Context: an optimization exercise on an open-source flow, tuned for small area, a short achievable clock period and few clock cycles. The choices shown serve that exercise and are no tape-out recipe. RTL that was checked went through simulation tests only; none was proved equivalent to the original. Not every run is shown, and edits may drop behaviour that the tests do not exercise. No functional check of the RTL was part of runs 2 to 10.

<file path="run.sh">
#!/bin/bash
# synth_recipe.tcl (not shown) runs the flow's synth.tcl, then flattens the netlist and writes it again
# the make line also repeats each setting of config.mk as NAME=value (left out here)
make -C /OpenROAD-flow-scripts/flow DESIGN_CONFIG=/design/flow/config.mk WORK_HOME=/design/flow/orfs CLKGATE_MAP_FILE= SYNTH_SCRIPT=/design/flow/synth_recipe.tcl finish
</file>
<file path="constraint.sdc">
create_clock -name core_clock -period 5.0 [get_ports {clk}]
set_input_delay 1.0000 -clock core_clock [delete_from_list [all_inputs] [get_ports {clk}]]
set_output_delay 1.0000 -clock core_clock [all_outputs]
set_load 0.01 [all_outputs]
</file>
<file path="design.v">
`timescale 1ns / 1ps
module div32(
    input clk,
    input rst,
    input start,
    input [31:0] dividend,
    input [31:0] divisor,
    output [31:0] quotient,
    output [31:0] remainder,
    output reg finish
);
reg [63:0] rem_reg;
reg [31:0] divisor_reg;
reg [5:0] count;
reg running;
assign quotient = rem_reg[31:0];
assign remainder = rem_reg[63:32];
wire [63:0] rem_shifted = rem_reg << 1;
wire [32:0] sub_temp = {1'b0, rem_shifted[63:32]} - {1'b0, divisor_reg}; 
wire sub_borrow = sub_temp[32];
wire [31:0] sub_result = sub_temp[31:0];
always @(posedge clk or posedge rst) begin
    if (rst) begin
        rem_reg <= 64'b0;
        divisor_reg <= 32'b0;
        finish <= 1'b0;
        running <= 1'b0;
        count <= 6'b0;
    end else begin
        if (start) begin  
            if (divisor == 32'b0) begin   
                rem_reg <= 64'b0;
                finish <= 1'b1;
                running <= 1'b0;
            end 
            else if (dividend < divisor) begin  
                rem_reg <= {dividend, 32'b0};  
                finish <= 1'b1;
                running <= 1'b0;
            end 
            else begin  
                rem_reg <= {32'b0, dividend};  
                divisor_reg <= divisor;
                finish <= 1'b0;
                running <= 1'b1;
                count <= 6'b0;
            end
        end 
        else if (running) begin
            if (count < 32) begin
                if (sub_borrow) begin  
                    rem_reg <= {rem_shifted[63:32], rem_shifted[31:1], 1'b0};  
                end 
                else begin
                    rem_reg <= {sub_result, rem_shifted[31:1], 1'b1};  
                end
                count <= count + 1;
            end 
            else begin
                finish <= 1'b1;
                running <= 1'b0;
            end
        end
    end
end
endmodule
</file>
<file path="config.mk">
export PLATFORM = sky130hd
export DESIGN_NAME = div32
export DESIGN_NICKNAME = div32
export VERILOG_FILES = /design/flow/design.v
export SDC_FILE = /design/flow/constraint.sdc
export NUM_CORES = 8
export LEC_CHECK = 0
export CAP_MARGIN = 20
export CORE_MARGIN = 2
export CORE_UTILIZATION = 40
export PLACE_DENSITY = 0.6
export SLEW_MARGIN = 20
</file>
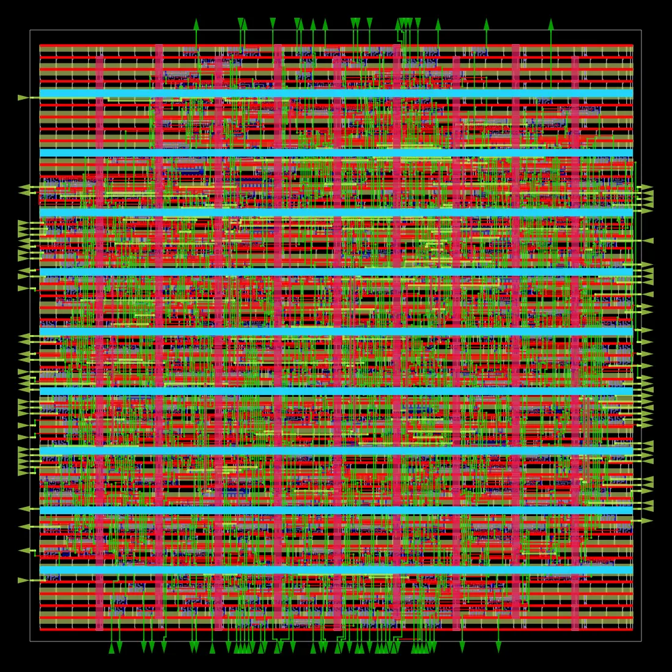
Figure 1: run 1, the whole layout, all layers.
height of the die: 140 um
site row count: 49
post-route insts no fill: 1,227

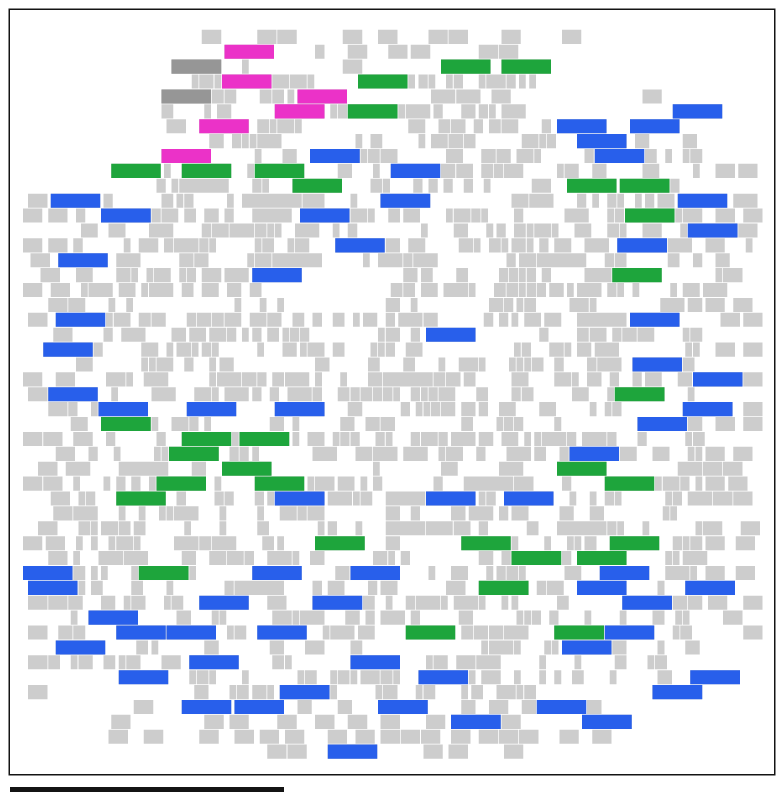
Figure 2: run 1, sequential cells grouped by signal name.
Bar = 50 um. Other sequential cells in the stronger grey, the rest of the logic in the fainter grey.
[magenta] `count` | flops: 6
[green] `divisor_reg` | flops: 32
[blue] `rem_reg` | flops: 64 | where: all over the die
final core utilization: 0.509
sequential cell area: 0.00260 mm2
fraction of area in registers: 0.284

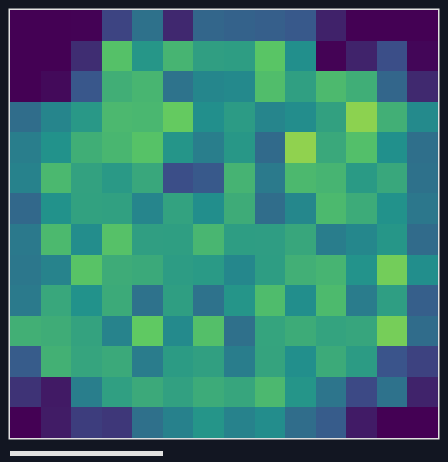
Figure 3: run 1, local utilization.
Bar = 50 um. 14 x 14 tiles, from dark purple (low) to yellow (high), 0 to 100% covered.
nearly empty tiles: 7.1%
fullest tile: 83%
tiles over 75% full: 3.1%
mean over tiles: 46%
Core ar.: 0.0180 mm2
initial core utilization: 0.408

run 1: cell type report:
cell class | instances | area, um2 | area share
timing repair buffer | 146 | 1430 | 0.156
tap | 229 | 287 | 0.0313
multi-input combinational | 659 | 4270 | 0.466
inverter | 74 | 280 | 0.0306
clock inverter | 4 | 55.1 | 0.00601
sequential | 104 | 2600 | 0.284
clock buffer | 11 | 243 | 0.0265
run 1: final timing paths:
kind	slack [ns]	depth (start not counted)	end	startpoint
max in group asynchronous	3.02	3	divisor_reg[31]	rst
worst max-delay path	0.86	13	divisor_reg[8]	divisor[9]
worst max register to register	1.03	13	rem_reg[36]	rem_reg[31]
worst min-delay path	0.50	1	divisor_reg[0]	divisor_reg[0]
worst min register to register	0.50	1	divisor_reg[0]	divisor_reg[0]
min in group asynchronous	1.12	2	rem_reg[3]	rst
==> qor.json, run 1 <==
{
  "synthesis_stage_register_bit_count": 104,
  "worst_hold_path_type": "flip-flop to flip-flop",
  "critical_path.top_delay_family": "simple AND/OR/NAND/NOR gates",
  "clock_sink_count": 104,
  "yosysWarnings": 1,
  "synth_top_family_by_area": "compound AO/OA/AOI/OAI gates",
  "post-route-min-period_ns": 4.14,
  "fillers": 1765,
  "drc": 0,
  "ys_types": 56,
  "hold_vio_cnt_final": 0,
  "final-setup-viol-count": 0,
  "status": "no timing/DRC/antenna violations",
  "synth-edff-count": 0,
  "grt.total_usage": 0.250,
  "worst_skew_pair.late_latency_ns": 0.37,
  "seq_area_frac_synth": 0.354,
  "layout_setup_ws_ns": 0.858,
  "globalRouteMet3Util": 0.0361,
  "fin_skew_ns": 0.0130,
  "globalRoute.busiestLayer": "met2",
  "cp-end-kind": "flip-flop",
  "routed_wl_mm": 24.0,
  "synthXorXnorAreaFrac": 0.0322,
  "worst_ep_required_time_ns": 5.29,
  "postSynthNetCount": 1018,
  "netlist_instances": 886,
  "drive_above_1_share": 0.0441,
  "post-place-ws_ns": 0.500,
  "max_slew_violation_count": 0,
  "most-common-layout-cells": "130 x sky130_fd_sc_hd__clkdlybuf4s50_1, 104 x sky130_fd_sc_hd__nand2_1, 104 x sky130_fd_sc_hd__dfrtp_1",
  "place_area_mm2": 0.00887,
  "crit_fanout": 38,
  "synth_largest_type_area_fraction": 0.354,
  "syn_to_final_growth_pct": 24.7,
  "synth_ff_type": "sky130_fd_sc_hd__dfrtp_1",
  "max_cap_violations": 0,
  "path_cells": "clkdlybuf4s50_1, inv_1, ha_1, a21o_1, a211o_1, a31oi_1, or4_1, o211ai_1, a211oi_4, nor2b_4, buf_4, nand2_1, o21ai_1",
  "slew_headroom": 0.396,
  "cts_hold_buf": 0,
  "synth.top_cells.by_area": "sky130_fd_sc_hd__dfrtp_1 35%, sky130_fd_sc_hd__ha_1 11%, sky130_fd_sc_hd__nand2_1 5.3%",
  "cpPeakStageDelay_ns": 0.73,
  "cts_max_path_buffers": 2,
  "highest_layer": "met4",
  "synthTopCellsByCount": "104 x sky130_fd_sc_hd__dfrtp_1, 104 x sky130_fd_sc_hd__nand2_1, 82 x sky130_fd_sc_hd__nor2_1",
  "final_nets": 1126,
  "die_area_mm2": 0.0195,
  "global_route.usage.met2": 0.418
}
Testbench counts for the RTL of run 1, summed over its fixed seeds: cycles 136,437.
--- run 2 (diff from run 1) ---
==> design.v (replaced) <==
`timescale 1ns / 1ps
module div32(
    input clk,
    input rst,
    input start,
    input [31:0] dividend,
    input [31:0] divisor,
    output [31:0] quotient,
    output [31:0] remainder,
    output reg finish
);
reg [31:0] r;       
reg [31:0] q;       
reg [31:0] d;       
reg [4:0]  j;       
reg        norm;    
reg        iter;    
assign quotient  = q;
assign remainder = r;
function [5:0] lzc;
    input [31:0] x;
    integer i;
    begin
        lzc = 6'd32;
        for (i = 0; i < 32; i = i + 1)
            if (x[i]) lzc = 6'd31 - i[5:0];
    end
endfunction
wire [5:0] za = lzc(r);
wire [5:0] zb = lzc(d);
wire       dz = (d == 32'b0);
wire [5:0] sh = zb - za;           
wire       lt = zb < za;           
wire [32:0] sub = {1'b0, r} - {1'b0, d};
wire        ge  = ~sub[32];
always @(posedge clk or posedge rst) begin
    if (rst) begin
        finish <= 1'b0;
        norm   <= 1'b0;
        iter   <= 1'b0;
    end else if (start) begin
        finish <= 1'b0;
        norm   <= 1'b1;
        iter   <= 1'b0;
    end else if (norm) begin
        norm <= 1'b0;
        if (dz | lt) finish <= 1'b1;
        else         iter   <= 1'b1;
    end else if (iter) begin
        if (j == 5'd0) begin
            iter   <= 1'b0;
            finish <= 1'b1;
        end
    end
end
always @(posedge clk) begin
    if (start) begin
        r <= dividend;
        d <= divisor;
        q <= 32'b0;
    end else if (norm) begin
        if (dz) r <= 32'b0;
        d <= d << sh[4:0];
        j <= sh[4:0];
    end else if (iter) begin
        if (ge) r <= sub[31:0];
        q <= {q[30:0], ge};
        d <= d >> 1;
        j <= j - 5'd1;
    end
end
endmodule
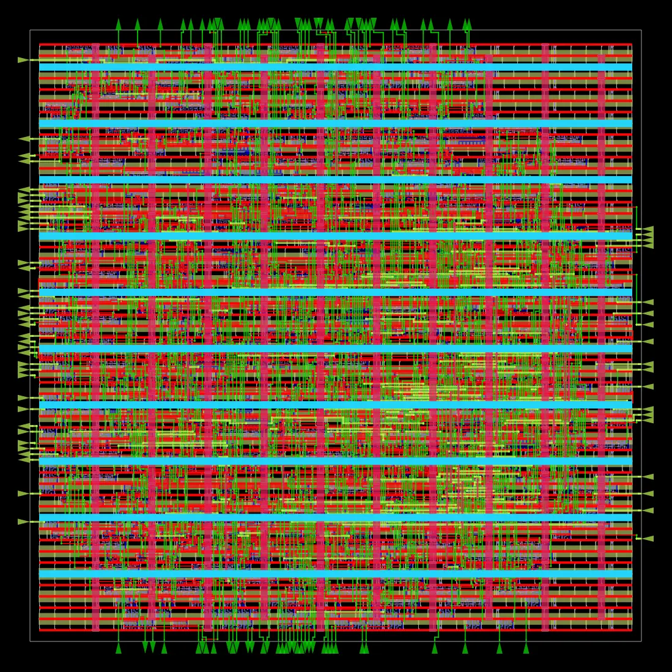
Figure 4: run 2, the whole layout, all layers.
final core utilization: 0.512
area of all placed cells without fillers: 0.0104 mm2
number of top-level pins: 132

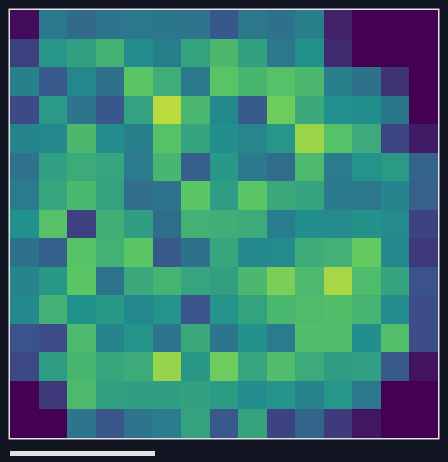
Figure 5: run 2, local utilization.
Bar = 50 um. 15 x 15 tiles, from dark purple (low) to yellow (high), 0 to 100% covered.
emptiest ninth of the die: north-east
tiles over 75% full: 3.6%
nearly empty tiles: 6.7%
mean over tiles: 46%
Core ar.: 0.0202 mm2
initial core utilization: 0.408

==> qor.json, run 2 <==
{
  "status": "no timing/DRC/antenna violations",
  "ys_types": {"value": 74, "change": "+32%"},
  "path_cells": "nor2_1, o311ai_0, a311oi_1, nor3_1, o311ai_0, a311oi_1, o31ai_1, a31oi_1, fa_1, buf_12, mux4_2, mux2i_1, mux2i_1, a221oi_1, o31ai_1",
  "drive_above_1_share": {"value": 0.0809, "change": "+0.0368"},
  "post-route-min-period": {"value": 4.63, "unit": "ns", "change": "+0.485 ns"},
  "crit_fanout": {"value": 26, "change": "-32%"},
  "cts_hold_buf": {"value": 0, "change": "unchanged"},
  "cp-end-kind": "flip-flop",
  "global_route.overflow_total": 0,
  "netlist_instances": {"value": 984, "change": "+11%"},
  "clock_sink_count": {"value": 104, "change": "unchanged"},
  "clk_root_buffer_cell": "sky130_fd_sc_hd__clkbuf_16",
  "layout_setup_ws": {"value": 0.373, "unit": "ns", "change": "-0.485 ns"},
  "synth.top_cells.by_area": "sky130_fd_sc_hd__edfxtp_1 25%, sky130_fd_sc_hd__nand2_1 7.8%, sky130_fd_sc_hd__dfxtp_1 7.8%",
  "final_nets": {"value": 1217, "change": "+8.1%"},
  "synth_top_family_by_area": "compound AO/OA/AOI/OAI gates",
  "worst_hold_path_type": "flip-flop to flip-flop",
  "synth_largest_type_area_fraction": {"value": 0.251, "change": "-0.103"},
  "synthTopCellsByCount": "171 x sky130_fd_sc_hd__nand2_1, 88 x sky130_fd_sc_hd__a21oi_1, 80 x sky130_fd_sc_hd__o21ai_0",
  "seq_area_frac_synth": {"value": 0.338, "change": "-0.0165"},
  "synth_ff_type": "sky130_fd_sc_hd__edfxtp_1",
  "fin_skew": {"value": 0.0113, "unit": "ns", "change": "-0.00176 ns"},
  "cts_max_path_buffers": {"value": 2, "change": "unchanged"},
  "yosysWarnings": {"value": 1, "change": "unchanged"},
  "stdcell_count": {"value": 1383, "change": "+13%"},
  "synthXorXnorAreaFrac": {"value": 0.0286, "change": "-0.00353"},
  "cts_setup_buffers": 0,
  "postSynthNetCount": {"value": 1093, "change": "+7.4%"},
  "critical_path.endpoint": "d[30]",
  "critical_path_buf_inv_count": 1,
  "worst_skew_pair.late_latency": {"value": 0.37, "unit": "ns", "change": "about the same"},
  "worst_ep_required_time": {"value": 5.12, "unit": "ns", "change": "-0.17 ns"},
  "hp-start": "q[31]",
  "most-common-layout-cells": "171 x sky130_fd_sc_hd__nand2_1, 130 x sky130_fd_sc_hd__clkdlybuf4s50_1, 88 x sky130_fd_sc_hd__a21oi_1",
  "cp.depth": {"value": 15, "change": "+2"},
  "hold_vio_cnt_final": {"value": 0, "change": "unchanged"},
  "die_area": {"value": 0.0218, "unit": "mm2", "change": "+12%"},
  "rr_startpoint": "d[1]",
  "r2r_end": "d[30]",
  "hold_path_depth": {"value": 2, "change": "+1"},
  "hold_path_end": "q[31]",
  "grt.total_usage": {"value": 0.250, "change": "-0.000774"},
  "max_cap_violations": {"value": 0, "change": "unchanged"},
  "startpoint": "d[1]",
  "critical_path.top_delay_family": "compound AO/OA/AOI/OAI gates",
  "syn_to_final_growth_pct": 25.6,
  "ff2ff_setup_slack": {"value": 0.37, "unit": "ns", "change": "-0.66 ns"},
  "max_slew_violation_count": {"value": 0, "change": "unchanged"},
  "synth-edff-count": {"value": 69, "change": "+69"},
  "drc": {"value": 0, "change": "unchanged"},
  "place_area": {"value": 0.0101, "unit": "mm2", "change": "+13%"},
  "cpPeakStageDelay": {"value": 0.56, "unit": "ns", "change": "-0.17 ns"},
  "worst-r2r-cell-count": {"value": 15, "change": "+2"},
  "synthesis_stage_register_bit_count": {"value": 104, "change": "unchanged"},
  "slew_headroom": {"value": 0.536, "change": "+0.140"},
  "post-place-ws": {"value": 0.468, "unit": "ns", "change": "-0.0326 ns"}
}
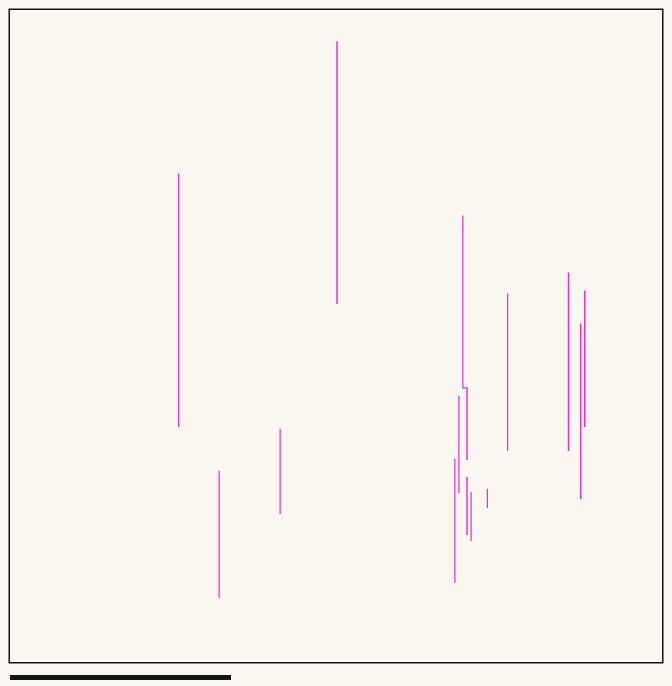
Figure 6: run 2, met4 routing.
Bar = 50 um.
longest straight run: 59.2 um
wire length on this layer: 443 um
share of all routed wire: 1.6%
overall via count from detail_route: 8,068
total wire length after detailed routing: 27.3 mm

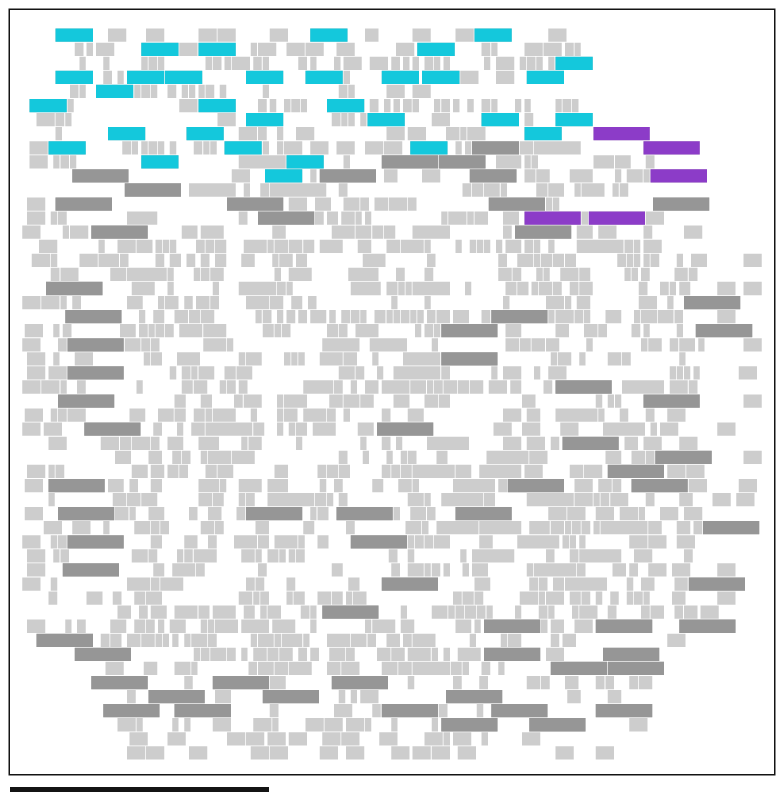
Figure 7: run 2, sequential cells grouped by signal name.
Bar = 50 um. Other sequential cells in the stronger grey, the rest of the logic in the fainter grey.
[cyan] `q` | flops: 32 | where: a horizontal strip, top
[purple] `j` | flops: 5 | where: north-east
not coloured: 67
fraction of area in registers: 0.269
sequential cell area: 0.00279 mm2

==> run 2: cell types whose count changed after synthesis, sizes merged, moves of 28 or more <==
cell / before / now
mux2i: 6 / 34
edfxtp: 0 / 69
dfrtp: 104 / 3
o21a: 36 / 6
nand2: 104 / 171
dfxtp: 0 / 32
o22ai: 30 / 0
a21oi: 51 / 88
==> run 2: layout make-up <==
| type | instances | area, um2 |
|---|---|---|
| multi-input combinational | 768 | 5070 |
| fill | 1925 | 9870 |
| clock inverter | 7 | 85.1 |
| sequential | 104 | 2790 |
| inverter | 57 | 214 |
| clock buffer | 9 | 225 |
| tap | 270 | 338 |
| timing repair buffer | 168 | 1650 |
==> run 2: metal layers <==
metal	global-route usage	wire length, um
met1	0.357	12600
met2	0.395	12300
met3	0.0417	1930
met4	0.0615	442
met5	0	0
--- run 3 (diff from run 2) ---
--- a/design.v
+++ b/design.v
@@ -19,16 +19,34 @@
 assign remainder = r;
-function [5:0] lzc;
+function [5:0] lzc32;    
     input [31:0] x;
+    reg [15:0] v1; reg [15:0] c1;           
+    reg [7:0]  v2; reg [15:0] c2;           
+    reg [3:0]  v3; reg [11:0] c3;           
+    reg [1:0]  v4; reg [7:0]  c4;           
     integer i;
     begin
-        lzc = 6'd32;
-        for (i = 0; i < 32; i = i + 1)
-            if (x[i]) lzc = 6'd31 - i[5:0];
+        for (i = 0; i < 16; i = i + 1) begin
+            v1[i] = x[2*i+1] | x[2*i];
+            c1[i] = ~x[2*i+1];
+        end
+        for (i = 0; i < 8; i = i + 1) begin
+            v2[i] = v1[2*i+1] | v1[2*i];
+            c2[2*i+:2] = v1[2*i+1] ? {1'b0, c1[2*i+1]} : {1'b1, c1[2*i]};
+        end
+        for (i = 0; i < 4; i = i + 1) begin
+            v3[i] = v2[2*i+1] | v2[2*i];
+            c3[3*i+:3] = v2[2*i+1] ? {1'b0, c2[2*(2*i+1)+:2]} : {1'b1, c2[2*(2*i)+:2]};
+        end
+        for (i = 0; i < 2; i = i + 1) begin
+            v4[i] = v3[2*i+1] | v3[2*i];
+            c4[4*i+:4] = v3[2*i+1] ? {1'b0, c3[3*(2*i+1)+:3]} : {1'b1, c3[3*(2*i)+:3]};
+        end
+        lzc32 = {~(v4[1] | v4[0]), v4[1] ? {1'b0, c4[7:4]} : {1'b1, c4[3:0]}};
     end
 endfunction
-wire [5:0] za = lzc(r);
-wire [5:0] zb = lzc(d);
-wire       dz = (d == 32'b0);
-wire [5:0] sh = zb - za;           
-wire       lt = zb < za;           
+wire [5:0] la = lzc32(dividend);
+wire [5:0] lb = lzc32(divisor);
+wire       bz = lb[5];                           
+wire [5:0] sh = {1'b0, lb[4:0]} - {1'b0, la[4:0]};   
+wire       triv = bz | sh[5];                    
 wire [32:0] sub = {1'b0, r} - {1'b0, d};
@@ -41,4 +59,4 @@
     end else if (start) begin
-        finish <= 1'b0;
-        norm   <= 1'b1;
+        finish <= triv;
+        norm   <= ~triv;
         iter   <= 1'b0;
@@ -46,4 +64,3 @@
         norm <= 1'b0;
-        if (dz | lt) finish <= 1'b1;
-        else         iter   <= 1'b1;
+        iter <= 1'b1;
     end else if (iter) begin
@@ -57,9 +74,8 @@
     if (start) begin
-        r <= dividend;
+        r <= bz ? 32'b0 : dividend;
         d <= divisor;
         q <= 32'b0;
+        j <= sh[4:0];
     end else if (norm) begin
-        if (dz) r <= 32'b0;
-        d <= d << sh[4:0];
-        j <= sh[4:0];
+        d <= d << j;
     end else if (iter) begin
@@ -69,2 +85,4 @@
         j <= j - 5'd1;
+    end else begin
+        d <= d >> 1;
     end
--- a/config.mk
+++ b/config.mk
@@ -7,2 +7,3 @@
 export LEC_CHECK = 0
+export ABC_CLOCK_PERIOD_IN_PS = 2500
 export CAP_MARGIN = 20
@@ -11,2 +12,3 @@
 export PLACE_DENSITY = 0.6
+export SETUP_SLACK_MARGIN = 2.5
 export SLEW_MARGIN = 20
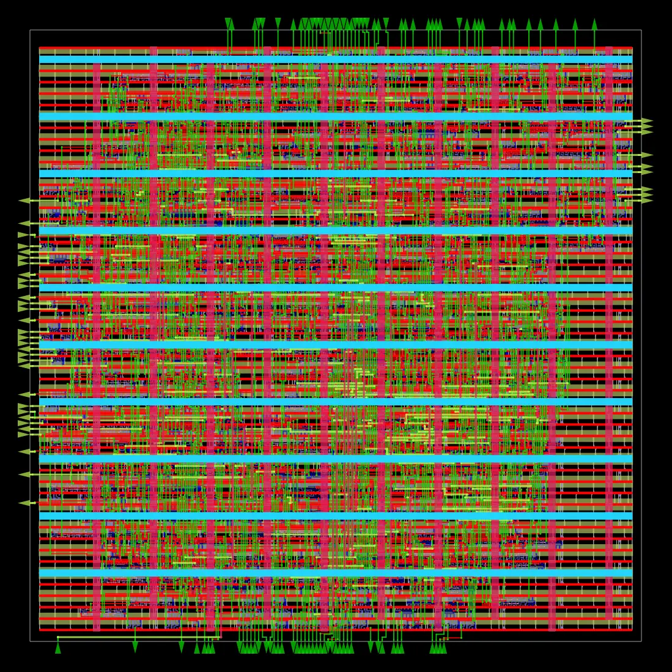
Figure 8: run 3, the whole layout, all layers.
final core utilization: 0.565
total wire length after detailed routing: 29.0 mm

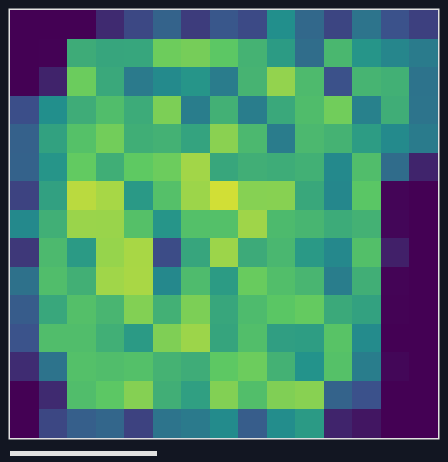
Figure 9: run 3, local utilization.
Bar = 50 um. 15 x 15 tiles, from dark purple (low) to yellow (high), 0 to 100% covered.
emptiest ninth of the die: south-east
nearly empty tiles: 11%
fullest tile: 93%
tiles over 75% full: 16%
mean over tiles: 51%
initial core utilization: 0.410
Core ar.: 0.0196 mm2

==> qor.json, run 3 <==
{
  "cts_buffers": 9,
  "cts_setup_buffers": {"value": 44, "change": "+44"},
  "seq_area_frac_synth": {"value": 0.310, "change": "-0.0281"},
  "hold_path_depth": {"value": 2, "change": "unchanged"},
  "highest_layer": "met4",
  "fin_skew": {"value": 0.0107, "unit": "ns", "change": "-0.000527 ns"},
  "netlist_instances": {"value": 1024, "change": "+4.1%"},
  "hold_path_end": "q[31]",
  "cts_max_path_buffers": {"value": 2, "change": "unchanged"},
  "synth-adder-area-share": 0.0657,
  "detail_route.wl_per_cell_um": 19.9,
  "synth.top_cells.by_area": "sky130_fd_sc_hd__dfxtp_1 15%, sky130_fd_sc_hd__edfxtp_1 15%, sky130_fd_sc_hd__nand2_1 9.0%",
  "path_cells": "clkdlybuf4s15_1, nor2_1, a211oi_2, nor3_2, nor4_4, o41ai_2, a211oi_2, buf_4, fa_2, buf_4, buf_6, xor2_1, nand2_1, o21ai_1",
  "syn_to_final_growth_pct": 37.7,
  "post-route-min-period": {"value": 3.29, "unit": "ns", "change": "-1.33 ns"},
  "global_route.usage.met1": {"value": 0.354, "change": "-0.00207"},
  "grt.total_usage": {"value": 0.265, "change": "+0.0159"},
  "yosysWarnings": {"value": 1, "change": "unchanged"},
  "final_nets": {"value": 1295, "change": "+6.4%"},
  "max_cap_violations": {"value": 0, "change": "unchanged"},
  "hold_vio_cnt_final": {"value": 0, "change": "unchanged"},
  "wirelength_met1": {"value": 12.7, "unit": "mm", "change": "+0.52%"},
  "drive_above_1_share": {"value": 0.235, "change": "+0.154"},
  "status": "no timing/DRC/antenna violations",
  "stdcell_count": {"value": 1457, "change": "+5.4%"},
  "synth-edff-count": {"value": 39, "change": "-43%"},
  "worst-r2r-cell-count": {"value": 10, "change": "-5"},
  "cts_resized": 231,
  "postSynthNetCount": {"value": 1132, "change": "+3.6%"},
  "worst_skew_pair.late_latency": {"value": 0.37, "unit": "ns", "change": "about the same"},
  "drc": {"value": 0, "change": "unchanged"},
  "post-place-ws": {"value": 0.828, "unit": "ns", "change": "+0.361 ns"},
  "worst_hold_path_type": "flip-flop to flip-flop",
  "global_route.overflow_total": {"value": 0, "change": "unchanged"},
  "critical_path.top_delay_family": "buffers and inverters",
  "crit_fanout": {"value": 4, "change": "-85%"},
  "synth_ff_type": "sky130_fd_sc_hd__dfxtp_1",
  "num_io_pins": {"value": 132, "change": "unchanged"},
  "cts_hold_buf": {"value": 0, "change": "unchanged"},
  "max_slew_violation_count": {"value": 0, "change": "unchanged"},
  "critical_path_buf_inv_count": {"value": 4, "change": "+3"},
  "post_synth.cell_area_avg_um2": 7.85,
  "globalRoute.busiestLayer": "met2",
  "dr_wl_met2": {"value": 13.9, "unit": "mm", "change": "+13%"},
  "grt_pass1_vias": 8054,
  "clock_sink_count": {"value": 104, "change": "unchanged"},
  "slew_headroom": {"value": 0.470, "change": "-0.0657"},
  "globalRouteMet3Util": {"value": 0.0379, "change": "-0.00374"},
  "antenna_found_initial": 0,
  "synth_largest_type_area_fraction": {"value": 0.154, "change": "-0.0965"},
  "die_area": {"value": 0.0212, "unit": "mm2", "change": "-2.6%"},
  "synthTopCellsByCount": "193 x sky130_fd_sc_hd__nand2_1, 102 x sky130_fd_sc_hd__a21oi_1, 87 x sky130_fd_sc_hd__o21ai_0",
  "wl_met3": {"value": 1.58, "unit": "mm", "change": "-18%"},
  "worst_ep_required_time": {"value": 5.09, "unit": "ns", "change": "-0.03 ns"},
  "clk_root_buffer_cell": "sky130_fd_sc_hd__clkbuf_16",
  "layout_setup_ws": {"value": 1.71, "unit": "ns", "change": "+1.33 ns"},
  "r2r_end": "r[31]",
  "most-common-layout-cells": "187 x sky130_fd_sc_hd__nand2_1, 95 x sky130_fd_sc_hd__a21oi_1, 78 x sky130_fd_sc_hd__o21ai_0",
  "stdcell_area": {"value": 0.0111, "unit": "mm2", "change": "+6.7%"},
  "cpPeakStageDelay": {"value": 0.39, "unit": "ns", "change": "-0.17 ns"},
  "synth_top_family_by_area": "compound AO/OA/AOI/OAI gates"
}
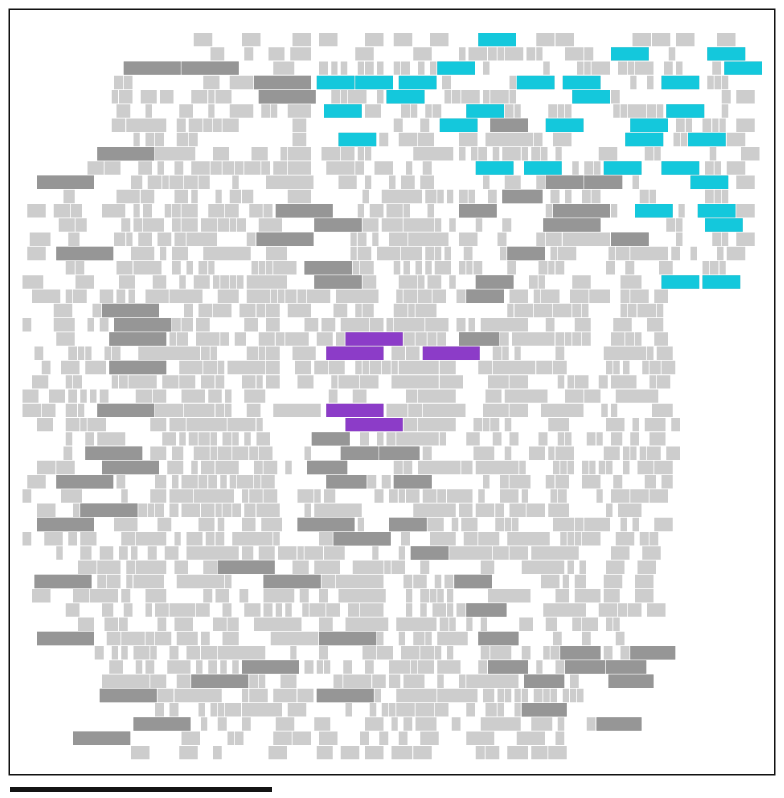
Figure 10: run 3, sequential cells grouped by signal name.
Bar = 50 um. Other sequential cells in the stronger grey, the rest of the logic in the fainter grey.
[purple] `j` | flops: 5 | where: centre
[cyan] `q` | flops: 32
not coloured: 67
sequential cell area: 0.00252 mm2
fraction of area in registers: 0.227

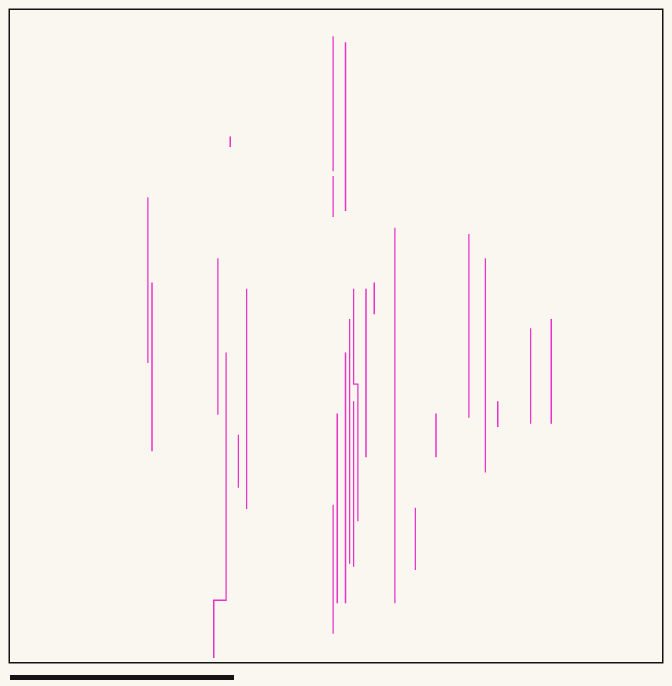
Figure 11: run 3, met4 routing.
Bar = 50 um.
wire length on this layer: 878 um
longest straight run: 83.6 um
share of all routed wire: 3.0%
overall via count from detail_route: 8,383

[run 3: how the worst max path moves through the flow]
stage | startpoint | end | cells after the start
4_1_cts | dividend[25] | j[4] | 15
3_3_place_gp | divisor[15] | j[4] | 14
5_1_grt | dividend[15] | j[4] | 17
3_5_place_dp | divisor[15] | j[4] | 14
2_1_floorplan | dividend[27] | j[4] | 14
6_report | divisor[8] | j[2] | 14
[run 3: cell type report]
type / instances / area (um2)
Timing Repair Buffer: 206 / 1860
Clock buffer: 9 / 225
Clock inverter: 7 / 73.8
Sequential cell: 104 / 2520
Inverter: 60 / 235
Fill cell: 1843 / 8520
Tap cell: 265 / 332
Multi-Input combinational cell: 806 / 5830
[run 3: worst min-delay path, delay by kind of cell (launching register included)]
family / cells / cell delay [ns]
AOI/OAI and AO/OA: 1 / 0.05
and+or+nand+nor: 1 / 0.05
DFF: 1 / 0.31
[run 3: cell families (layout without fill, tap and decap cells)]
logic type	count (synthesis)	after routing
and+or+nand+nor	361	361
AOI/OAI and AO/OA	306	309
buffers and inverters	117	282
DFF	104	104
muxes	66	66
adders and majority gates	41	41
xor gates and xnor gates	29	29
--- run 4 (diff from run 3) ---
--- a/config.mk
+++ b/config.mk
@@ -7,3 +7,3 @@
 export LEC_CHECK = 0
-export ABC_CLOCK_PERIOD_IN_PS = 2500
+export ABC_CLOCK_PERIOD_IN_PS = 2000
 export CAP_MARGIN = 20
@@ -12,3 +12,3 @@
 export PLACE_DENSITY = 0.6
-export SETUP_SLACK_MARGIN = 2.5
+export SETUP_SLACK_MARGIN = 3.0
 export SLEW_MARGIN = 20
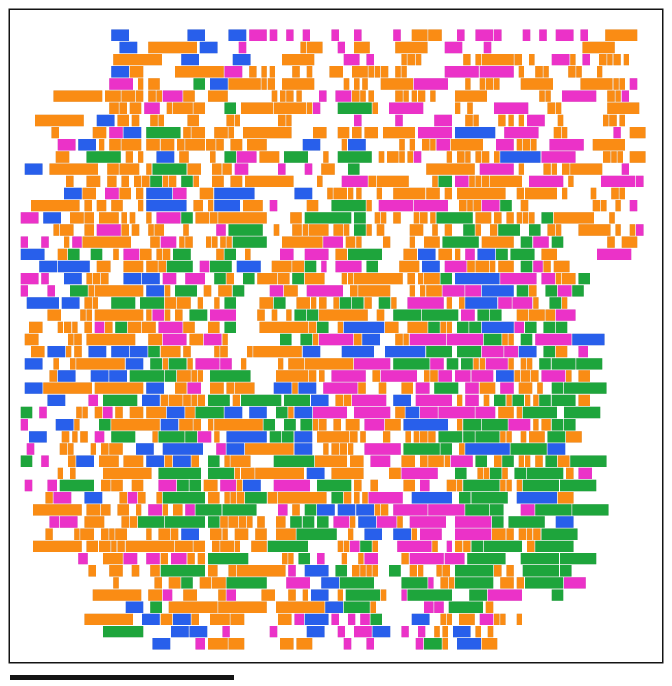
Figure 12: run 4, sizing map.
Bar = 50 um.
[magenta] drive 2 | cells: 221
[green] drive 3 to 4 | cells: 205
[blue] drive 6 and up | cells: 116
[orange] drive 1 or less | cells: 740
non-clock buffer count in the final layout: 293
relative area change from synthesis to final layout: 57.5%

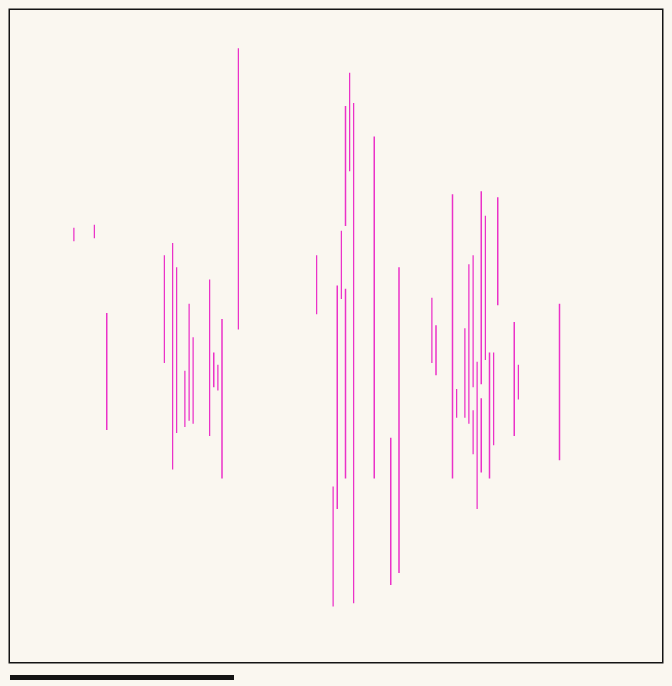
Figure 13: run 4, met4 routing.
Bar = 50 um.
wire length on this layer: 1,280 um
nets with wire on the layer: 42
longest straight run: 112 um
main direction: vertical
share of all routed wire: 3.9%
total wire length after detailed routing: 32.7 mm
overall via count from detail_route: 9,166

==> qor.json, run 4 <==
{
  "critical_path_buf_inv_count": {"value": 2, "change": "-2"},
  "cpPeakStageDelay": {"value": 0.39, "unit": "ns", "change": "about the same"},
  "r2r_end": "r[30]",
  "non_clock_buffer_area_share": {"value": 0.213, "change": "+0.0453"},
  "post_synth.cell_area_avg": {"value": 7.85, "unit": "um2", "change": "unchanged"},
  "layout_setup_ws": {"value": 1.74, "unit": "ns", "change": "+0.0341 ns"},
  "worst_ep_required_time": {"value": 5.11, "unit": "ns", "change": "+0.02 ns"},
  "largestClassByArea": "multi-input gates",
  "fraction_of_area_in_registers": {"value": 0.201, "change": "-0.0260"},
  "highest_layer": "met4",
  "status": "no timing/DRC/antenna violations",
  "worst_skew_pair.late_latency": {"value": 0.37, "unit": "ns", "change": "about the same"},
  "multi_input_gate_area": {"value": 0.00651, "unit": "mm2", "change": "+12%"},
  "layout.sequential_cells": {"value": 104, "change": "unchanged"},
  "critical_path.top_delay_family": "compound AO/OA/AOI/OAI gates",
  "critical_path.endpoint": "j[4]",
  "grt.total_usage": {"value": 0.288, "change": "+0.0222"},
  "hold_path_depth": {"value": 2, "change": "unchanged"},
  "grt_pass1_vias": {"value": 8717, "change": "+8.2%"},
  "path_cells": "buf_8, nor2_4, o31ai_4, a211oi_2, nor3_2, nor4_4, o41ai_2, a211oi_2, buf_4, fa_2, a21o_1, a21oi_2, xnor2_1, nand2_1, o21ai_1",
  "clk_root_buffer_cell": "sky130_fd_sc_hd__clkbuf_16",
  "crit_fanout": {"value": 3, "change": "-1"},
  "n_multi_input_combinational_cell": {"value": 808, "change": "+0.25%"},
  "cts_buffers": {"value": 9, "change": "unchanged"},
  "max_slew_violation_count": {"value": 0, "change": "unchanged"},
  "post-place-ws": {"value": 0.798, "unit": "ns", "change": "-0.0303 ns"},
  "n_clock_buffer": {"value": 9, "change": "unchanged"},
  "postSynthNetCount": {"value": 1132, "change": "unchanged"},
  "num_io_pins": {"value": 132, "change": "unchanged"},
  "area.sequential": {"value": 0.00255, "unit": "mm2", "change": "+1.3%"},
  "yosysWarnings": {"value": 1, "change": "unchanged"},
  "initial_utilization": {"value": 0.410, "change": "unchanged"},
  "wirelength_met1": {"value": 13.2, "unit": "mm", "change": "+4.6%"},
  "synth-edff-count": {"value": 39, "change": "unchanged"},
  "synth.top_cells.by_area": "sky130_fd_sc_hd__dfxtp_1 15%, sky130_fd_sc_hd__edfxtp_1 15%, sky130_fd_sc_hd__nand2_1 9.0%",
  "area_share_clock_buf_inv": {"value": 0.0244, "change": "-0.00260"},
  "globalRoute.busiestLayer": "met2",
  "tap_cells": {"value": 265, "change": "unchanged"},
  "globalRouteMet3Util": {"value": 0.0483, "change": "+0.0103"},
  "global_route.usage.met1": {"value": 0.379, "change": "+0.0246"},
  "cp.depth": {"value": 15, "change": "+1"},
  "fillers": {"value": 1622, "change": "-12%"},
  "final_nets": {"value": 1385, "change": "+6.9%"},
  "diodes": 0,
  "slew_headroom": {"value": 0.609, "change": "+0.139"},
  "max_cap_violations": {"value": 0, "change": "unchanged"},
  "drive_above_1_share": {"value": 0.423, "change": "+0.188"},
  "clock_sink_count": {"value": 104, "change": "unchanged"},
  "worst-r2r-cell-count": {"value": 12, "change": "+2"},
  "global_route.overflow_total": {"value": 0, "change": "unchanged"},
  "wl_met3": {"value": 2.48, "unit": "mm", "change": "+57%"},
  "synth_largest_type_area_fraction": {"value": 0.154, "change": "unchanged"},
  "final.signal_inverter_count": {"value": 61, "change": "+1.7%"},
  "most-common-layout-cells": "172 x sky130_fd_sc_hd__nand2_1, 99 x sky130_fd_sc_hd__buf_4, 84 x sky130_fd_sc_hd__buf_6",
  "hold_vio_cnt_final": {"value": 0, "change": "unchanged"},
  "worst_hold_path_type": "flip-flop to flip-flop",
  "netlist_instances": {"value": 1024, "change": "unchanged"},
  "dr_wl_met2": {"value": 15.7, "unit": "mm", "change": "+12%"},
  "die_area": {"value": 0.0212, "unit": "mm2", "change": "unchanged"},
  "core_ar": {"value": 0.0196, "unit": "mm2", "change": "unchanged"},
  "startpoint": "divisor[3]"
}
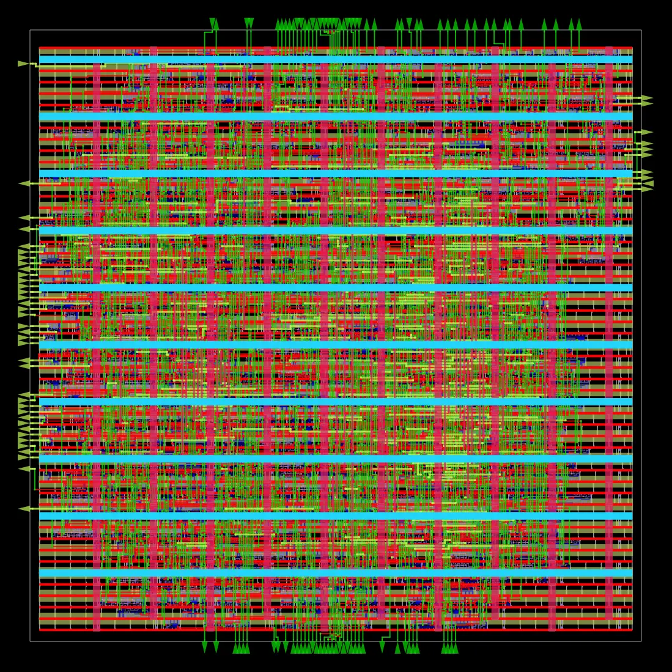
Figure 14: run 4, the whole layout, all layers.
post-route insts no fill: 1,547
height of the die: 146 um
area of all placed cells without fillers: 0.0127 mm2
final core utilization: 0.646
site row count: 51

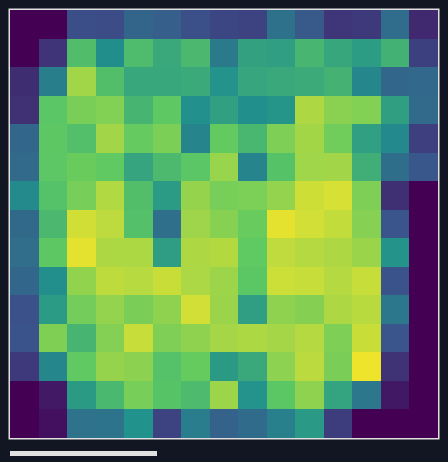
Figure 15: run 4, local utilization.
Bar = 50 um. 15 x 15 tiles, from dark purple (low) to yellow (high), 0 to 100% covered.
tiles over 75% full: 40%
nearly empty tiles: 7.1%
fullest tile: 98%
mean over tiles: 58%
densest ninth of the die: centre

-- run 4: cell counts after synthesis --
No cell type changed its count.
-- run 4: logic make-up (layout without fill, tap and decap cells) --
logic type / after synthesis / in the layout / share of synthesized area
compound gates: 306 / 311 / 0.234
xor+xnor: 29 / 29 / 0.0316
fa+ha+maj: 41 / 41 / 0.0657
buf+inv: 117 / 370 / 0.0573
flops: 104 / 104 / 0.310
mux: 66 / 66 / 0.109
simple gates: 361 / 361 / 0.193
-- run 4: worst min path at each step --
| stage | start | end | slack [ns] |
|---|---|---|---|
| 2_1_floorplan | q[31] | q[31] | 0.48 |
| 5_1_grt | q[31] | q[31] | 0.48 |
| 6_report | q[31] | q[31] | 0.45 |
| 4_1_cts | q[31] | q[31] | 0.46 |
| 3_5_place_dp | q[31] | q[31] | 0.45 |
| 3_3_place_gp | q[31] | q[31] | 0.45 |
-- run 4: timing repair --
action,in CTS,in global routing
gates cloned,10,1
setup endpoints to repair,207,167
hold buffers,0,0
gates resized for setup,581,229
pin swaps,76,74
hold endpoints to repair,0,0
setup buffers,94,54
--- run 5 (diff from run 4) ---
--- a/design.v
+++ b/design.v
@@ -14,3 +14,4 @@
 reg [31:0] d;       
-reg [4:0]  j;       
+reg [4:0]  za;      
+reg [5:0]  j;       
 reg        norm;    
@@ -19,8 +20,8 @@
 assign remainder = r;
-function [5:0] lzc32;    
+function [5:0] lzc32;
     input [31:0] x;
-    reg [15:0] v1; reg [15:0] c1;           
-    reg [7:0]  v2; reg [15:0] c2;           
-    reg [3:0]  v3; reg [11:0] c3;           
-    reg [1:0]  v4; reg [7:0]  c4;           
+    reg [15:0] v1; reg [15:0] c1;
+    reg [7:0]  v2; reg [15:0] c2;
+    reg [3:0]  v3; reg [11:0] c3;
+    reg [1:0]  v4; reg [7:0]  c4;
     integer i;
@@ -48,5 +49,4 @@
 wire [5:0] lb = lzc32(divisor);
-wire       bz = lb[5];                           
-wire [5:0] sh = {1'b0, lb[4:0]} - {1'b0, la[4:0]};   
-wire       triv = bz | sh[5];                    
+wire [5:0] sh   = {1'b0, j[4:0]} - {1'b0, za};    
+wire       triv = j[5] | sh[5];                   
 wire [32:0] sub = {1'b0, r} - {1'b0, d};
@@ -59,10 +59,11 @@
     end else if (start) begin
-        finish <= triv;
-        norm   <= ~triv;
+        finish <= 1'b0;
+        norm   <= 1'b1;
         iter   <= 1'b0;
     end else if (norm) begin
-        norm <= 1'b0;
-        iter <= 1'b1;
+        norm   <= 1'b0;
+        finish <= triv;
+        iter   <= ~triv;
     end else if (iter) begin
-        if (j == 5'd0) begin
+        if (j[4:0] == 5'd0) begin
             iter   <= 1'b0;
@@ -74,8 +75,10 @@
     if (start) begin
-        r <= bz ? 32'b0 : dividend;
-        d <= divisor;
-        q <= 32'b0;
-        j <= sh[4:0];
+        r  <= lb[5] ? 32'b0 : dividend;
+        d  <= divisor;
+        q  <= 32'b0;
+        za <= la[4:0];
+        j  <= lb;
     end else if (norm) begin
-        d <= d << j;
+        d <= d << sh[4:0];
+        j <= sh;
     end else if (iter) begin
@@ -84,3 +87,3 @@
         d <= d >> 1;
-        j <= j - 5'd1;
+        j <= j - 6'd1;
     end else begin
--- a/config.mk
+++ b/config.mk
@@ -7,3 +7,2 @@
 export LEC_CHECK = 0
-export ABC_CLOCK_PERIOD_IN_PS = 2000
 export CAP_MARGIN = 20
@@ -12,3 +11,3 @@
 export PLACE_DENSITY = 0.6
-export SETUP_SLACK_MARGIN = 3.0
+export SETUP_SLACK_MARGIN = 2.8
 export SLEW_MARGIN = 20
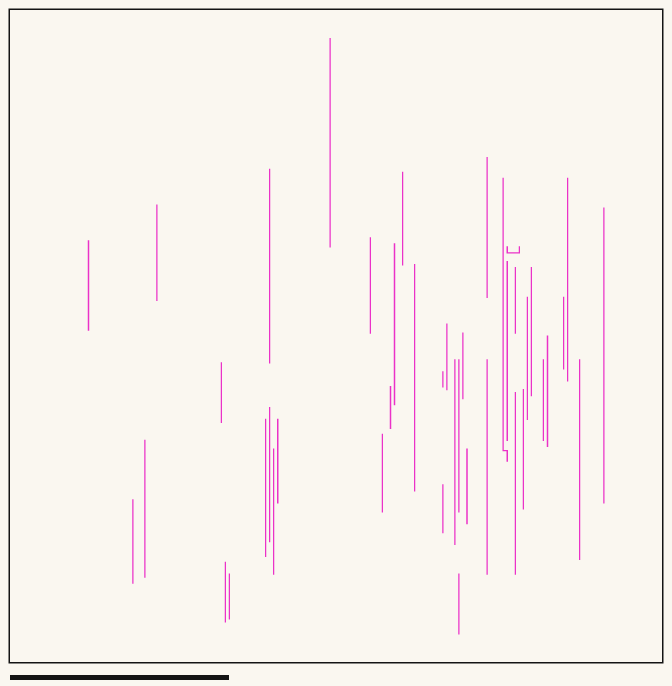
Figure 16: run 5, met4 routing.
Bar = 50 um.
share of all routed wire: 3.7%
main direction: vertical
overall via count from detail_route: 9,108
total wire length after detailed routing: 31.9 mm

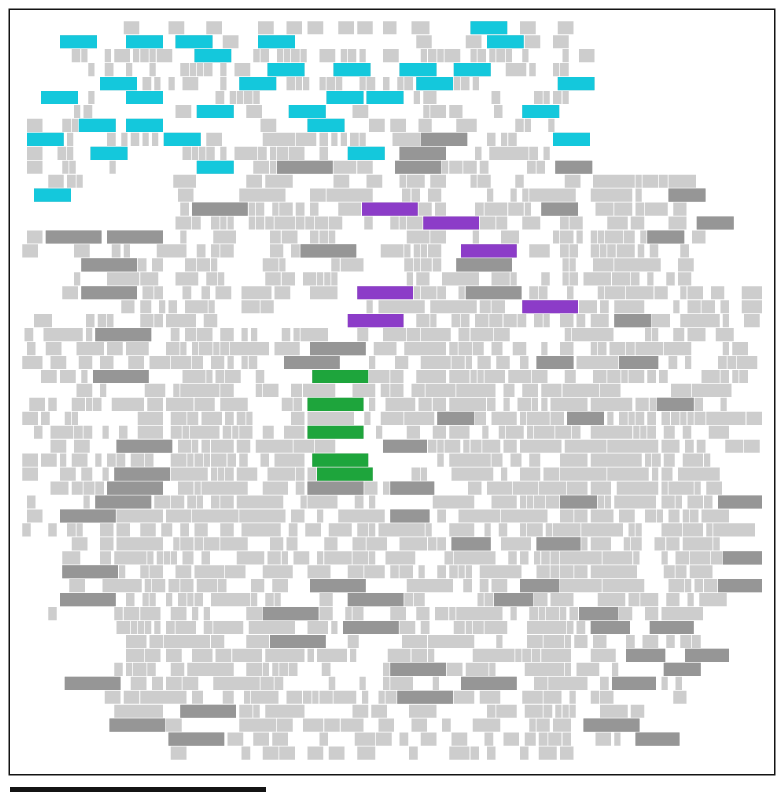
Figure 17: run 5, sequential cells grouped by signal name.
Bar = 50 um. Other sequential cells in the stronger grey, the rest of the logic in the fainter grey.
[purple] `j` | flops: 6
[green] `za` | flops: 5 | where: centre
[cyan] `q` | flops: 32
not coloured: 67
sequential cell area: 0.00271 mm2

==> qor.json, run 5 <==
{
  "status": "no timing/DRC/antenna violations",
  "fp.dieH": {"value": 149, "unit": "um", "change": "+2.2%"},
  "critical_path.top_delay_family": "adder cells",
  "global_route.usage.met1": {"value": 0.375, "change": "-0.00357"},
  "post-place-ws": {"value": 1.40, "unit": "ns", "change": "+0.602 ns"},
  "place_inst": 1415,
  "syn-cell-area_mm2": 0.00841,
  "cts_tree": "built",
  "cts_hold_buf": {"value": 0, "change": "unchanged"},
  "post-dp-hpwl_mm": 21.7,
  "place_area_mm2": 0.0102,
  "stdcell_count": {"value": 1524, "change": "-1.5%"},
  "clk_root_buffer_cell": "sky130_fd_sc_hd__clkbuf_16",
  "htree_levels": 3,
  "wl_met3": {"value": 2.50, "unit": "mm", "change": "+0.93%"},
  "synthesis_stage_register_bit_count": 110,
  "top_achievable_clock_speed_ghz": 0.336,
  "postSynthNetCount": {"value": 1159, "change": "+2.4%"},
  "detail_route.wl_per_cell_um": 20.9,
  "cp-start-kind": "flip-flop",
  "placement_rows": {"value": 53, "change": "+3.9%"},
  "gp_congestion": 0.924,
  "yosysMostFrequentCell": "sky130_fd_sc_hd__nand2_1",
  "post_synth_and_or_nand_nor_area_fraction": {"value": 0.202, "change": "+0.00884"},
  "grt_start_max_net_pins": 75,
  "period_share": 0.595,
  "synth.top_cells.by_area": "sky130_fd_sc_hd__edfxtp_1 16%, sky130_fd_sc_hd__dfxtp_1 15%, sky130_fd_sc_hd__nand2_1 8.4%",
  "crit_fanout": {"value": 7, "change": "+4"},
  "worst_hold_path_type": "flip-flop to flip-flop",
  "max_cap_violations": {"value": 0, "change": "unchanged"},
  "yosysWarnings": {"value": 1, "change": "unchanged"},
  "post_synth.cell_area_avg": {"value": 7.99, "unit": "um2", "change": "+1.9%"},
  "routed_via_density": 5.98,
  "highest_layer": "met4",
  "path_cells": "inv_2, ha_4, inv_2, fa_2, buf_6, buf_12, mux4_2, nand2_2, nand2_2, or2_1, a32oi_1, o21ai_1",
  "synth_largest_type_area_fraction": {"value": 0.161, "change": "+0.00625"},
  "diodes": {"value": 0, "change": "unchanged"},
  "fraction_of_the_mapped_netlist_area_in_compound_gates": {"value": 0.234, "change": "about the same"},
  "globalRoute.busiestLayer": "met2",
  "drt_pass1_iterations": 5,
  "most-common-layout-cells": "169 x sky130_fd_sc_hd__nand2_1, 93 x sky130_fd_sc_hd__a21oi_1, 80 x sky130_fd_sc_hd__dlygate4sd2_1",
  "synthXorXnorAreaFrac": {"value": 0.0344, "change": "+0.00276"},
  "dr_wl_met2": {"value": 14.9, "unit": "mm", "change": "-4.6%"},
  "fin_skew_ns": 0.0134,
  "worst_skew_pair.late_latency": {"value": 0.38, "unit": "ns", "change": "about the same"},
  "fillers": {"value": 1854, "change": "+14%"},
  "antenna_found_initial": 0,
  "synth_ff_type": "sky130_fd_sc_hd__dfxtp_1",
  "ys_types": 72,
  "grt.total_usage": {"value": 0.280, "change": "-0.00779"},
  "cts_max_path_buffers": 2,
  "seq_area_frac_synth": 0.317,
  "final-setup-viol-count": 0,
  "cpPeakStageDelay": {"value": 0.62, "unit": "ns", "change": "+0.23 ns"},
  "synth-adder-area-share": {"value": 0.0613, "change": "-0.00440"},
  "synthTopCellsByCount": "188 x sky130_fd_sc_hd__nand2_1, 109 x sky130_fd_sc_hd__a21oi_1, 69 x sky130_fd_sc_hd__inv_1",
  "hold_vio_cnt_final": {"value": 0, "change": "unchanged"},
  "yosys.area.top_type": "sky130_fd_sc_hd__edfxtp_1",
  "rsz0062_at_grt": "true",
  "globalRouteMet3Util": {"value": 0.0557, "change": "+0.00738"},
  "synth.area.mux_share": {"value": 0.0905, "change": "-0.0182"},
  "finalSetupTns_ns": 0,
  "worst_pin_slew_ns": 0.580,
  "global_route.overflow_total": {"value": 0, "change": "unchanged"},
  "drc": 0,
  "postSynth.asyncResetShare": 0.0273,
  "slew_headroom": {"value": 0.614, "change": "+0.00460"},
  "wirelength_met1": {"value": 13.3, "unit": "mm", "change": "+0.27%"},
  "path_clk_slew_ns": 0.08,
  "worst_path_max_delay_cell": "sky130_fd_sc_hd__fa_2",
  "cts_buffers": {"value": 9, "change": "unchanged"},
  "cts_setup_buffers": {"value": 69, "change": "-27%"},
  "cp-end-kind": "flip-flop",
  "worst_hold_slack_ns": 0.467,
  "synth-edff-count": {"value": 45, "change": "+15%"},
  "worst_ep_required_time": {"value": 5.25, "unit": "ns", "change": "+0.14 ns"},
  "clock_sink_count": {"value": 110, "change": "+5.8%"},
  "max_slew_violation_count": {"value": 0, "change": "unchanged"},
  "grt_first_pass_wirelength_mm": 47.5,
  "die_area": {"value": 0.0222, "unit": "mm2", "change": "+4.5%"},
  "drive_above_1_share": {"value": 0.316, "change": "-0.107"},
  "grt_pass1_vias": {"value": 8540, "change": "-2.0%"},
  "cts_resized": {"value": 370, "change": "-36%"},
  "antenna_violating_nets_post_route": 0,
  "final_nets": {"value": 1351, "change": "-2.5%"},
  "synth_top_family_by_area": "compound AO/OA/AOI/OAI gates",
  "netlist_instances": {"value": 1052, "change": "+2.7%"},
  "num_io_pins": {"value": 132, "change": "unchanged"},
  "critical_path_buf_inv_count": {"value": 4, "change": "+2"},
  "global_route.usage.met2": 0.437,
  "numPortBuffers": 131,
  "setup.worst_path.class": "flip-flop to flip-flop"
}
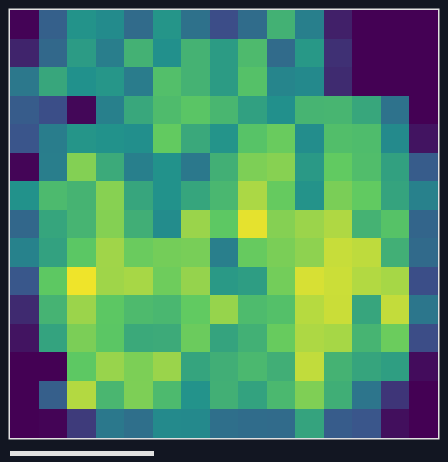
Figure 18: run 5, local utilization.
Bar = 50 um. 15 x 15 tiles, from dark purple (low) to yellow (high), 0 to 100% covered.
mean over tiles: 54%
tiles over 75% full: 24%
fullest tile: 98%
nearly empty tiles: 8.9%
emptiest ninth of the die: north-east
initial core utilization: 0.404
final core utilization: 0.590
Core ar.: 0.0208 mm2

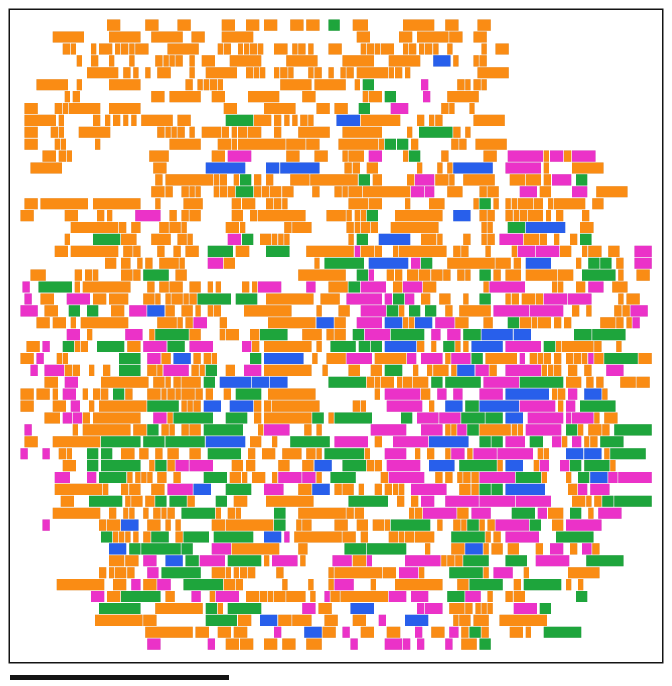
Figure 19: run 5, sizing map.
Bar = 50 um.
[magenta] drive 2 | cells: 182
[green] drive 3 to 4 | cells: 161
[orange] drive 1 or less | cells: 854
[blue] drive 6 and up | cells: 52
area of all placed cells without fillers: 0.0123 mm2
non-clock buffer count in the final layout: 234
minimum setup slack in the final design: 2.03 ns
relative area change from synthesis to final layout: 46.0%

## run 5: changes by cell type in the layout (fill, tap and decap cells not counted), sizes merged, moves of 7 or more
cell         previous run  this run
nor3                   25        50
o21bai                  3        10
o21ai                  88        69
a211o                   2         9
o22ai                   1        10
dlygate4sd2            13        80
mux2i                  40        22
nor2                   77        61
a21oi                 104       111
clkbuf                 44        19
xor2                   11        18
inv                    58        75
buf                   217       121
## run 5: worst paths after layout
kind	from	endpoint	slack [ns]	cells after the start
max reg2reg	j[0]	d[12]	2.03	12
min in group asynchronous	rst	norm	0.80	2
max in group asynchronous	rst	finish	4.07	2
min reg2reg	q[25]	q[26]	0.47	2
min	q[25]	q[26]	0.47	2
max	j[0]	d[12]	2.03	12
## run 5: cell families (layout without fill, tap and decap cells)
logic type	after synthesis	in the layout
xor gates and xnor gates	33	33
AOI/OAI and AO/OA	311	314
muxes	49	49
adders and majority gates	40	40
and+or+nand+nor	380	383
DFF	110	110
buffers and inverters	129	320
## run 5: final cells by class
cell class	count	area [um2]	share of cell area
clock buffer	9	225	0.0183
clock inverter	7	86.3	0.00703
inverter	70	263	0.0214
multi-input combinational	819	6550	0.533
sequential	110	2710	0.221
tap	275	344	0.0280
timing repair buffer	234	2100	0.171
--- run 6 (diff from run 5) ---
--- a/config.mk
+++ b/config.mk
@@ -7,2 +7,3 @@
 export LEC_CHECK = 0
+export ABC_CLOCK_PERIOD_IN_PS = 2000
 export CAP_MARGIN = 20
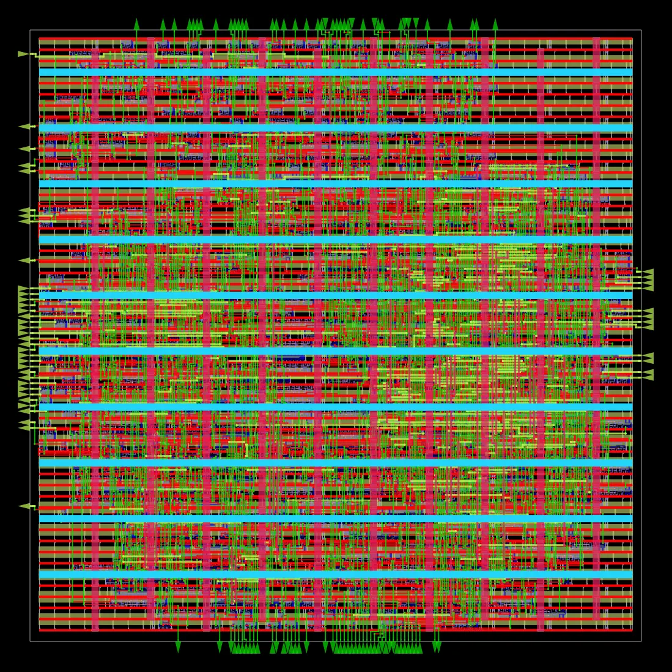
Figure 20: run 6, the whole layout, all layers.
die extent in x: 149 um
post-route insts no fill: 1,524

==> qor.json, run 6 <==
{
  "setup.worst_path.class": "flip-flop to flip-flop",
  "cts_tree": "built",
  "clk_root_buffer_cell": "sky130_fd_sc_hd__clkbuf_16",
  "placement_rows": {"value": 53, "change": "unchanged"},
  "tap_cells": {"value": 275, "change": "unchanged"},
  "synth_ff_type": "sky130_fd_sc_hd__dfxtp_1",
  "cp-end-kind": "flip-flop",
  "multi_input_gate_area": {"value": 0.00655, "unit": "mm2", "change": "unchanged"},
  "numPortBuffers": {"value": 131, "change": "unchanged"},
  "status": "no timing/DRC/antenna violations",
  "place_inst": {"value": 1415, "change": "unchanged"},
  "synth-edff-count": {"value": 45, "change": "unchanged"},
  "drc": {"value": 0, "change": "unchanged"},
  "path_clk_slew": {"value": 0.08, "unit": "ns", "change": "about the same"},
  "ys_types": {"value": 72, "change": "unchanged"},
  "ff2ff_setup_slack": {"value": 2.03, "unit": "ns", "change": "about the same"},
  "postSynthNetCount": {"value": 1159, "change": "unchanged"},
  "initial_utilization": {"value": 0.404, "change": "unchanged"},
  "top_achievable_clock_speed": {"value": 0.336, "unit": "GHz", "change": "unchanged"},
  "cts_buffers": {"value": 9, "change": "unchanged"},
  "post-dp-hpwl": {"value": 21.7, "unit": "mm", "change": "unchanged"},
  "postSynth.asyncResetShare": {"value": 0.0273, "change": "unchanged"},
  "synthTopCellsByCount": "188 x sky130_fd_sc_hd__nand2_1, 109 x sky130_fd_sc_hd__a21oi_1, 69 x sky130_fd_sc_hd__inv_1",
  "seq_area_frac_synth": {"value": 0.317, "change": "unchanged"},
  "global_route.usage.met2": {"value": 0.437, "change": "unchanged"},
  "grt_first_pass_wirelength": {"value": 47.5, "unit": "mm", "change": "unchanged"},
  "non_clock_buffer_area_share": {"value": 0.171, "change": "unchanged"},
  "vias": {"value": 9108, "change": "unchanged"},
  "fin_skew": {"value": 0.0134, "unit": "ns", "change": "unchanged"},
  "cp-start-kind": "flip-flop",
  "buffers": {"value": 234, "change": "unchanged"},
  "drive_above_1_share": {"value": 0.316, "change": "unchanged"},
  "critical_path.endpoint": "d[12]",
  "most-common-layout-cells": "169 x sky130_fd_sc_hd__nand2_1, 93 x sky130_fd_sc_hd__a21oi_1, 80 x sky130_fd_sc_hd__dlygate4sd2_1",
  "drt_pass1_iterations": {"value": 5, "change": "unchanged"},
  "num_io_pins": {"value": 132, "change": "unchanged"},
  "routed_via_density": {"value": 5.98, "change": "unchanged"},
  "worst_path_max_delay_cell": "sky130_fd_sc_hd__fa_2",
  "rr_startpoint": "j[0]",
  "rsz0062_at_grt": "true",
  "multi_input_area_share": {"value": 0.533, "change": "unchanged"},
  "path_cells": "inv_2, ha_4, inv_2, fa_2, buf_6, buf_12, mux4_2, nand2_2, nand2_2, or2_1, a32oi_1, o21ai_1",
  "final.signal_inverter_count": {"value": 70, "change": "unchanged"},
  "slew_headroom": {"value": 0.614, "change": "unchanged"},
  "detail_route.wl_per_cell": {"value": 20.9, "unit": "um", "change": "unchanged"},
  "syn-cell-area": {"value": 0.00841, "unit": "mm2", "change": "unchanged"},
  "max_cap_violations": {"value": 0, "change": "unchanged"},
  "syn_to_final_growth": {"value": 46.0, "unit": "%", "change": "unchanged"},
  "synth.top_cells.by_area": "sky130_fd_sc_hd__edfxtp_1 16%, sky130_fd_sc_hd__dfxtp_1 15%, sky130_fd_sc_hd__nand2_1 8.4%",
  "cts_max_path_buffers": {"value": 2, "change": "unchanged"},
  "fraction_of_area_in_registers": {"value": 0.221, "change": "unchanged"},
  "grt.total_usage": {"value": 0.280, "change": "unchanged"},
  "cts_resized": {"value": 370, "change": "unchanged"},
  "r2r_end": "d[12]",
  "antenna_found_initial": {"value": 0, "change": "unchanged"},
  "netlist_instances": {"value": 1052, "change": "unchanged"},
  "n_multi_input_combinational_cell": {"value": 819, "change": "unchanged"},
  "worst_pin_slew": {"value": 0.580, "unit": "ns", "change": "unchanged"},
  "worst-r2r-cell-count": {"value": 12, "change": "unchanged"},
  "synth_largest_type_area_fraction": {"value": 0.161, "change": "unchanged"},
  "finish.utilization": {"value": 0.590, "change": "unchanged"},
  "final-setup-viol-count": {"value": 0, "change": "unchanged"},
  "cts_setup_buffers": {"value": 69, "change": "unchanged"},
  "worst_ep_required_time": {"value": 5.25, "unit": "ns", "change": "about the same"},
  "final_nets": {"value": 1351, "change": "unchanged"},
  "diodes": {"value": 0, "change": "unchanged"},
  "globalRoute.busiestLayer": "met2",
  "routed_wl": {"value": 31.9, "unit": "mm", "change": "unchanged"},
  "hp-start": "q[25]",
  "core_ar": {"value": 0.0208, "unit": "mm2", "change": "unchanged"},
  "globalRouteMet3Util": {"value": 0.0557, "change": "unchanged"},
  "n_clock_buffer": {"value": 9, "change": "unchanged"},
  "startpoint": "j[0]",
  "gp_congestion": {"value": 0.924, "change": "unchanged"},
  "antenna_violating_nets_post_route": {"value": 0, "change": "unchanged"},
  "max_slew_violation_count": {"value": 0, "change": "unchanged"},
  "finalSetupTns": {"value": 0, "unit": "ns", "change": "unchanged"},
  "clock_sink_count": {"value": 110, "change": "unchanged"},
  "first_iter_violations": 904,
  "fillers": {"value": 1854, "change": "unchanged"},
  "area_share_clock_buf_inv": {"value": 0.0254, "change": "unchanged"},
  "worst_hold_path_type": "flip-flop to flip-flop",
  "layout.sequential_cells": {"value": 110, "change": "unchanged"},
  "hold_vio_cnt_final": {"value": 0, "change": "unchanged"},
  "largestClassByArea": "multi-input gates",
  "yosys.area.top_type": "sky130_fd_sc_hd__edfxtp_1",
  "hold_path_end": "q[26]",
  "yosysMostFrequentCell": "sky130_fd_sc_hd__nand2_1",
  "global_route.usage.met1": {"value": 0.375, "change": "unchanged"},
  "grt_start_max_net_pins": {"value": 75, "change": "unchanged"}
}
==> run 6: logic make-up after synthesis <==
logic type      share of synthesized area
mux                                0.0905
buf+inv                            0.0607
fa+ha+maj                          0.0613
simple gates                        0.202
compound gates                      0.234
xor+xnor                           0.0344
flops                               0.317
==> run 6: stage by stage <==
step	hold WS (ns)	setup WS, ns	instance area (um2)
floorplan	0.481	2.28	8710
global placement	0.446	1.37	10200
detailed placement	0.460	1.40	10200
CTS	0.470	2.07	11800
global route	0.485	1.96	12300
finish	0.467	2.03	12300
==> run 6: worst max-delay path, delay by kind of cell, from the launching register on <==
family / cells / cell delay [ns]
mux: 1 / 0.55
flops: 1 / 0.44
buf+inv: 4 / 0.43
fa+ha+maj: 2 / 0.74
simple gates: 3 / 0.38
compound gates: 2 / 0.30
==> run 6: metal layers <==
metal	vias to the layer above	wire length [um]
met2	447	14900
li1	4231	-
met5	-	0
met3	90	2500
met1	4340	13300
met4	0	1190
--- run 7 (diff from run 6) ---
--- a/design.v
+++ b/design.v
@@ -49,3 +49,14 @@
 wire [5:0] lb = lzc32(divisor);
-wire [5:0] sh   = {1'b0, j[4:0]} - {1'b0, za};    
+wire [4:0] sp = j[4:0] ^ ~za;
+wire [4:0] sg = j[4:0] & ~za;
+wire [5:0] sc;                                    
+assign sc[0] = 1'b1;
+assign sc[1] = sg[0] | sp[0];
+assign sc[2] = sg[1] | (sp[1] & sg[0]) | (sp[1] & sp[0]);
+assign sc[3] = sg[2] | (sp[2] & sg[1]) | (sp[2] & sp[1] & sg[0]) | (sp[2] & sp[1] & sp[0]);
+assign sc[4] = sg[3] | (sp[3] & sg[2]) | (sp[3] & sp[2] & sg[1]) | (sp[3] & sp[2] & sp[1] & sg[0])
+             | (sp[3] & sp[2] & sp[1] & sp[0]);
+assign sc[5] = sg[4] | (sp[4] & sg[3]) | (sp[4] & sp[3] & sg[2]) | (sp[4] & sp[3] & sp[2] & sg[1])
+             | (sp[4] & sp[3] & sp[2] & sp[1] & sg[0]) | (sp[4] & sp[3] & sp[2] & sp[1] & sp[0]);
+wire [5:0] sh   = {~sc[5], sp ^ sc[4:0]};         
 wire       triv = j[5] | sh[5];                   
--- a/config.mk
+++ b/config.mk
@@ -7,3 +7,2 @@
 export LEC_CHECK = 0
-export ABC_CLOCK_PERIOD_IN_PS = 2000
 export CAP_MARGIN = 20
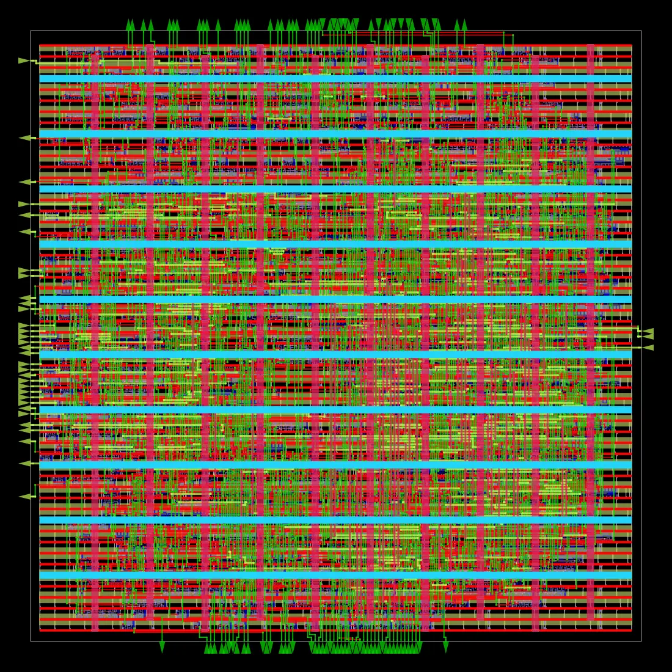
Figure 21: run 7, the whole layout, all layers.
final core utilization: 0.632
site row count: 53
total wire length after detailed routing: 36.9 mm

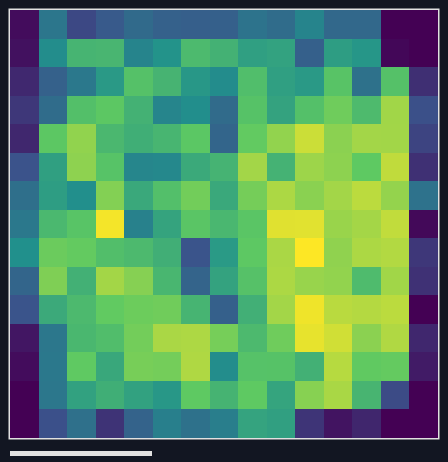
Figure 22: run 7, local utilization.
Bar = 50 um. 15 x 15 tiles, from dark purple (low) to yellow (high), 0 to 100% covered.
mean over tiles: 57%
tiles over 75% full: 31%
nearly empty tiles: 4.4%
fullest tile: 100%
Core ar.: 0.0210 mm2
initial core utilization: 0.409

==> qor.json, run 7 <==
{
  "largestClassByArea": "multi-input gates",
  "slew_headroom": {"value": 0.471, "change": "-0.143"},
  "synth_ff_type": "sky130_fd_sc_hd__dfxtp_1",
  "cts_tree": "built",
  "worst-r2r-cell-count": {"value": 11, "change": "-1"},
  "path_clk_slew": {"value": 0.08, "unit": "ns", "change": "about the same"},
  "grt_first_pass_wirelength": {"value": 50.9, "unit": "mm", "change": "+7.2%"},
  "r2r_end": "d[31]",
  "gp_congestion": {"value": 0.930, "change": "+0.63%"},
  "top_achievable_clock_speed": {"value": 0.353, "unit": "GHz", "change": "+5.0%"},
  "yosys.area.top_type": "sky130_fd_sc_hd__edfxtp_1",
  "layout.sequential_cells": {"value": 110, "change": "unchanged"},
  "hold_vio_cnt_final": {"value": 0, "change": "unchanged"},
  "global_route.usage.met2": {"value": 0.473, "change": "+0.0363"},
  "globalRoute.busiestLayer": "met2",
  "multi_input_area_share": {"value": 0.521, "change": "-0.0122"},
  "syn-cell-area": {"value": 0.00859, "unit": "mm2", "change": "+2.2%"},
  "tap_cells": {"value": 275, "change": "unchanged"},
  "seq_area_frac_synth": {"value": 0.310, "change": "-0.00679"},
  "dr_wl_met2": {"value": 17.3, "unit": "mm", "change": "+16%"},
  "postSynthNetCount": {"value": 1186, "change": "+2.3%"},
  "critical_path_buf_inv_count": {"value": 3, "change": "-1"},
  "drive_above_1_share": {"value": 0.348, "change": "+0.0320"},
  "yosysMostFrequentCell": "sky130_fd_sc_hd__nand2_1",
  "finalSetupTns": {"value": 0, "unit": "ns", "change": "unchanged"},
  "antenna_found_initial": {"value": 0, "change": "unchanged"},
  "ff2ff_setup_slack": {"value": 2.17, "unit": "ns", "change": "+0.14 ns"},
  "synth-edff-count": {"value": 45, "change": "unchanged"},
  "non_clock_buffer_area_share": {"value": 0.210, "change": "+0.0387"},
  "fraction_of_the_mapped_netlist_area_in_compound_gates": {"value": 0.226, "change": "-0.00821"},
  "synthXorXnorAreaFrac": {"value": 0.0294, "change": "-0.00496"},
  "cts_setup_buffers": {"value": 80, "change": "+16%"},
  "postSynth.asyncResetShare": {"value": 0.0273, "change": "unchanged"},
  "worst_hold_slack": {"value": 0.463, "unit": "ns", "change": "-0.00382 ns"},
  "clock_sink_count": {"value": 110, "change": "unchanged"},
  "path_cells": "inv_2, ha_4, xnor2_4, buf_12, buf_8, mux2i_4, mux2i_1, mux2_4, mux2i_4, nand2_1, a32o_1",
  "numPortBuffers": {"value": 131, "change": "unchanged"},
  "cp-end-kind": "flip-flop",
  "cts_max_path_buffers": {"value": 2, "change": "unchanged"},
  "synth.area.mux_share": {"value": 0.113, "change": "+0.0227"},
  "synth-adder-area-share": {"value": 0.0591, "change": "-0.00219"},
  "synthTopCellsByCount": "157 x sky130_fd_sc_hd__nand2_1, 110 x sky130_fd_sc_hd__a21oi_1, 78 x sky130_fd_sc_hd__mux2i_1",
  "post_synth_and_or_nand_nor_area_fraction": {"value": 0.201, "change": "-0.00127"},
  "multi_input_gate_area": {"value": 0.00692, "unit": "mm2", "change": "+5.8%"},
  "final.signal_inverter_count": {"value": 66, "change": "-5.7%"},
  "routed_via_density": {"value": 6.11, "change": "+2.3%"},
  "drt_pass1_iterations": {"value": 5, "change": "unchanged"},
  "fraction_of_area_in_registers": {"value": 0.203, "change": "-0.0177"},
  "highest_layer": "met4",
  "fin_skew": {"value": 0.00954, "unit": "ns", "change": "-0.00390 ns"},
  "global_route.usage.met1": {"value": 0.402, "change": "+0.0269"},
  "globalRouteMet3Util": {"value": 0.0364, "change": "-0.0193"},
  "cts_resized": {"value": 372, "change": "+0.54%"},
  "hold_path_end": "q[31]",
  "worst_hold_path_type": "flip-flop to flip-flop",
  "fillers": {"value": 1735, "change": "-6.4%"},
  "rsz0062_at_grt": "true",
  "cp-start-kind": "flip-flop",
  "detail_route.wl_per_cell": {"value": 23.2, "unit": "um", "change": "+11%"},
  "num_io_pins": {"value": 132, "change": "unchanged"},
  "post-dp-hpwl": {"value": 22.8, "unit": "mm", "change": "+5.3%"},
  "area_share_clock_buf_inv": {"value": 0.0212, "change": "-0.00419"},
  "worst_ep_required_time": {"value": 5.12, "unit": "ns", "change": "-0.13 ns"},
  "area.sequential_mm2": 0.00270,
  "rr_startpoint": "za[1]",
  "setup.worst_path.class": "flip-flop to flip-flop",
  "n_clock_buffer": {"value": 10, "change": "+1"},
  "first_iter_violations": {"value": 1073, "change": "+19%"},
  "diodes": {"value": 0, "change": "unchanged"},
  "drc": {"value": 0, "change": "unchanged"},
  "clk_root_buffer_cell": "sky130_fd_sc_hd__clkbuf_16",
  "wl_met3": {"value": 3.09, "unit": "mm", "change": "+24%"},
  "antenna_violating_nets_post_route": {"value": 0, "change": "unchanged"},
  "synth.top_cells.by_area": "sky130_fd_sc_hd__edfxtp_1 16%, sky130_fd_sc_hd__dfxtp_1 14%, sky130_fd_sc_hd__mux2i_1 9.1%",
  "status": "no timing/DRC/antenna violations",
  "fp.dieH_um": 151,
  "worst_pin_slew": {"value": 0.794, "unit": "ns", "change": "+0.214 ns"},
  "synth_top_family_by_area": "compound AO/OA/AOI/OAI gates",
  "floorplan.die.width": {"value": 151, "unit": "um", "change": "+1.1%"},
  "critical_path.top_delay_family": "multiplexers",
  "cts_buffers": {"value": 9, "change": "unchanged"},
  "n_multi_input_combinational_cell": {"value": 842, "change": "+2.8%"},
  "cp.depth": {"value": 11, "change": "-1"},
  "critical_path.endpoint": "d[31]"
}
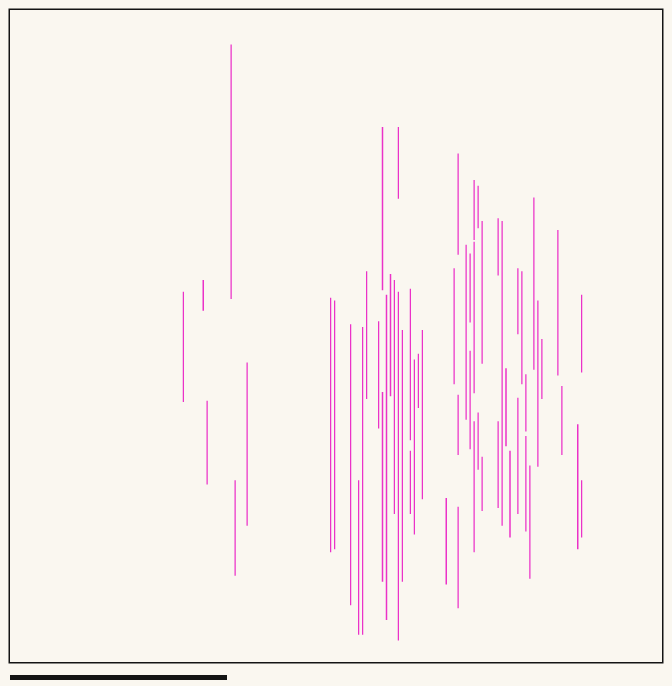
Figure 23: run 7, met4 routing.
Bar = 50 um.
share of all routed wire: 5.0%
main direction: vertical
nets with wire on the layer: 52
overall via count from detail_route: 9,718

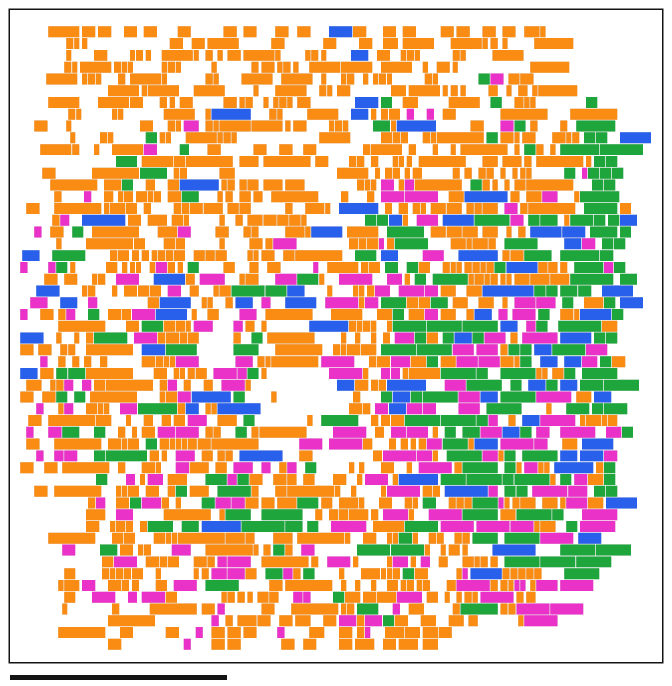
Figure 24: run 7, sizing map.
Bar = 50 um.
[magenta] drive 2 | cells: 186
[orange] drive 1 or less | cells: 857
[green] drive 3 to 4 | cells: 201
[blue] drive 6 and up | cells: 71
non-clock buffer count in the final layout: 281
area of all placed cells without fillers: 0.0133 mm2
relative area change from synthesis to final layout: 54.6%
minimum setup slack in the final design: 2.17 ns

[run 7: cell types whose count changed after synthesis, moves of 5 or more]
cell / before / now
sky130_fd_sc_hd__xor2_1: 18 / 12
sky130_fd_sc_hd__o22ai_1: 10 / 5
sky130_fd_sc_hd__a31oi_1: 3 / 13
sky130_fd_sc_hd__o21ai_1: 30 / 0
sky130_fd_sc_hd__nand2_1: 188 / 157
sky130_fd_sc_hd__mux2i_1: 22 / 78
sky130_fd_sc_hd__nand3_1: 12 / 18
sky130_fd_sc_hd__o221ai_1: 11 / 2
sky130_fd_sc_hd__clkbuf_1: 42 / 51
sky130_fd_sc_hd__mux4_2: 21 / 7
sky130_fd_sc_hd__o21ai_0: 39 / 69
sky130_fd_sc_hd__a211o_1: 6 / 1
sky130_fd_sc_hd__a221oi_1: 10 / 3
sky130_fd_sc_hd__nor2_1: 61 / 77
[run 7: through the flow]
step,area (um2),setup WS [ns],cells
6_report,13300,2.17,1590
5_1_grt,13300,2.14,1590
2_1_floorplan,8850,1.99,1079
3_3_place_gp,10300,1.18,1436
4_1_cts,12100,2.22,1542
3_5_place_dp,10300,1.10,1436
--- run 8 (diff from run 7) ---
--- a/design.v
+++ b/design.v
@@ -60,3 +60,3 @@
              | (sp[4] & sp[3] & sp[2] & sp[1] & sg[0]) | (sp[4] & sp[3] & sp[2] & sp[1] & sp[0]);
-wire [5:0] sh   = {~sc[5], sp ^ sc[4:0]};         
+wire [5:0] sh   = {~sc[5], sp ^ sc[4:0]};
 wire       triv = j[5] | sh[5];                   
@@ -64,2 +64,4 @@
 wire        ge  = ~sub[32];
+wire        take = iter & ge;
+wire [31:0] flip = {32{take}} & (r ^ sub[31:0]);
 always @(posedge clk or posedge rst) begin
@@ -85,19 +87,19 @@
 always @(posedge clk) begin
+    za <= la[4:0];
     if (start) begin
-        r  <= lb[5] ? 32'b0 : dividend;
-        d  <= divisor;
-        q  <= 32'b0;
-        za <= la[4:0];
-        j  <= lb;
-    end else if (norm) begin
-        d <= d << sh[4:0];
-        j <= sh;
-    end else if (iter) begin
-        if (ge) r <= sub[31:0];
-        q <= {q[30:0], ge};
-        d <= d >> 1;
-        j <= j - 6'd1;
+        r <= lb[5] ? 32'b0 : dividend;
+        d <= divisor;
+        j <= lb;
     end else begin
-        d <= d >> 1;
+        r <= r ^ flip;
+        if (norm) begin
+            d <= d << sh[4:0];
+            j <= sh;
+        end else begin
+            d <= d >> 1;
+            j <= j - 6'd1;
+        end
     end
+    if (start)     q <= 32'b0;
+    else if (iter) q <= {q[30:0], ge};
 end
--- a/config.mk
+++ b/config.mk
@@ -11,3 +11,3 @@
 export PLACE_DENSITY = 0.6
-export SETUP_SLACK_MARGIN = 2.8
+export SETUP_SLACK_MARGIN = 3.2
 export SLEW_MARGIN = 20
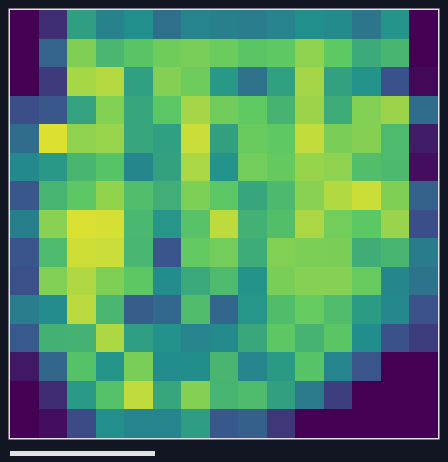
Figure 25: run 8, local utilization.
Bar = 50 um. 15 x 15 tiles, from dark purple (low) to yellow (high), 0 to 100% covered.
tiles over 75% full: 29%
fullest tile: 95%
nearly empty tiles: 7.6%
emptiest ninth of the die: south-east
mean over tiles: 56%
Core ar.: 0.0202 mm2
final core utilization: 0.614
initial core utilization: 0.407

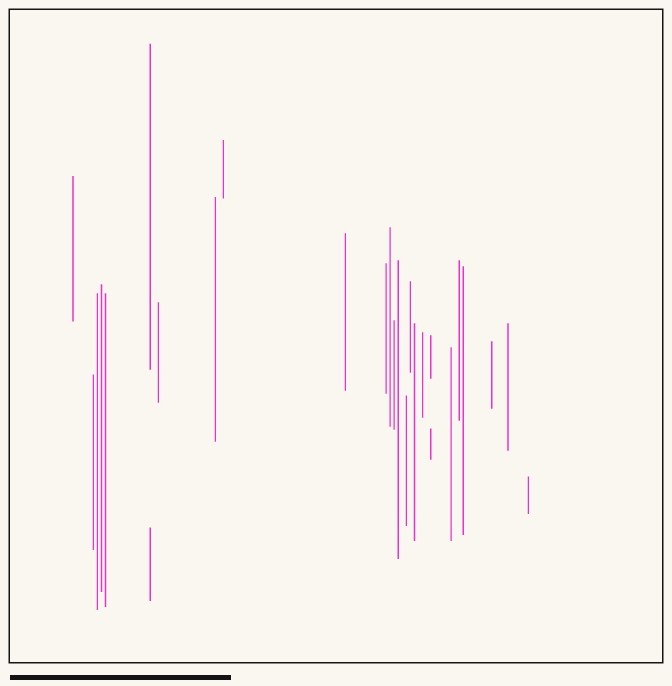
Figure 26: run 8, met4 routing.
Bar = 50 um.
longest straight run: 73.4 um
wire length on this layer: 991 um
main direction: vertical
nets with wire on the layer: 24
share of all routed wire: 3.2%
overall via count from detail_route: 8,622
total wire length after detailed routing: 31.0 mm

==> qor.json, run 8 <==
{
  "cts_tree": "built",
  "global_route.usage.met2": {"value": 0.427, "change": "-0.0462"},
  "yosysMostFrequentCell": "sky130_fd_sc_hd__nor2_1",
  "drt_pass1_iterations": {"value": 5, "change": "unchanged"},
  "cts_max_path_buffers": {"value": 2, "change": "unchanged"},
  "stdcell_count": {"value": 1475, "change": "-7.2%"},
  "critical_path.top_delay_family": "compound AO/OA/AOI/OAI gates",
  "hold_vio_cnt_final": {"value": 0, "change": "unchanged"},
  "syn-cell-area": {"value": 0.00824, "unit": "mm2", "change": "-4.1%"},
  "layout_setup_ws": {"value": 2.15, "unit": "ns", "change": "-0.0222 ns"},
  "wl_met3": {"value": 2.16, "unit": "mm", "change": "-30%"},
  "worst-r2r-cell-count": {"value": 13, "change": "+2"},
  "drc": {"value": 0, "change": "unchanged"},
  "top_achievable_clock_speed": {"value": 0.350, "unit": "GHz", "change": "-0.78%"},
  "postSynth.asyncResetShare": {"value": 0.0273, "change": "unchanged"},
  "gp_congestion": {"value": 0.912, "change": "-2.0%"},
  "num_io_pins": {"value": 132, "change": "unchanged"},
  "globalRouteMet3Util": {"value": 0.0460, "change": "+0.00962"},
  "postSynthNetCount": {"value": 1077, "change": "-9.2%"},
  "synth-edff-count": {"value": 34, "change": "-24%"},
  "synthTopCellsByCount": "100 x sky130_fd_sc_hd__nor2_1, 89 x sky130_fd_sc_hd__mux2i_1, 73 x sky130_fd_sc_hd__dfxtp_1, 73 x sky130_fd_sc_hd__nand2_1, 66 x sky130_fd_sc_hd__a21oi_1",
  "place_inst": {"value": 1329, "change": "-7.5%"},
  "fin_skew": {"value": 0.0121, "unit": "ns", "change": "+0.00258 ns"},
  "clk_root_buffer_cell": "sky130_fd_sc_hd__clkbuf_16",
  "drive_above_1_share": {"value": 0.398, "change": "+0.0501"},
  "diodes": {"value": 0, "change": "unchanged"},
  "cp-start-kind": "flip-flop",
  "grt_first_pass_wirelength": {"value": 46.8, "unit": "mm", "change": "-8.2%"},
  "rsz0062_at_grt": "true",
  "slew_headroom": {"value": 0.348, "change": "-0.122"},
  "numPortBuffers": {"value": 131, "change": "unchanged"},
  "globalRoute.busiestLayer": "met2",
  "path_cells": "inv_2, ha_4, fa_2, nand2b_4, a21oi_4, o31a_4, o211ai_1, buf_4, a211oi_4, o21ai_4, nor2_4, buf_12, a32o_1",
  "ff2ff_setup_slack": {"value": 2.15, "unit": "ns", "change": "-0.02 ns"},
  "place_area": {"value": 0.00999, "unit": "mm2", "change": "-2.6%"},
  "worst_hold_slack": {"value": 0.516, "unit": "ns", "change": "+0.0531 ns"},
  "highest_layer": "met4",
  "cts_buffers": {"value": 9, "change": "unchanged"},
  "path_clk_slew": {"value": 0.08, "unit": "ns", "change": "about the same"},
  "clock_sink_count": {"value": 110, "change": "unchanged"},
  "global_route.usage.met1": {"value": 0.387, "change": "-0.0154"},
  "setup.worst_path.class": "flip-flop to flip-flop",
  "finalSetupTns": {"value": 0, "unit": "ns", "change": "unchanged"},
  "yosys.area.top_type": "sky130_fd_sc_hd__dfxtp_1",
  "antenna_found_initial": {"value": 0, "change": "unchanged"},
  "synth.top_cells.by_area": "sky130_fd_sc_hd__dfxtp_1 18%, sky130_fd_sc_hd__edfxtp_1 12%, sky130_fd_sc_hd__mux2i_1 11%",
  "post-place-ws": {"value": 1.65, "unit": "ns", "change": "+0.544 ns"},
  "synth_ff_type": "sky130_fd_sc_hd__dfxtp_1",
  "floorplan.die.width": {"value": 148, "unit": "um", "change": "-2.0%"},
  "status": "no timing/DRC/antenna violations",
  "worst_ep_required_time": {"value": 5.23, "unit": "ns", "change": "+0.11 ns"},
  "worst_pin_slew": {"value": 0.977, "unit": "ns", "change": "+0.183 ns"},
  "routed_via_density": {"value": 5.85, "change": "-4.4%"},
  "detail_route.wl_per_cell": {"value": 21.0, "unit": "um", "change": "-9.5%"}
}
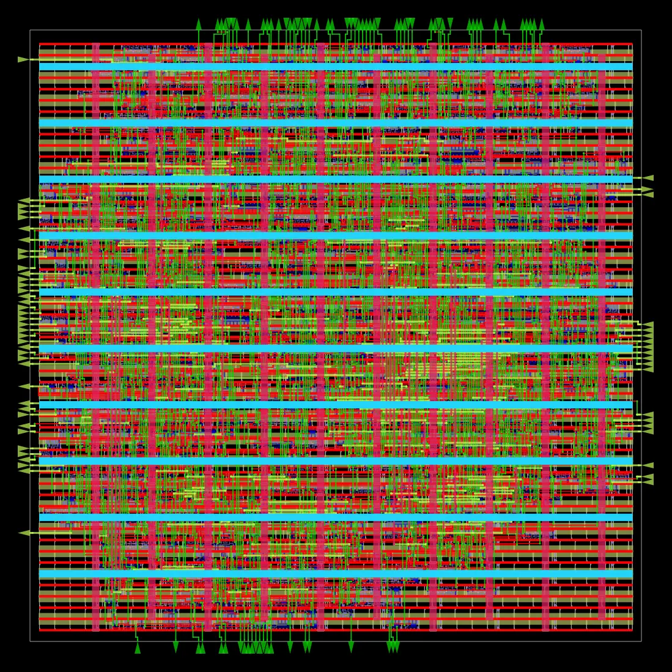
Figure 27: run 8, the whole layout, all layers.
area of all placed cells without fillers: 0.0124 mm2
height of the die: 148 um
site row count: 52

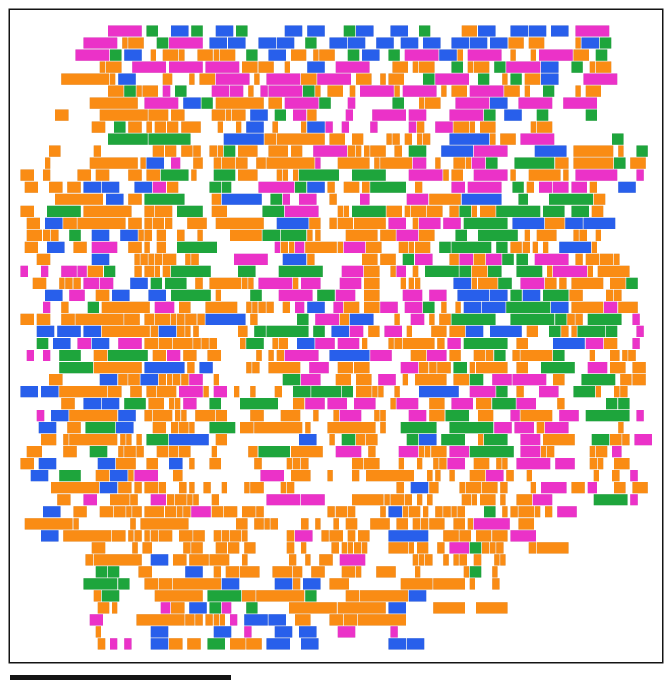
Figure 28: run 8, sizing map.
Bar = 50 um.
[magenta] drive 2 | cells: 188
[orange] drive 1 or less | cells: 725
[green] drive 3 to 4 | cells: 159
[blue] drive 6 and up | cells: 133
relative area change from synthesis to final layout: 50.6%
non-clock buffer count in the final layout: 261

-- run 8: how the worst max path moves through the flow --
stage           startpoint         to  slack [ns]  cells past startpoint
4_1_cts              d[17]  flip-flop        2.21                     11
6_report         flip-flop  flip-flop        2.15                     13
5_1_grt          flip-flop  flip-flop        2.09                     13
3_3_place_gp   divisor[13]  flip-flop        1.65                      8
3_5_place_dp   divisor[13]  flip-flop        1.65                      8
2_1_floorplan  divisor[13]  flip-flop        2.34                      8
-- run 8: kinds of logic after synthesis --
group | after synthesis | share of synthesized area
flip-flops | 110 | 0.310
XOR/XNOR | 35 | 0.0413
AO/OA/AOI/OAI | 289 | 0.241
adder cells (fa/ha/maj) | 40 | 0.0616
buffers and inverters | 115 | 0.0568
multiplexers | 107 | 0.134
AND/OR/NAND/NOR | 274 | 0.155
-- run 8: repair_timing --
action,CTS,global route
resized for setup,666,99
setup endpoints to repair,181,177
gates cloned,8,2
buffers inserted,104,16
pin swaps,74,61
-- run 8: final cells by class --
type / count / area [um2]
well taps: 270 / 338
clock inverters: 6 / 51.3
clock buffers: 10 / 229
multi-input cells: 753 / 6410
fillers: 1748 / 7820
inverters: 65 / 246
repair buffers: 261 / 2520
flip-flops and latches: 110 / 2620
--- run 9 (diff from run 8) ---
--- a/config.mk
+++ b/config.mk
@@ -11,3 +11,3 @@
 export PLACE_DENSITY = 0.6
-export SETUP_SLACK_MARGIN = 3.2
+export SETUP_SLACK_MARGIN = 2.8
 export SLEW_MARGIN = 20
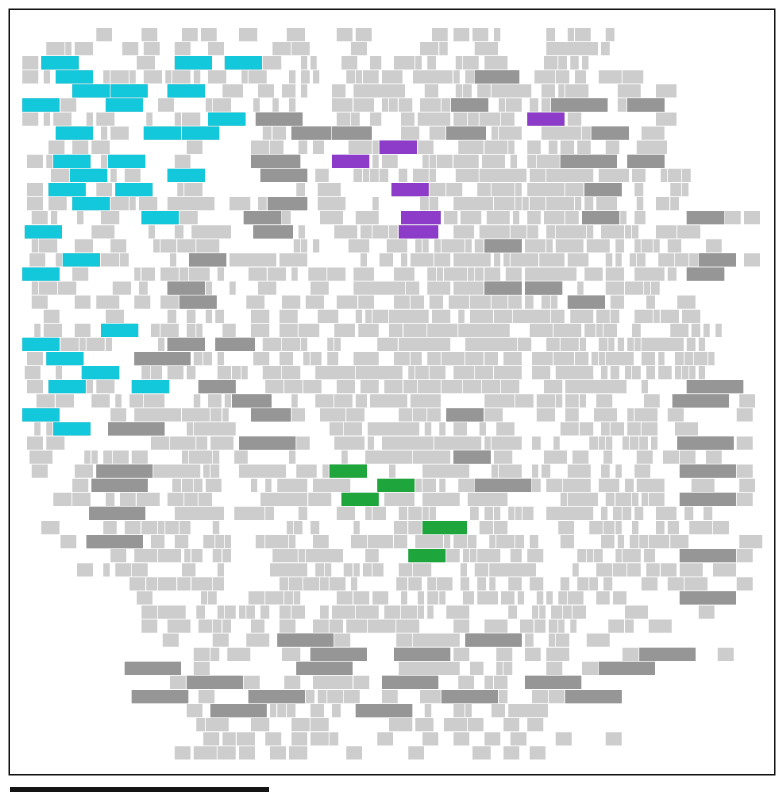
Figure 29: run 9, sequential cells grouped by signal name.
Bar = 50 um. Other sequential cells in the stronger grey, the rest of the logic in the fainter grey.
[cyan] `q` | flops: 32
[purple] `j` | flops: 6 | where: north
[green] `za` | flops: 5
fraction of area in registers: 0.222
final core utilization: 0.575

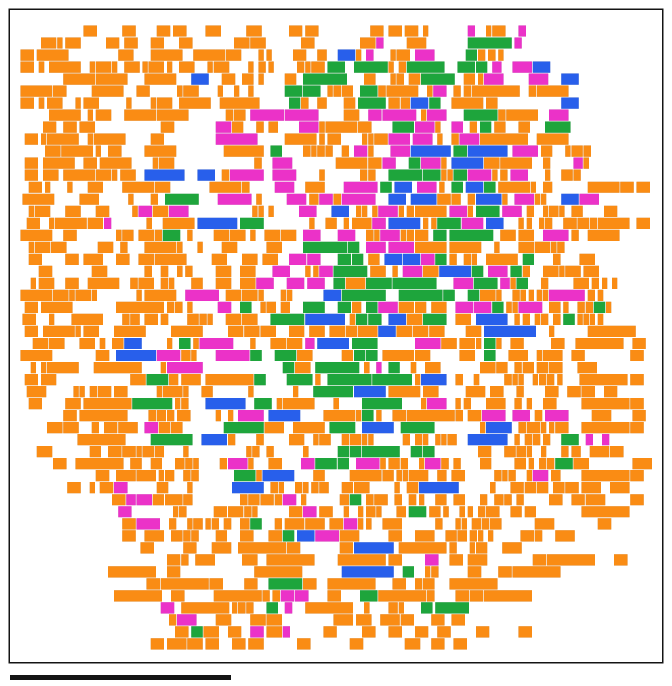
Figure 30: run 9, sizing map.
Bar = 50 um.
[orange] drive 1 or less | cells: 879
[green] drive 3 to 4 | cells: 110
[magenta] drive 2 | cells: 116
[blue] drive 6 and up | cells: 47
area of all placed cells without fillers: 0.0116 mm2
non-clock buffer count in the final layout: 208
relative area change from synthesis to final layout: 41.2%
minimum setup slack in the final design: 2.11 ns

==> qor.json, run 9 <==
{
  "status": "no timing/DRC/antenna violations",
  "routed_via_density": {"value": 5.90, "change": "+0.95%"},
  "antenna_found_initial": {"value": 0, "change": "unchanged"},
  "cp.depth": {"value": 12, "change": "-1"},
  "wl_met3": {"value": 2.25, "unit": "mm", "change": "+4.4%"},
  "gp_congestion": {"value": 0.925, "change": "+1.4%"},
  "globalRouteMet3Util": {"value": 0.0546, "change": "+0.00864"},
  "cts_max_path_buffers": {"value": 2, "change": "unchanged"},
  "initial_utilization": {"value": 0.407, "change": "unchanged"},
  "synth.top_cells.by_area": "sky130_fd_sc_hd__dfxtp_1 18%, sky130_fd_sc_hd__edfxtp_1 12%, sky130_fd_sc_hd__mux2i_1 11%",
  "num_io_pins": {"value": 132, "change": "unchanged"},
  "vias": {"value": 8391, "change": "-2.7%"},
  "dr_wl_met2_mm": 13.3,
  "cts_tree": "built",
  "fillers": {"value": 1823, "change": "+4.3%"},
  "diodes": {"value": 0, "change": "unchanged"},
  "finalSetupTns": {"value": 0, "unit": "ns", "change": "unchanged"},
  "critical_path_buf_inv_count": 2,
  "fin_skew": {"value": 0.0147, "unit": "ns", "change": "+0.00257 ns"},
  "clock_sink_count": {"value": 110, "change": "unchanged"},
  "drc": {"value": 0, "change": "unchanged"},
  "placement_rows": {"value": 52, "change": "unchanged"},
  "yosys.area.top_type": "sky130_fd_sc_hd__dfxtp_1",
  "worst_ep_required_time": {"value": 5.13, "unit": "ns", "change": "-0.10 ns"},
  "cp-start-kind": "flip-flop",
  "synthTopCellsByCount": "100 x sky130_fd_sc_hd__nor2_1, 89 x sky130_fd_sc_hd__mux2i_1, 73 x sky130_fd_sc_hd__dfxtp_1, 73 x sky130_fd_sc_hd__nand2_1, 66 x sky130_fd_sc_hd__a21oi_1",
  "postSynth.asyncResetShare": {"value": 0.0273, "change": "unchanged"},
  "globalRoute.busiestLayer": "met2",
  "drt_pass1_iterations": {"value": 6, "change": "+1"},
  "ff2ff_setup_slack": {"value": 2.11, "unit": "ns", "change": "-0.04 ns"},
  "slew_headroom": {"value": 0.339, "change": "-0.00993"},
  "numPortBuffers": {"value": 131, "change": "unchanged"},
  "rsz0062_at_grt": "true",
  "worst_hold_slack": {"value": 0.502, "unit": "ns", "change": "-0.0141 ns"},
  "worst-r2r-cell-count": {"value": 12, "change": "-1"},
  "synth_ff_type": "sky130_fd_sc_hd__dfxtp_1",
  "hp-start": "q[31]",
  "path_clk_slew": {"value": 0.10, "unit": "ns", "change": "+0.02 ns"},
  "clk_root_buffer_cell": "sky130_fd_sc_hd__clkbuf_16",
  "synth-edff-count": {"value": 34, "change": "unchanged"},
  "setup.worst_path.class": "flip-flop to flip-flop",
  "global_route.usage.met2": {"value": 0.418, "change": "-0.00907"},
  "core_ar": {"value": 0.0202, "unit": "mm2", "change": "unchanged"},
  "hold_vio_cnt_final": {"value": 0, "change": "unchanged"},
  "top_achievable_clock_speed": {"value": 0.346, "unit": "GHz", "change": "-1.2%"},
  "yosysMostFrequentCell": "sky130_fd_sc_hd__nor2_1",
  "global_route.usage.met1": {"value": 0.358, "change": "-0.0285"},
  "detail_route.wl_per_cell": {"value": 21.0, "unit": "um", "change": "about the same"},
  "critical_path.top_delay_family": "compound AO/OA/AOI/OAI gates",
  "place_area": {"value": 0.00991, "unit": "mm2", "change": "-0.86%"},
  "path_cells": "inv_1, ha_2, fa_2, nand2b_4, a21oi_2, o31a_2, o211ai_1, a211oi_2, o21ai_4, nor2_4, buf_12, a32o_1",
  "stdcell_count": {"value": 1422, "change": "-3.6%"},
  "grt_first_pass_wirelength": {"value": 45.6, "unit": "mm", "change": "-2.5%"}
}
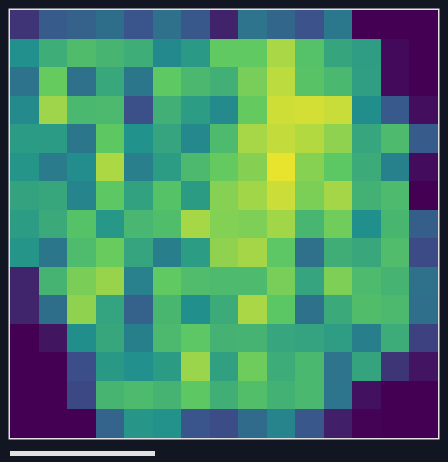
Figure 31: run 9, local utilization.
Bar = 50 um. 15 x 15 tiles, from dark purple (low) to yellow (high), 0 to 100% covered.
nearly empty tiles: 8.4%
emptiest ninth of the die: south-west
fullest tile: 97%
tiles over 75% full: 19%
densest ninth of the die: centre

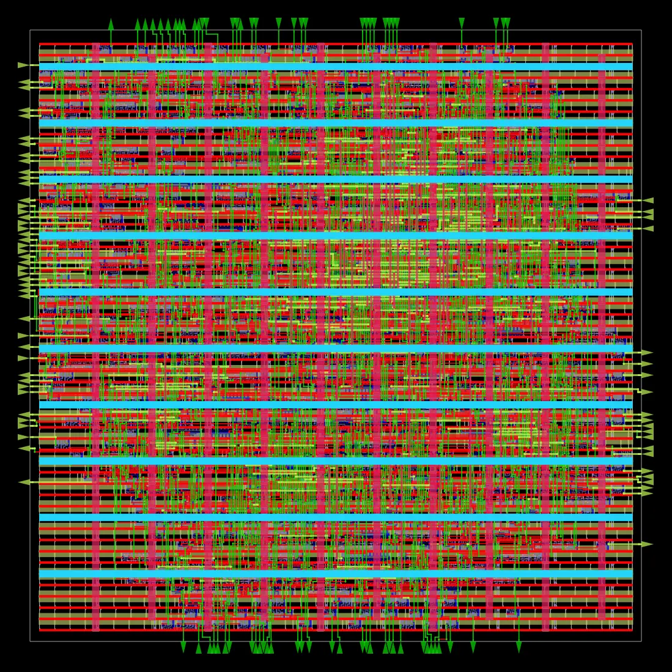
Figure 32: run 9, the whole layout, all layers.
die extent in x: 148 um
die area: 0.0218 mm2
total wire length after detailed routing: 29.9 mm

## run 9: cell counts after synthesis
Identical to the previous run, type by type.
## run 9: kinds of logic (layout without fill, tap and decap cells)
logic type	after synthesis	count (layout)	share of synthesized area
flip-flops	110	110	0.310
adder cells (fa/ha/maj)	40	40	0.0616
XOR/XNOR	35	39	0.0413
AO/OA/AOI/OAI	289	289	0.241
AND/OR/NAND/NOR	274	278	0.155
multiplexers	107	107	0.134
buffers and inverters	115	289	0.0568
## run 9: area by class of cell
class | instances | area, um2 | area share
inverter | 65 | 244 | 0.0210
clock buffer | 9 | 225 | 0.0193
sequential | 110 | 2580 | 0.222
timing repair buffer | 208 | 2000 | 0.172
tap | 270 | 338 | 0.0290
multi-input combinational | 753 | 6150 | 0.528
clock inverter | 7 | 104 | 0.00892
## run 9: timing repair
item,CTS,global route
endpoints found under the hold margin,0,0
setup buffers,56,9
pin swaps,50,38
endpoints found under the setup margin,177,112
resized for setup,224,88
gates cloned,10,2
hold buffers,0,0
--- run 10 (diff from run 9) ---
==> flow/run.sh (new file) <==
#!/bin/bash
# Standard layout, with plain buffers on the ports instead of the default delay-cell buffers.
set -euo pipefail
bash standard.sh BUFFER_PORTS_ARGS="-buffer_cell sky130_fd_sc_hd__buf_2" finish > standard.log 2>&1
==> standard.sh (new file) <==
#!/bin/bash
# synth_recipe.tcl (not shown) runs the flow's synth.tcl, then flattens the netlist and writes it again
# the make line also repeats each setting of config.mk as NAME=value (left out here)
make -C /OpenROAD-flow-scripts/flow DESIGN_CONFIG=/design/flow/config.mk WORK_HOME=/design/flow/orfs CLKGATE_MAP_FILE= SYNTH_SCRIPT=/design/flow/synth_recipe.tcl "${@:-finish}"
removed: run.sh
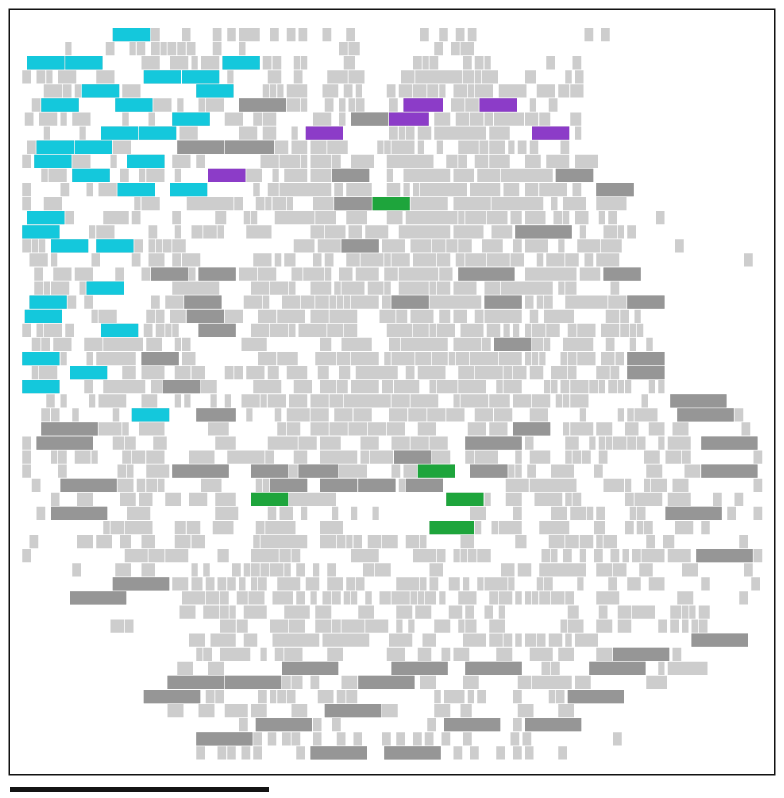
Figure 33: run 10, sequential cells grouped by signal name.
Bar = 50 um. Other sequential cells in the stronger grey, the rest of the logic in the fainter grey.
[green] `za` | flops: 5
[purple] `j` | flops: 6 | where: north
[cyan] `q` | flops: 32 | where: north-west
final core utilization: 0.535
fraction of area in registers: 0.237
sequential cell area: 0.00257 mm2

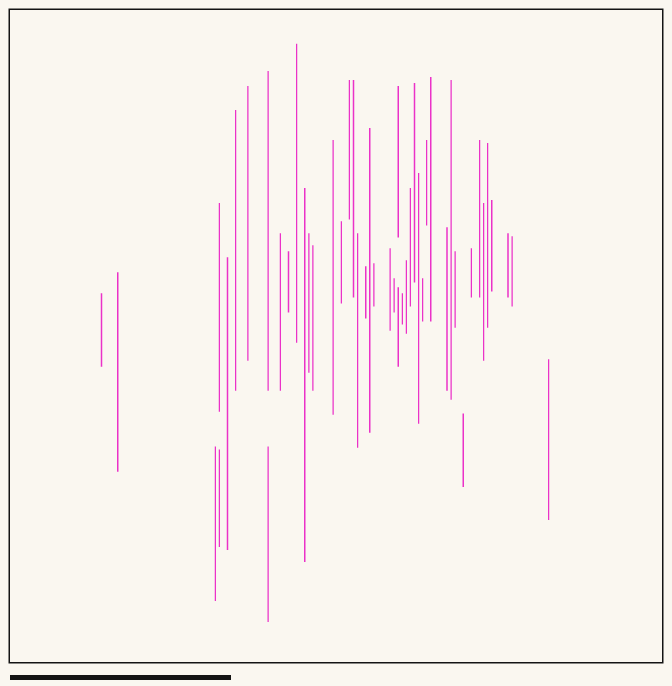
Figure 34: run 10, met4 routing.
Bar = 50 um.
wire length on this layer: 1,690 um
share of all routed wire: 5.8%
longest straight run: 84.3 um
overall via count from detail_route: 8,329
total wire length after detailed routing: 29.2 mm

==> qor.json, run 10 <==
{
  "yosysMostFrequentCell": "sky130_fd_sc_hd__nor2_1",
  "tap_cells": {"value": 270, "change": "unchanged"},
  "worst_hold_slack": {"value": 0.477, "unit": "ns", "change": "-0.0253 ns"},
  "max_cap_violations": 0,
  "core_ar": {"value": 0.0202, "unit": "mm2", "change": "unchanged"},
  "fin_skew": {"value": 0.0144, "unit": "ns", "change": "-0.000263 ns"},
  "hold_vio_cnt_final": {"value": 0, "change": "unchanged"},
  "place_area": {"value": 0.00925, "unit": "mm2", "change": "-6.7%"},
  "slew_headroom": {"value": 0.364, "change": "+0.0255"},
  "synthTopCellsByCount": "100 x sky130_fd_sc_hd__nor2_1, 89 x sky130_fd_sc_hd__mux2i_1, 73 x sky130_fd_sc_hd__dfxtp_1, 73 x sky130_fd_sc_hd__nand2_1, 66 x sky130_fd_sc_hd__a21oi_1",
  "placement_rows": {"value": 52, "change": "unchanged"},
  "critical_path_buf_inv_count": {"value": 1, "change": "-1"},
  "multi_input_gate_area": {"value": 0.00604, "unit": "mm2", "change": "-1.9%"},
  "fillers": {"value": 1856, "change": "+1.8%"},
  "antenna_found_initial": {"value": 0, "change": "unchanged"},
  "drc": {"value": 0, "change": "unchanged"},
  "postSynth.asyncResetShare": {"value": 0.0273, "change": "unchanged"},
  "numPortBuffers": {"value": 131, "change": "unchanged"},
  "drt_pass1_iterations": {"value": 5, "change": "-1"},
  "finalSetupTns": {"value": 0, "unit": "ns", "change": "unchanged"},
  "synth.top_cells.by_area": "sky130_fd_sc_hd__dfxtp_1 18%, sky130_fd_sc_hd__edfxtp_1 12%, sky130_fd_sc_hd__mux2i_1 11%",
  "non_clock_buffer_area_share": {"value": 0.122, "change": "-0.0497"},
  "num_io_pins": {"value": 132, "change": "unchanged"},
  "worst-r2r-cell-count": {"value": 11, "change": "-1"},
  "initial_utilization": {"value": 0.407, "change": "unchanged"},
  "synth-edff-count": {"value": 34, "change": "unchanged"},
  "rsz0062_at_grt": "true",
  "final.signal_inverter_count": {"value": 65, "change": "unchanged"},
  "grt_first_pass_wirelength": {"value": 43.8, "unit": "mm", "change": "-4.0%"},
  "path_clk_slew": {"value": 0.09, "unit": "ns", "change": "about the same"},
  "worst_ep_required_time": {"value": 5.23, "unit": "ns", "change": "+0.10 ns"},
  "yosys.area.top_type": "sky130_fd_sc_hd__dfxtp_1",
  "cts_max_path_buffers": {"value": 2, "change": "unchanged"},
  "die_area": {"value": 0.0218, "unit": "mm2", "change": "unchanged"},
  "cts_tree": "built",
  "status": "no timing/DRC/antenna violations",
  "cp.depth": {"value": 11, "change": "-1"},
  "routed_via_density": {"value": 5.91, "change": "+0.18%"},
  "floorplan.die.width": {"value": 148, "unit": "um", "change": "unchanged"},
  "critical_path.top_delay_family": "compound AO/OA/AOI/OAI gates",
  "layout.sequential_cells": {"value": 110, "change": "unchanged"},
  "diodes": {"value": 0, "change": "unchanged"},
  "clock_sink_count": {"value": 110, "change": "unchanged"},
  "detail_route.wl_per_cell": {"value": 20.7, "unit": "um", "change": "-1.4%"},
  "cp-start-kind": "flip-flop",
  "n_clock_buffer": {"value": 9, "change": "unchanged"},
  "n_multi_input_combinational_cell": {"value": 753, "change": "unchanged"}
}
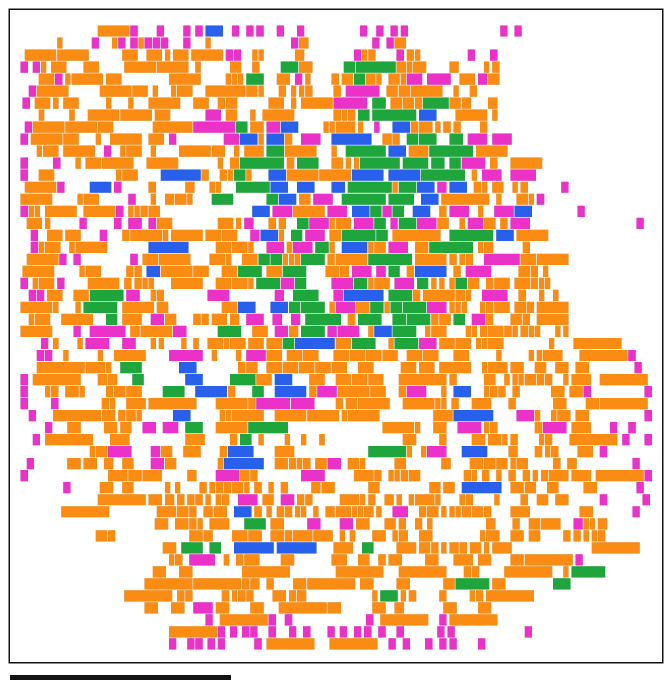
Figure 35: run 10, sizing map.
Bar = 50 um.
[magenta] drive 2 | cells: 219
[blue] drive 6 and up | cells: 50
[green] drive 3 to 4 | cells: 92
[orange] drive 1 or less | cells: 778
minimum setup slack in the final design: 2.09 ns
area of all placed cells without fillers: 0.0108 mm2
relative area change from synthesis to final layout: 31.3%
non-clock buffer count in the final layout: 195

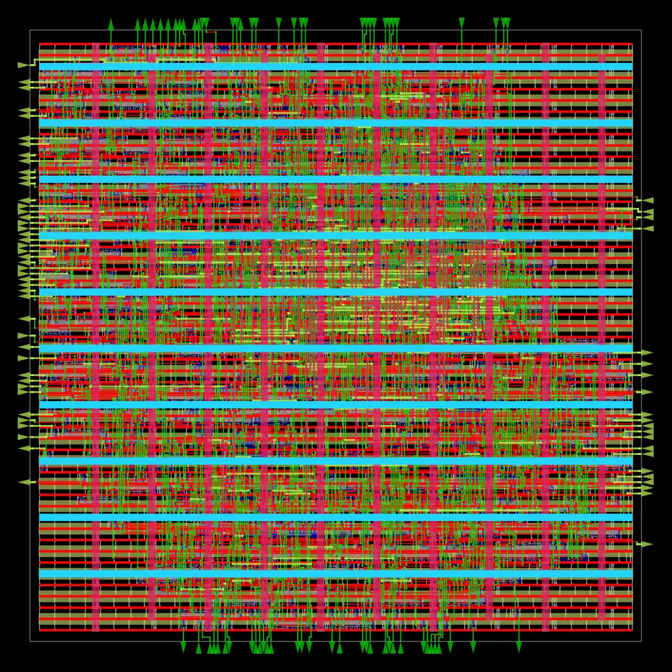
Figure 36: run 10, the whole layout, all layers.
post-route insts no fill: 1,409

[run 10: metal layers]
layer	global-route usage	vias up	part of all wire
met4	0.137	0	0.058
met2	0.401	350	0.45
li1	-	3899	-
met3	0.0340	102	0.059
met1	0.346	3978	0.43
met5	0	-	0
[run 10: what timing repair did]
item / CTS / global route
pin swaps: 31 / 29
hold endpoints to repair: 0 / 0
hold buffers: 0 / 0
cloned: 9 / 1
setup buffers: 39 / 17
resized for setup: 91 / 65
setup endpoints to repair: 108 / 108
[run 10: worst min path at each step]
stage | cells after the start | start | to | slack [ns]
global route | 2 | rst | finish | 0.48
global placement | 2 | q[31] | q[31] | 0.47
floorplan | 2 | d[2] | d[1] | 0.50
CTS | 2 | rst | norm | 0.48
detailed placement | 2 | q[31] | q[31] | 0.49
finish | 2 | rst | finish | 0.48
[run 10: kinds of logic after synthesis]
family,count (synthesis),synth area share
fa+ha+maj,40,0.0616
xor+xnor,35,0.0413
buf+inv,115,0.0568
flops,110,0.310
simple gates,274,0.155
mux,107,0.134
compound gates,289,0.241

==> gallery <==
Sizing map.
Bar = 50 um.
(a)
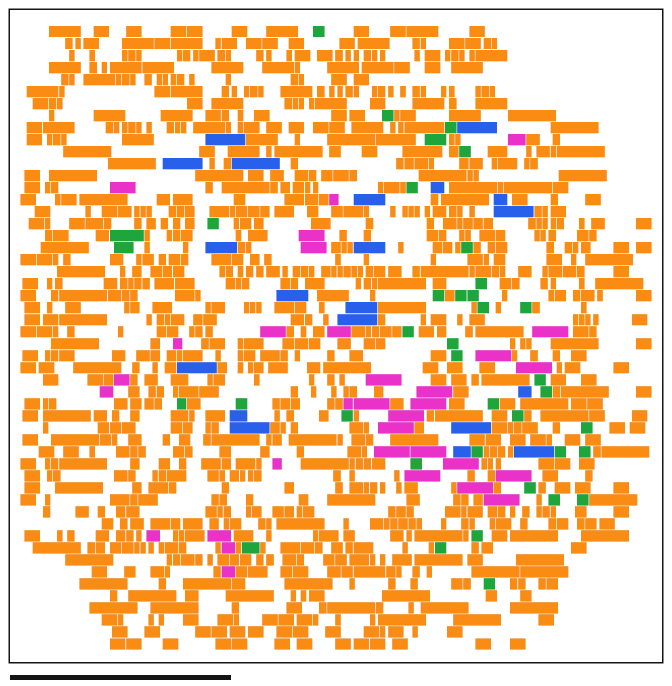
(b)
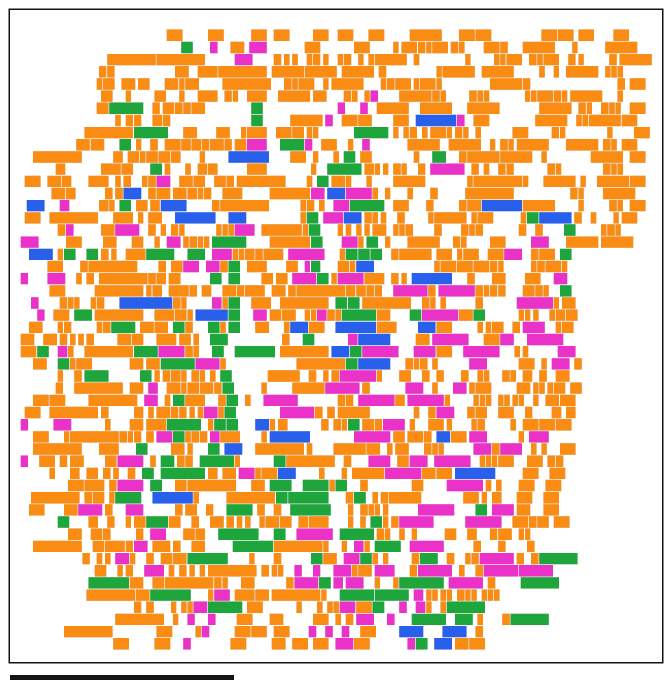
(c)
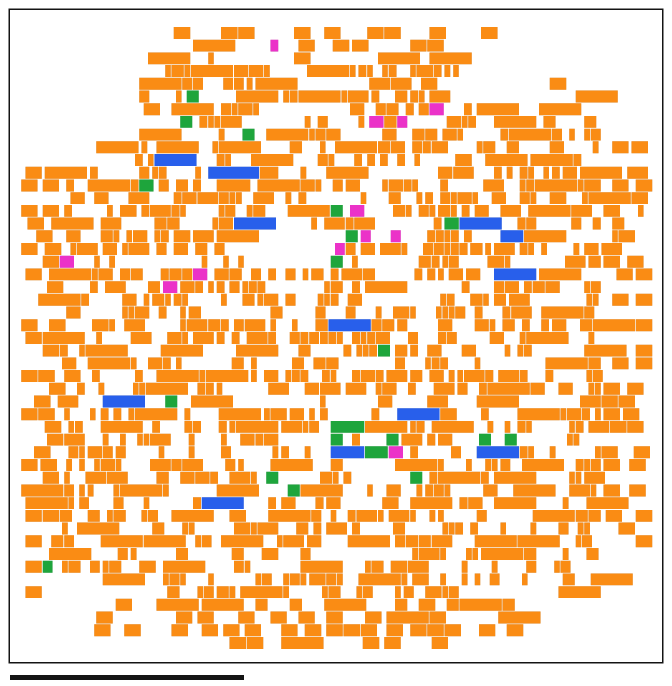
- run 1 = (c)
- run 2 = (a)
- run 3 = (b)

Key to (b):
[green] drive 3 to 4 | cells: 115
[blue] drive 6 and up | cells: 32
[orange] drive 1 or less | cells: 912
[magenta] drive 2 | cells: 133


## Gallery

Sequential cells grouped by signal name.
Bar = 50 um. Other sequential cells in the stronger grey, the rest of the logic in the fainter grey.
Plate I
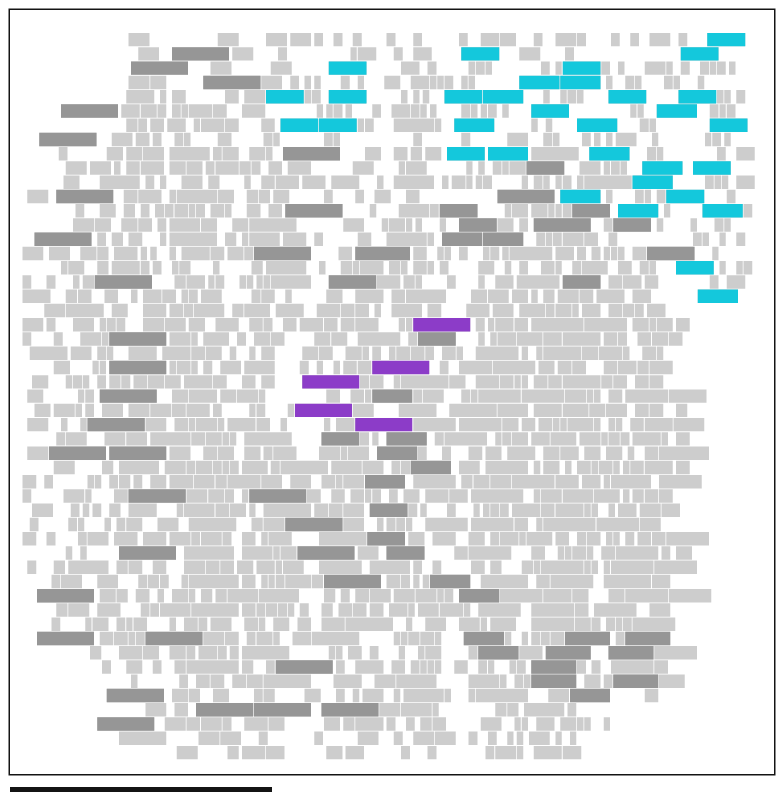
Plate II
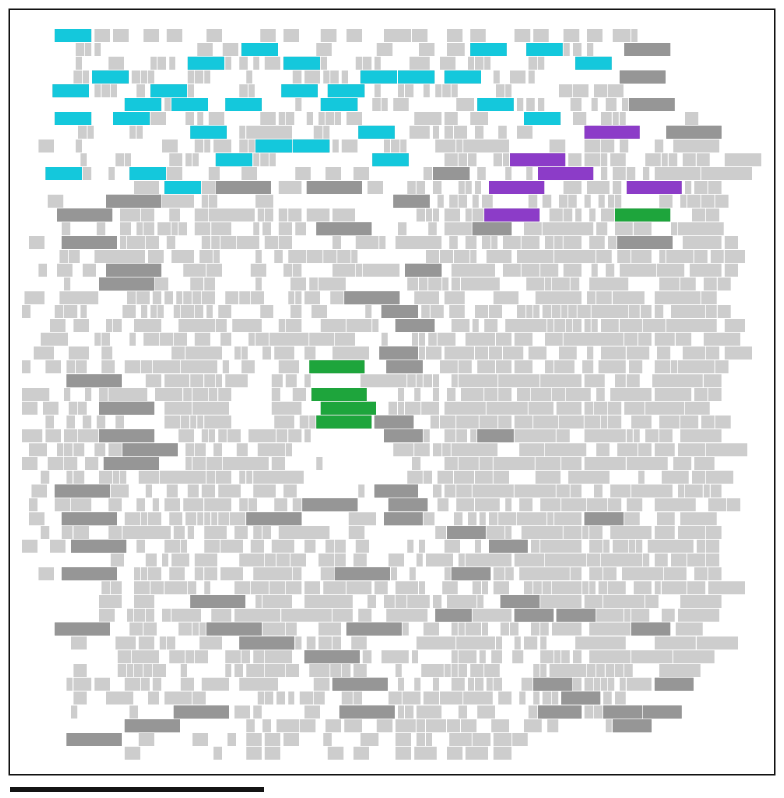
For run 4, see Plate I.
For run 7, see Plate II.

Key to Plate II:
[purple] `j` | flops: 6
[green] `za` | flops: 5 | where: centre
[cyan] `q` | flops: 32
not coloured: 67

==> port drivers added, routing unchanged <==
The results above use ideal ports. As a check the final layouts listed here were re-extracted and re-timed, cells and wires unchanged.
Step 1, drivers: a clkbuf_16 drives clk and a buf_2 each remaining input, both assumed.
Step 2 also shifts input and output timing later by t, the mid clock arrival at the registers, as if the neighbouring blocks saw the same clock.
Slacks: ideal / step 1 / step 2; pairs: ideal / step 1.
run	shift t [ns]	setup slack, ns	hold slack, ns
run 1	0.404	0.858 / 0.880 / 0.476	0.501 / 0.501 / 0.501
run 2	0.415	0.373 / 0.373 / 0.373	0.459 / 0.459 / 0.459
run 3	0.411	1.706 / 1.728 / 1.317	0.456 / 0.456 / 0.456
run 4	0.412	1.740 / 1.739 / 1.327	0.455 / 0.455 / 0.455
run 5	0.417	2.027 / 2.027 / 2.027	0.467 / 0.467 / 0.467
run 6	0.417	2.027 / 2.027 / 2.027	0.467 / 0.467 / 0.467
run 7	0.408	2.168 / 2.168 / 1.809	0.463 / 0.463 / 0.463
run 8	0.412	2.146 / 2.146 / 2.146	0.516 / 0.516 / 0.516
run 9	0.416	2.110 / 2.110 / 1.848	0.502 / 0.502 / 0.502
run 10	0.419	2.092 / 2.092 / 1.989	0.477 / 0.449 / 0.496
After both steps every run listed still meets setup and hold. For run 4, which loses most, drivers alone change the setup slack by -0.001 ns; drivers and shift together by -0.413 ns.
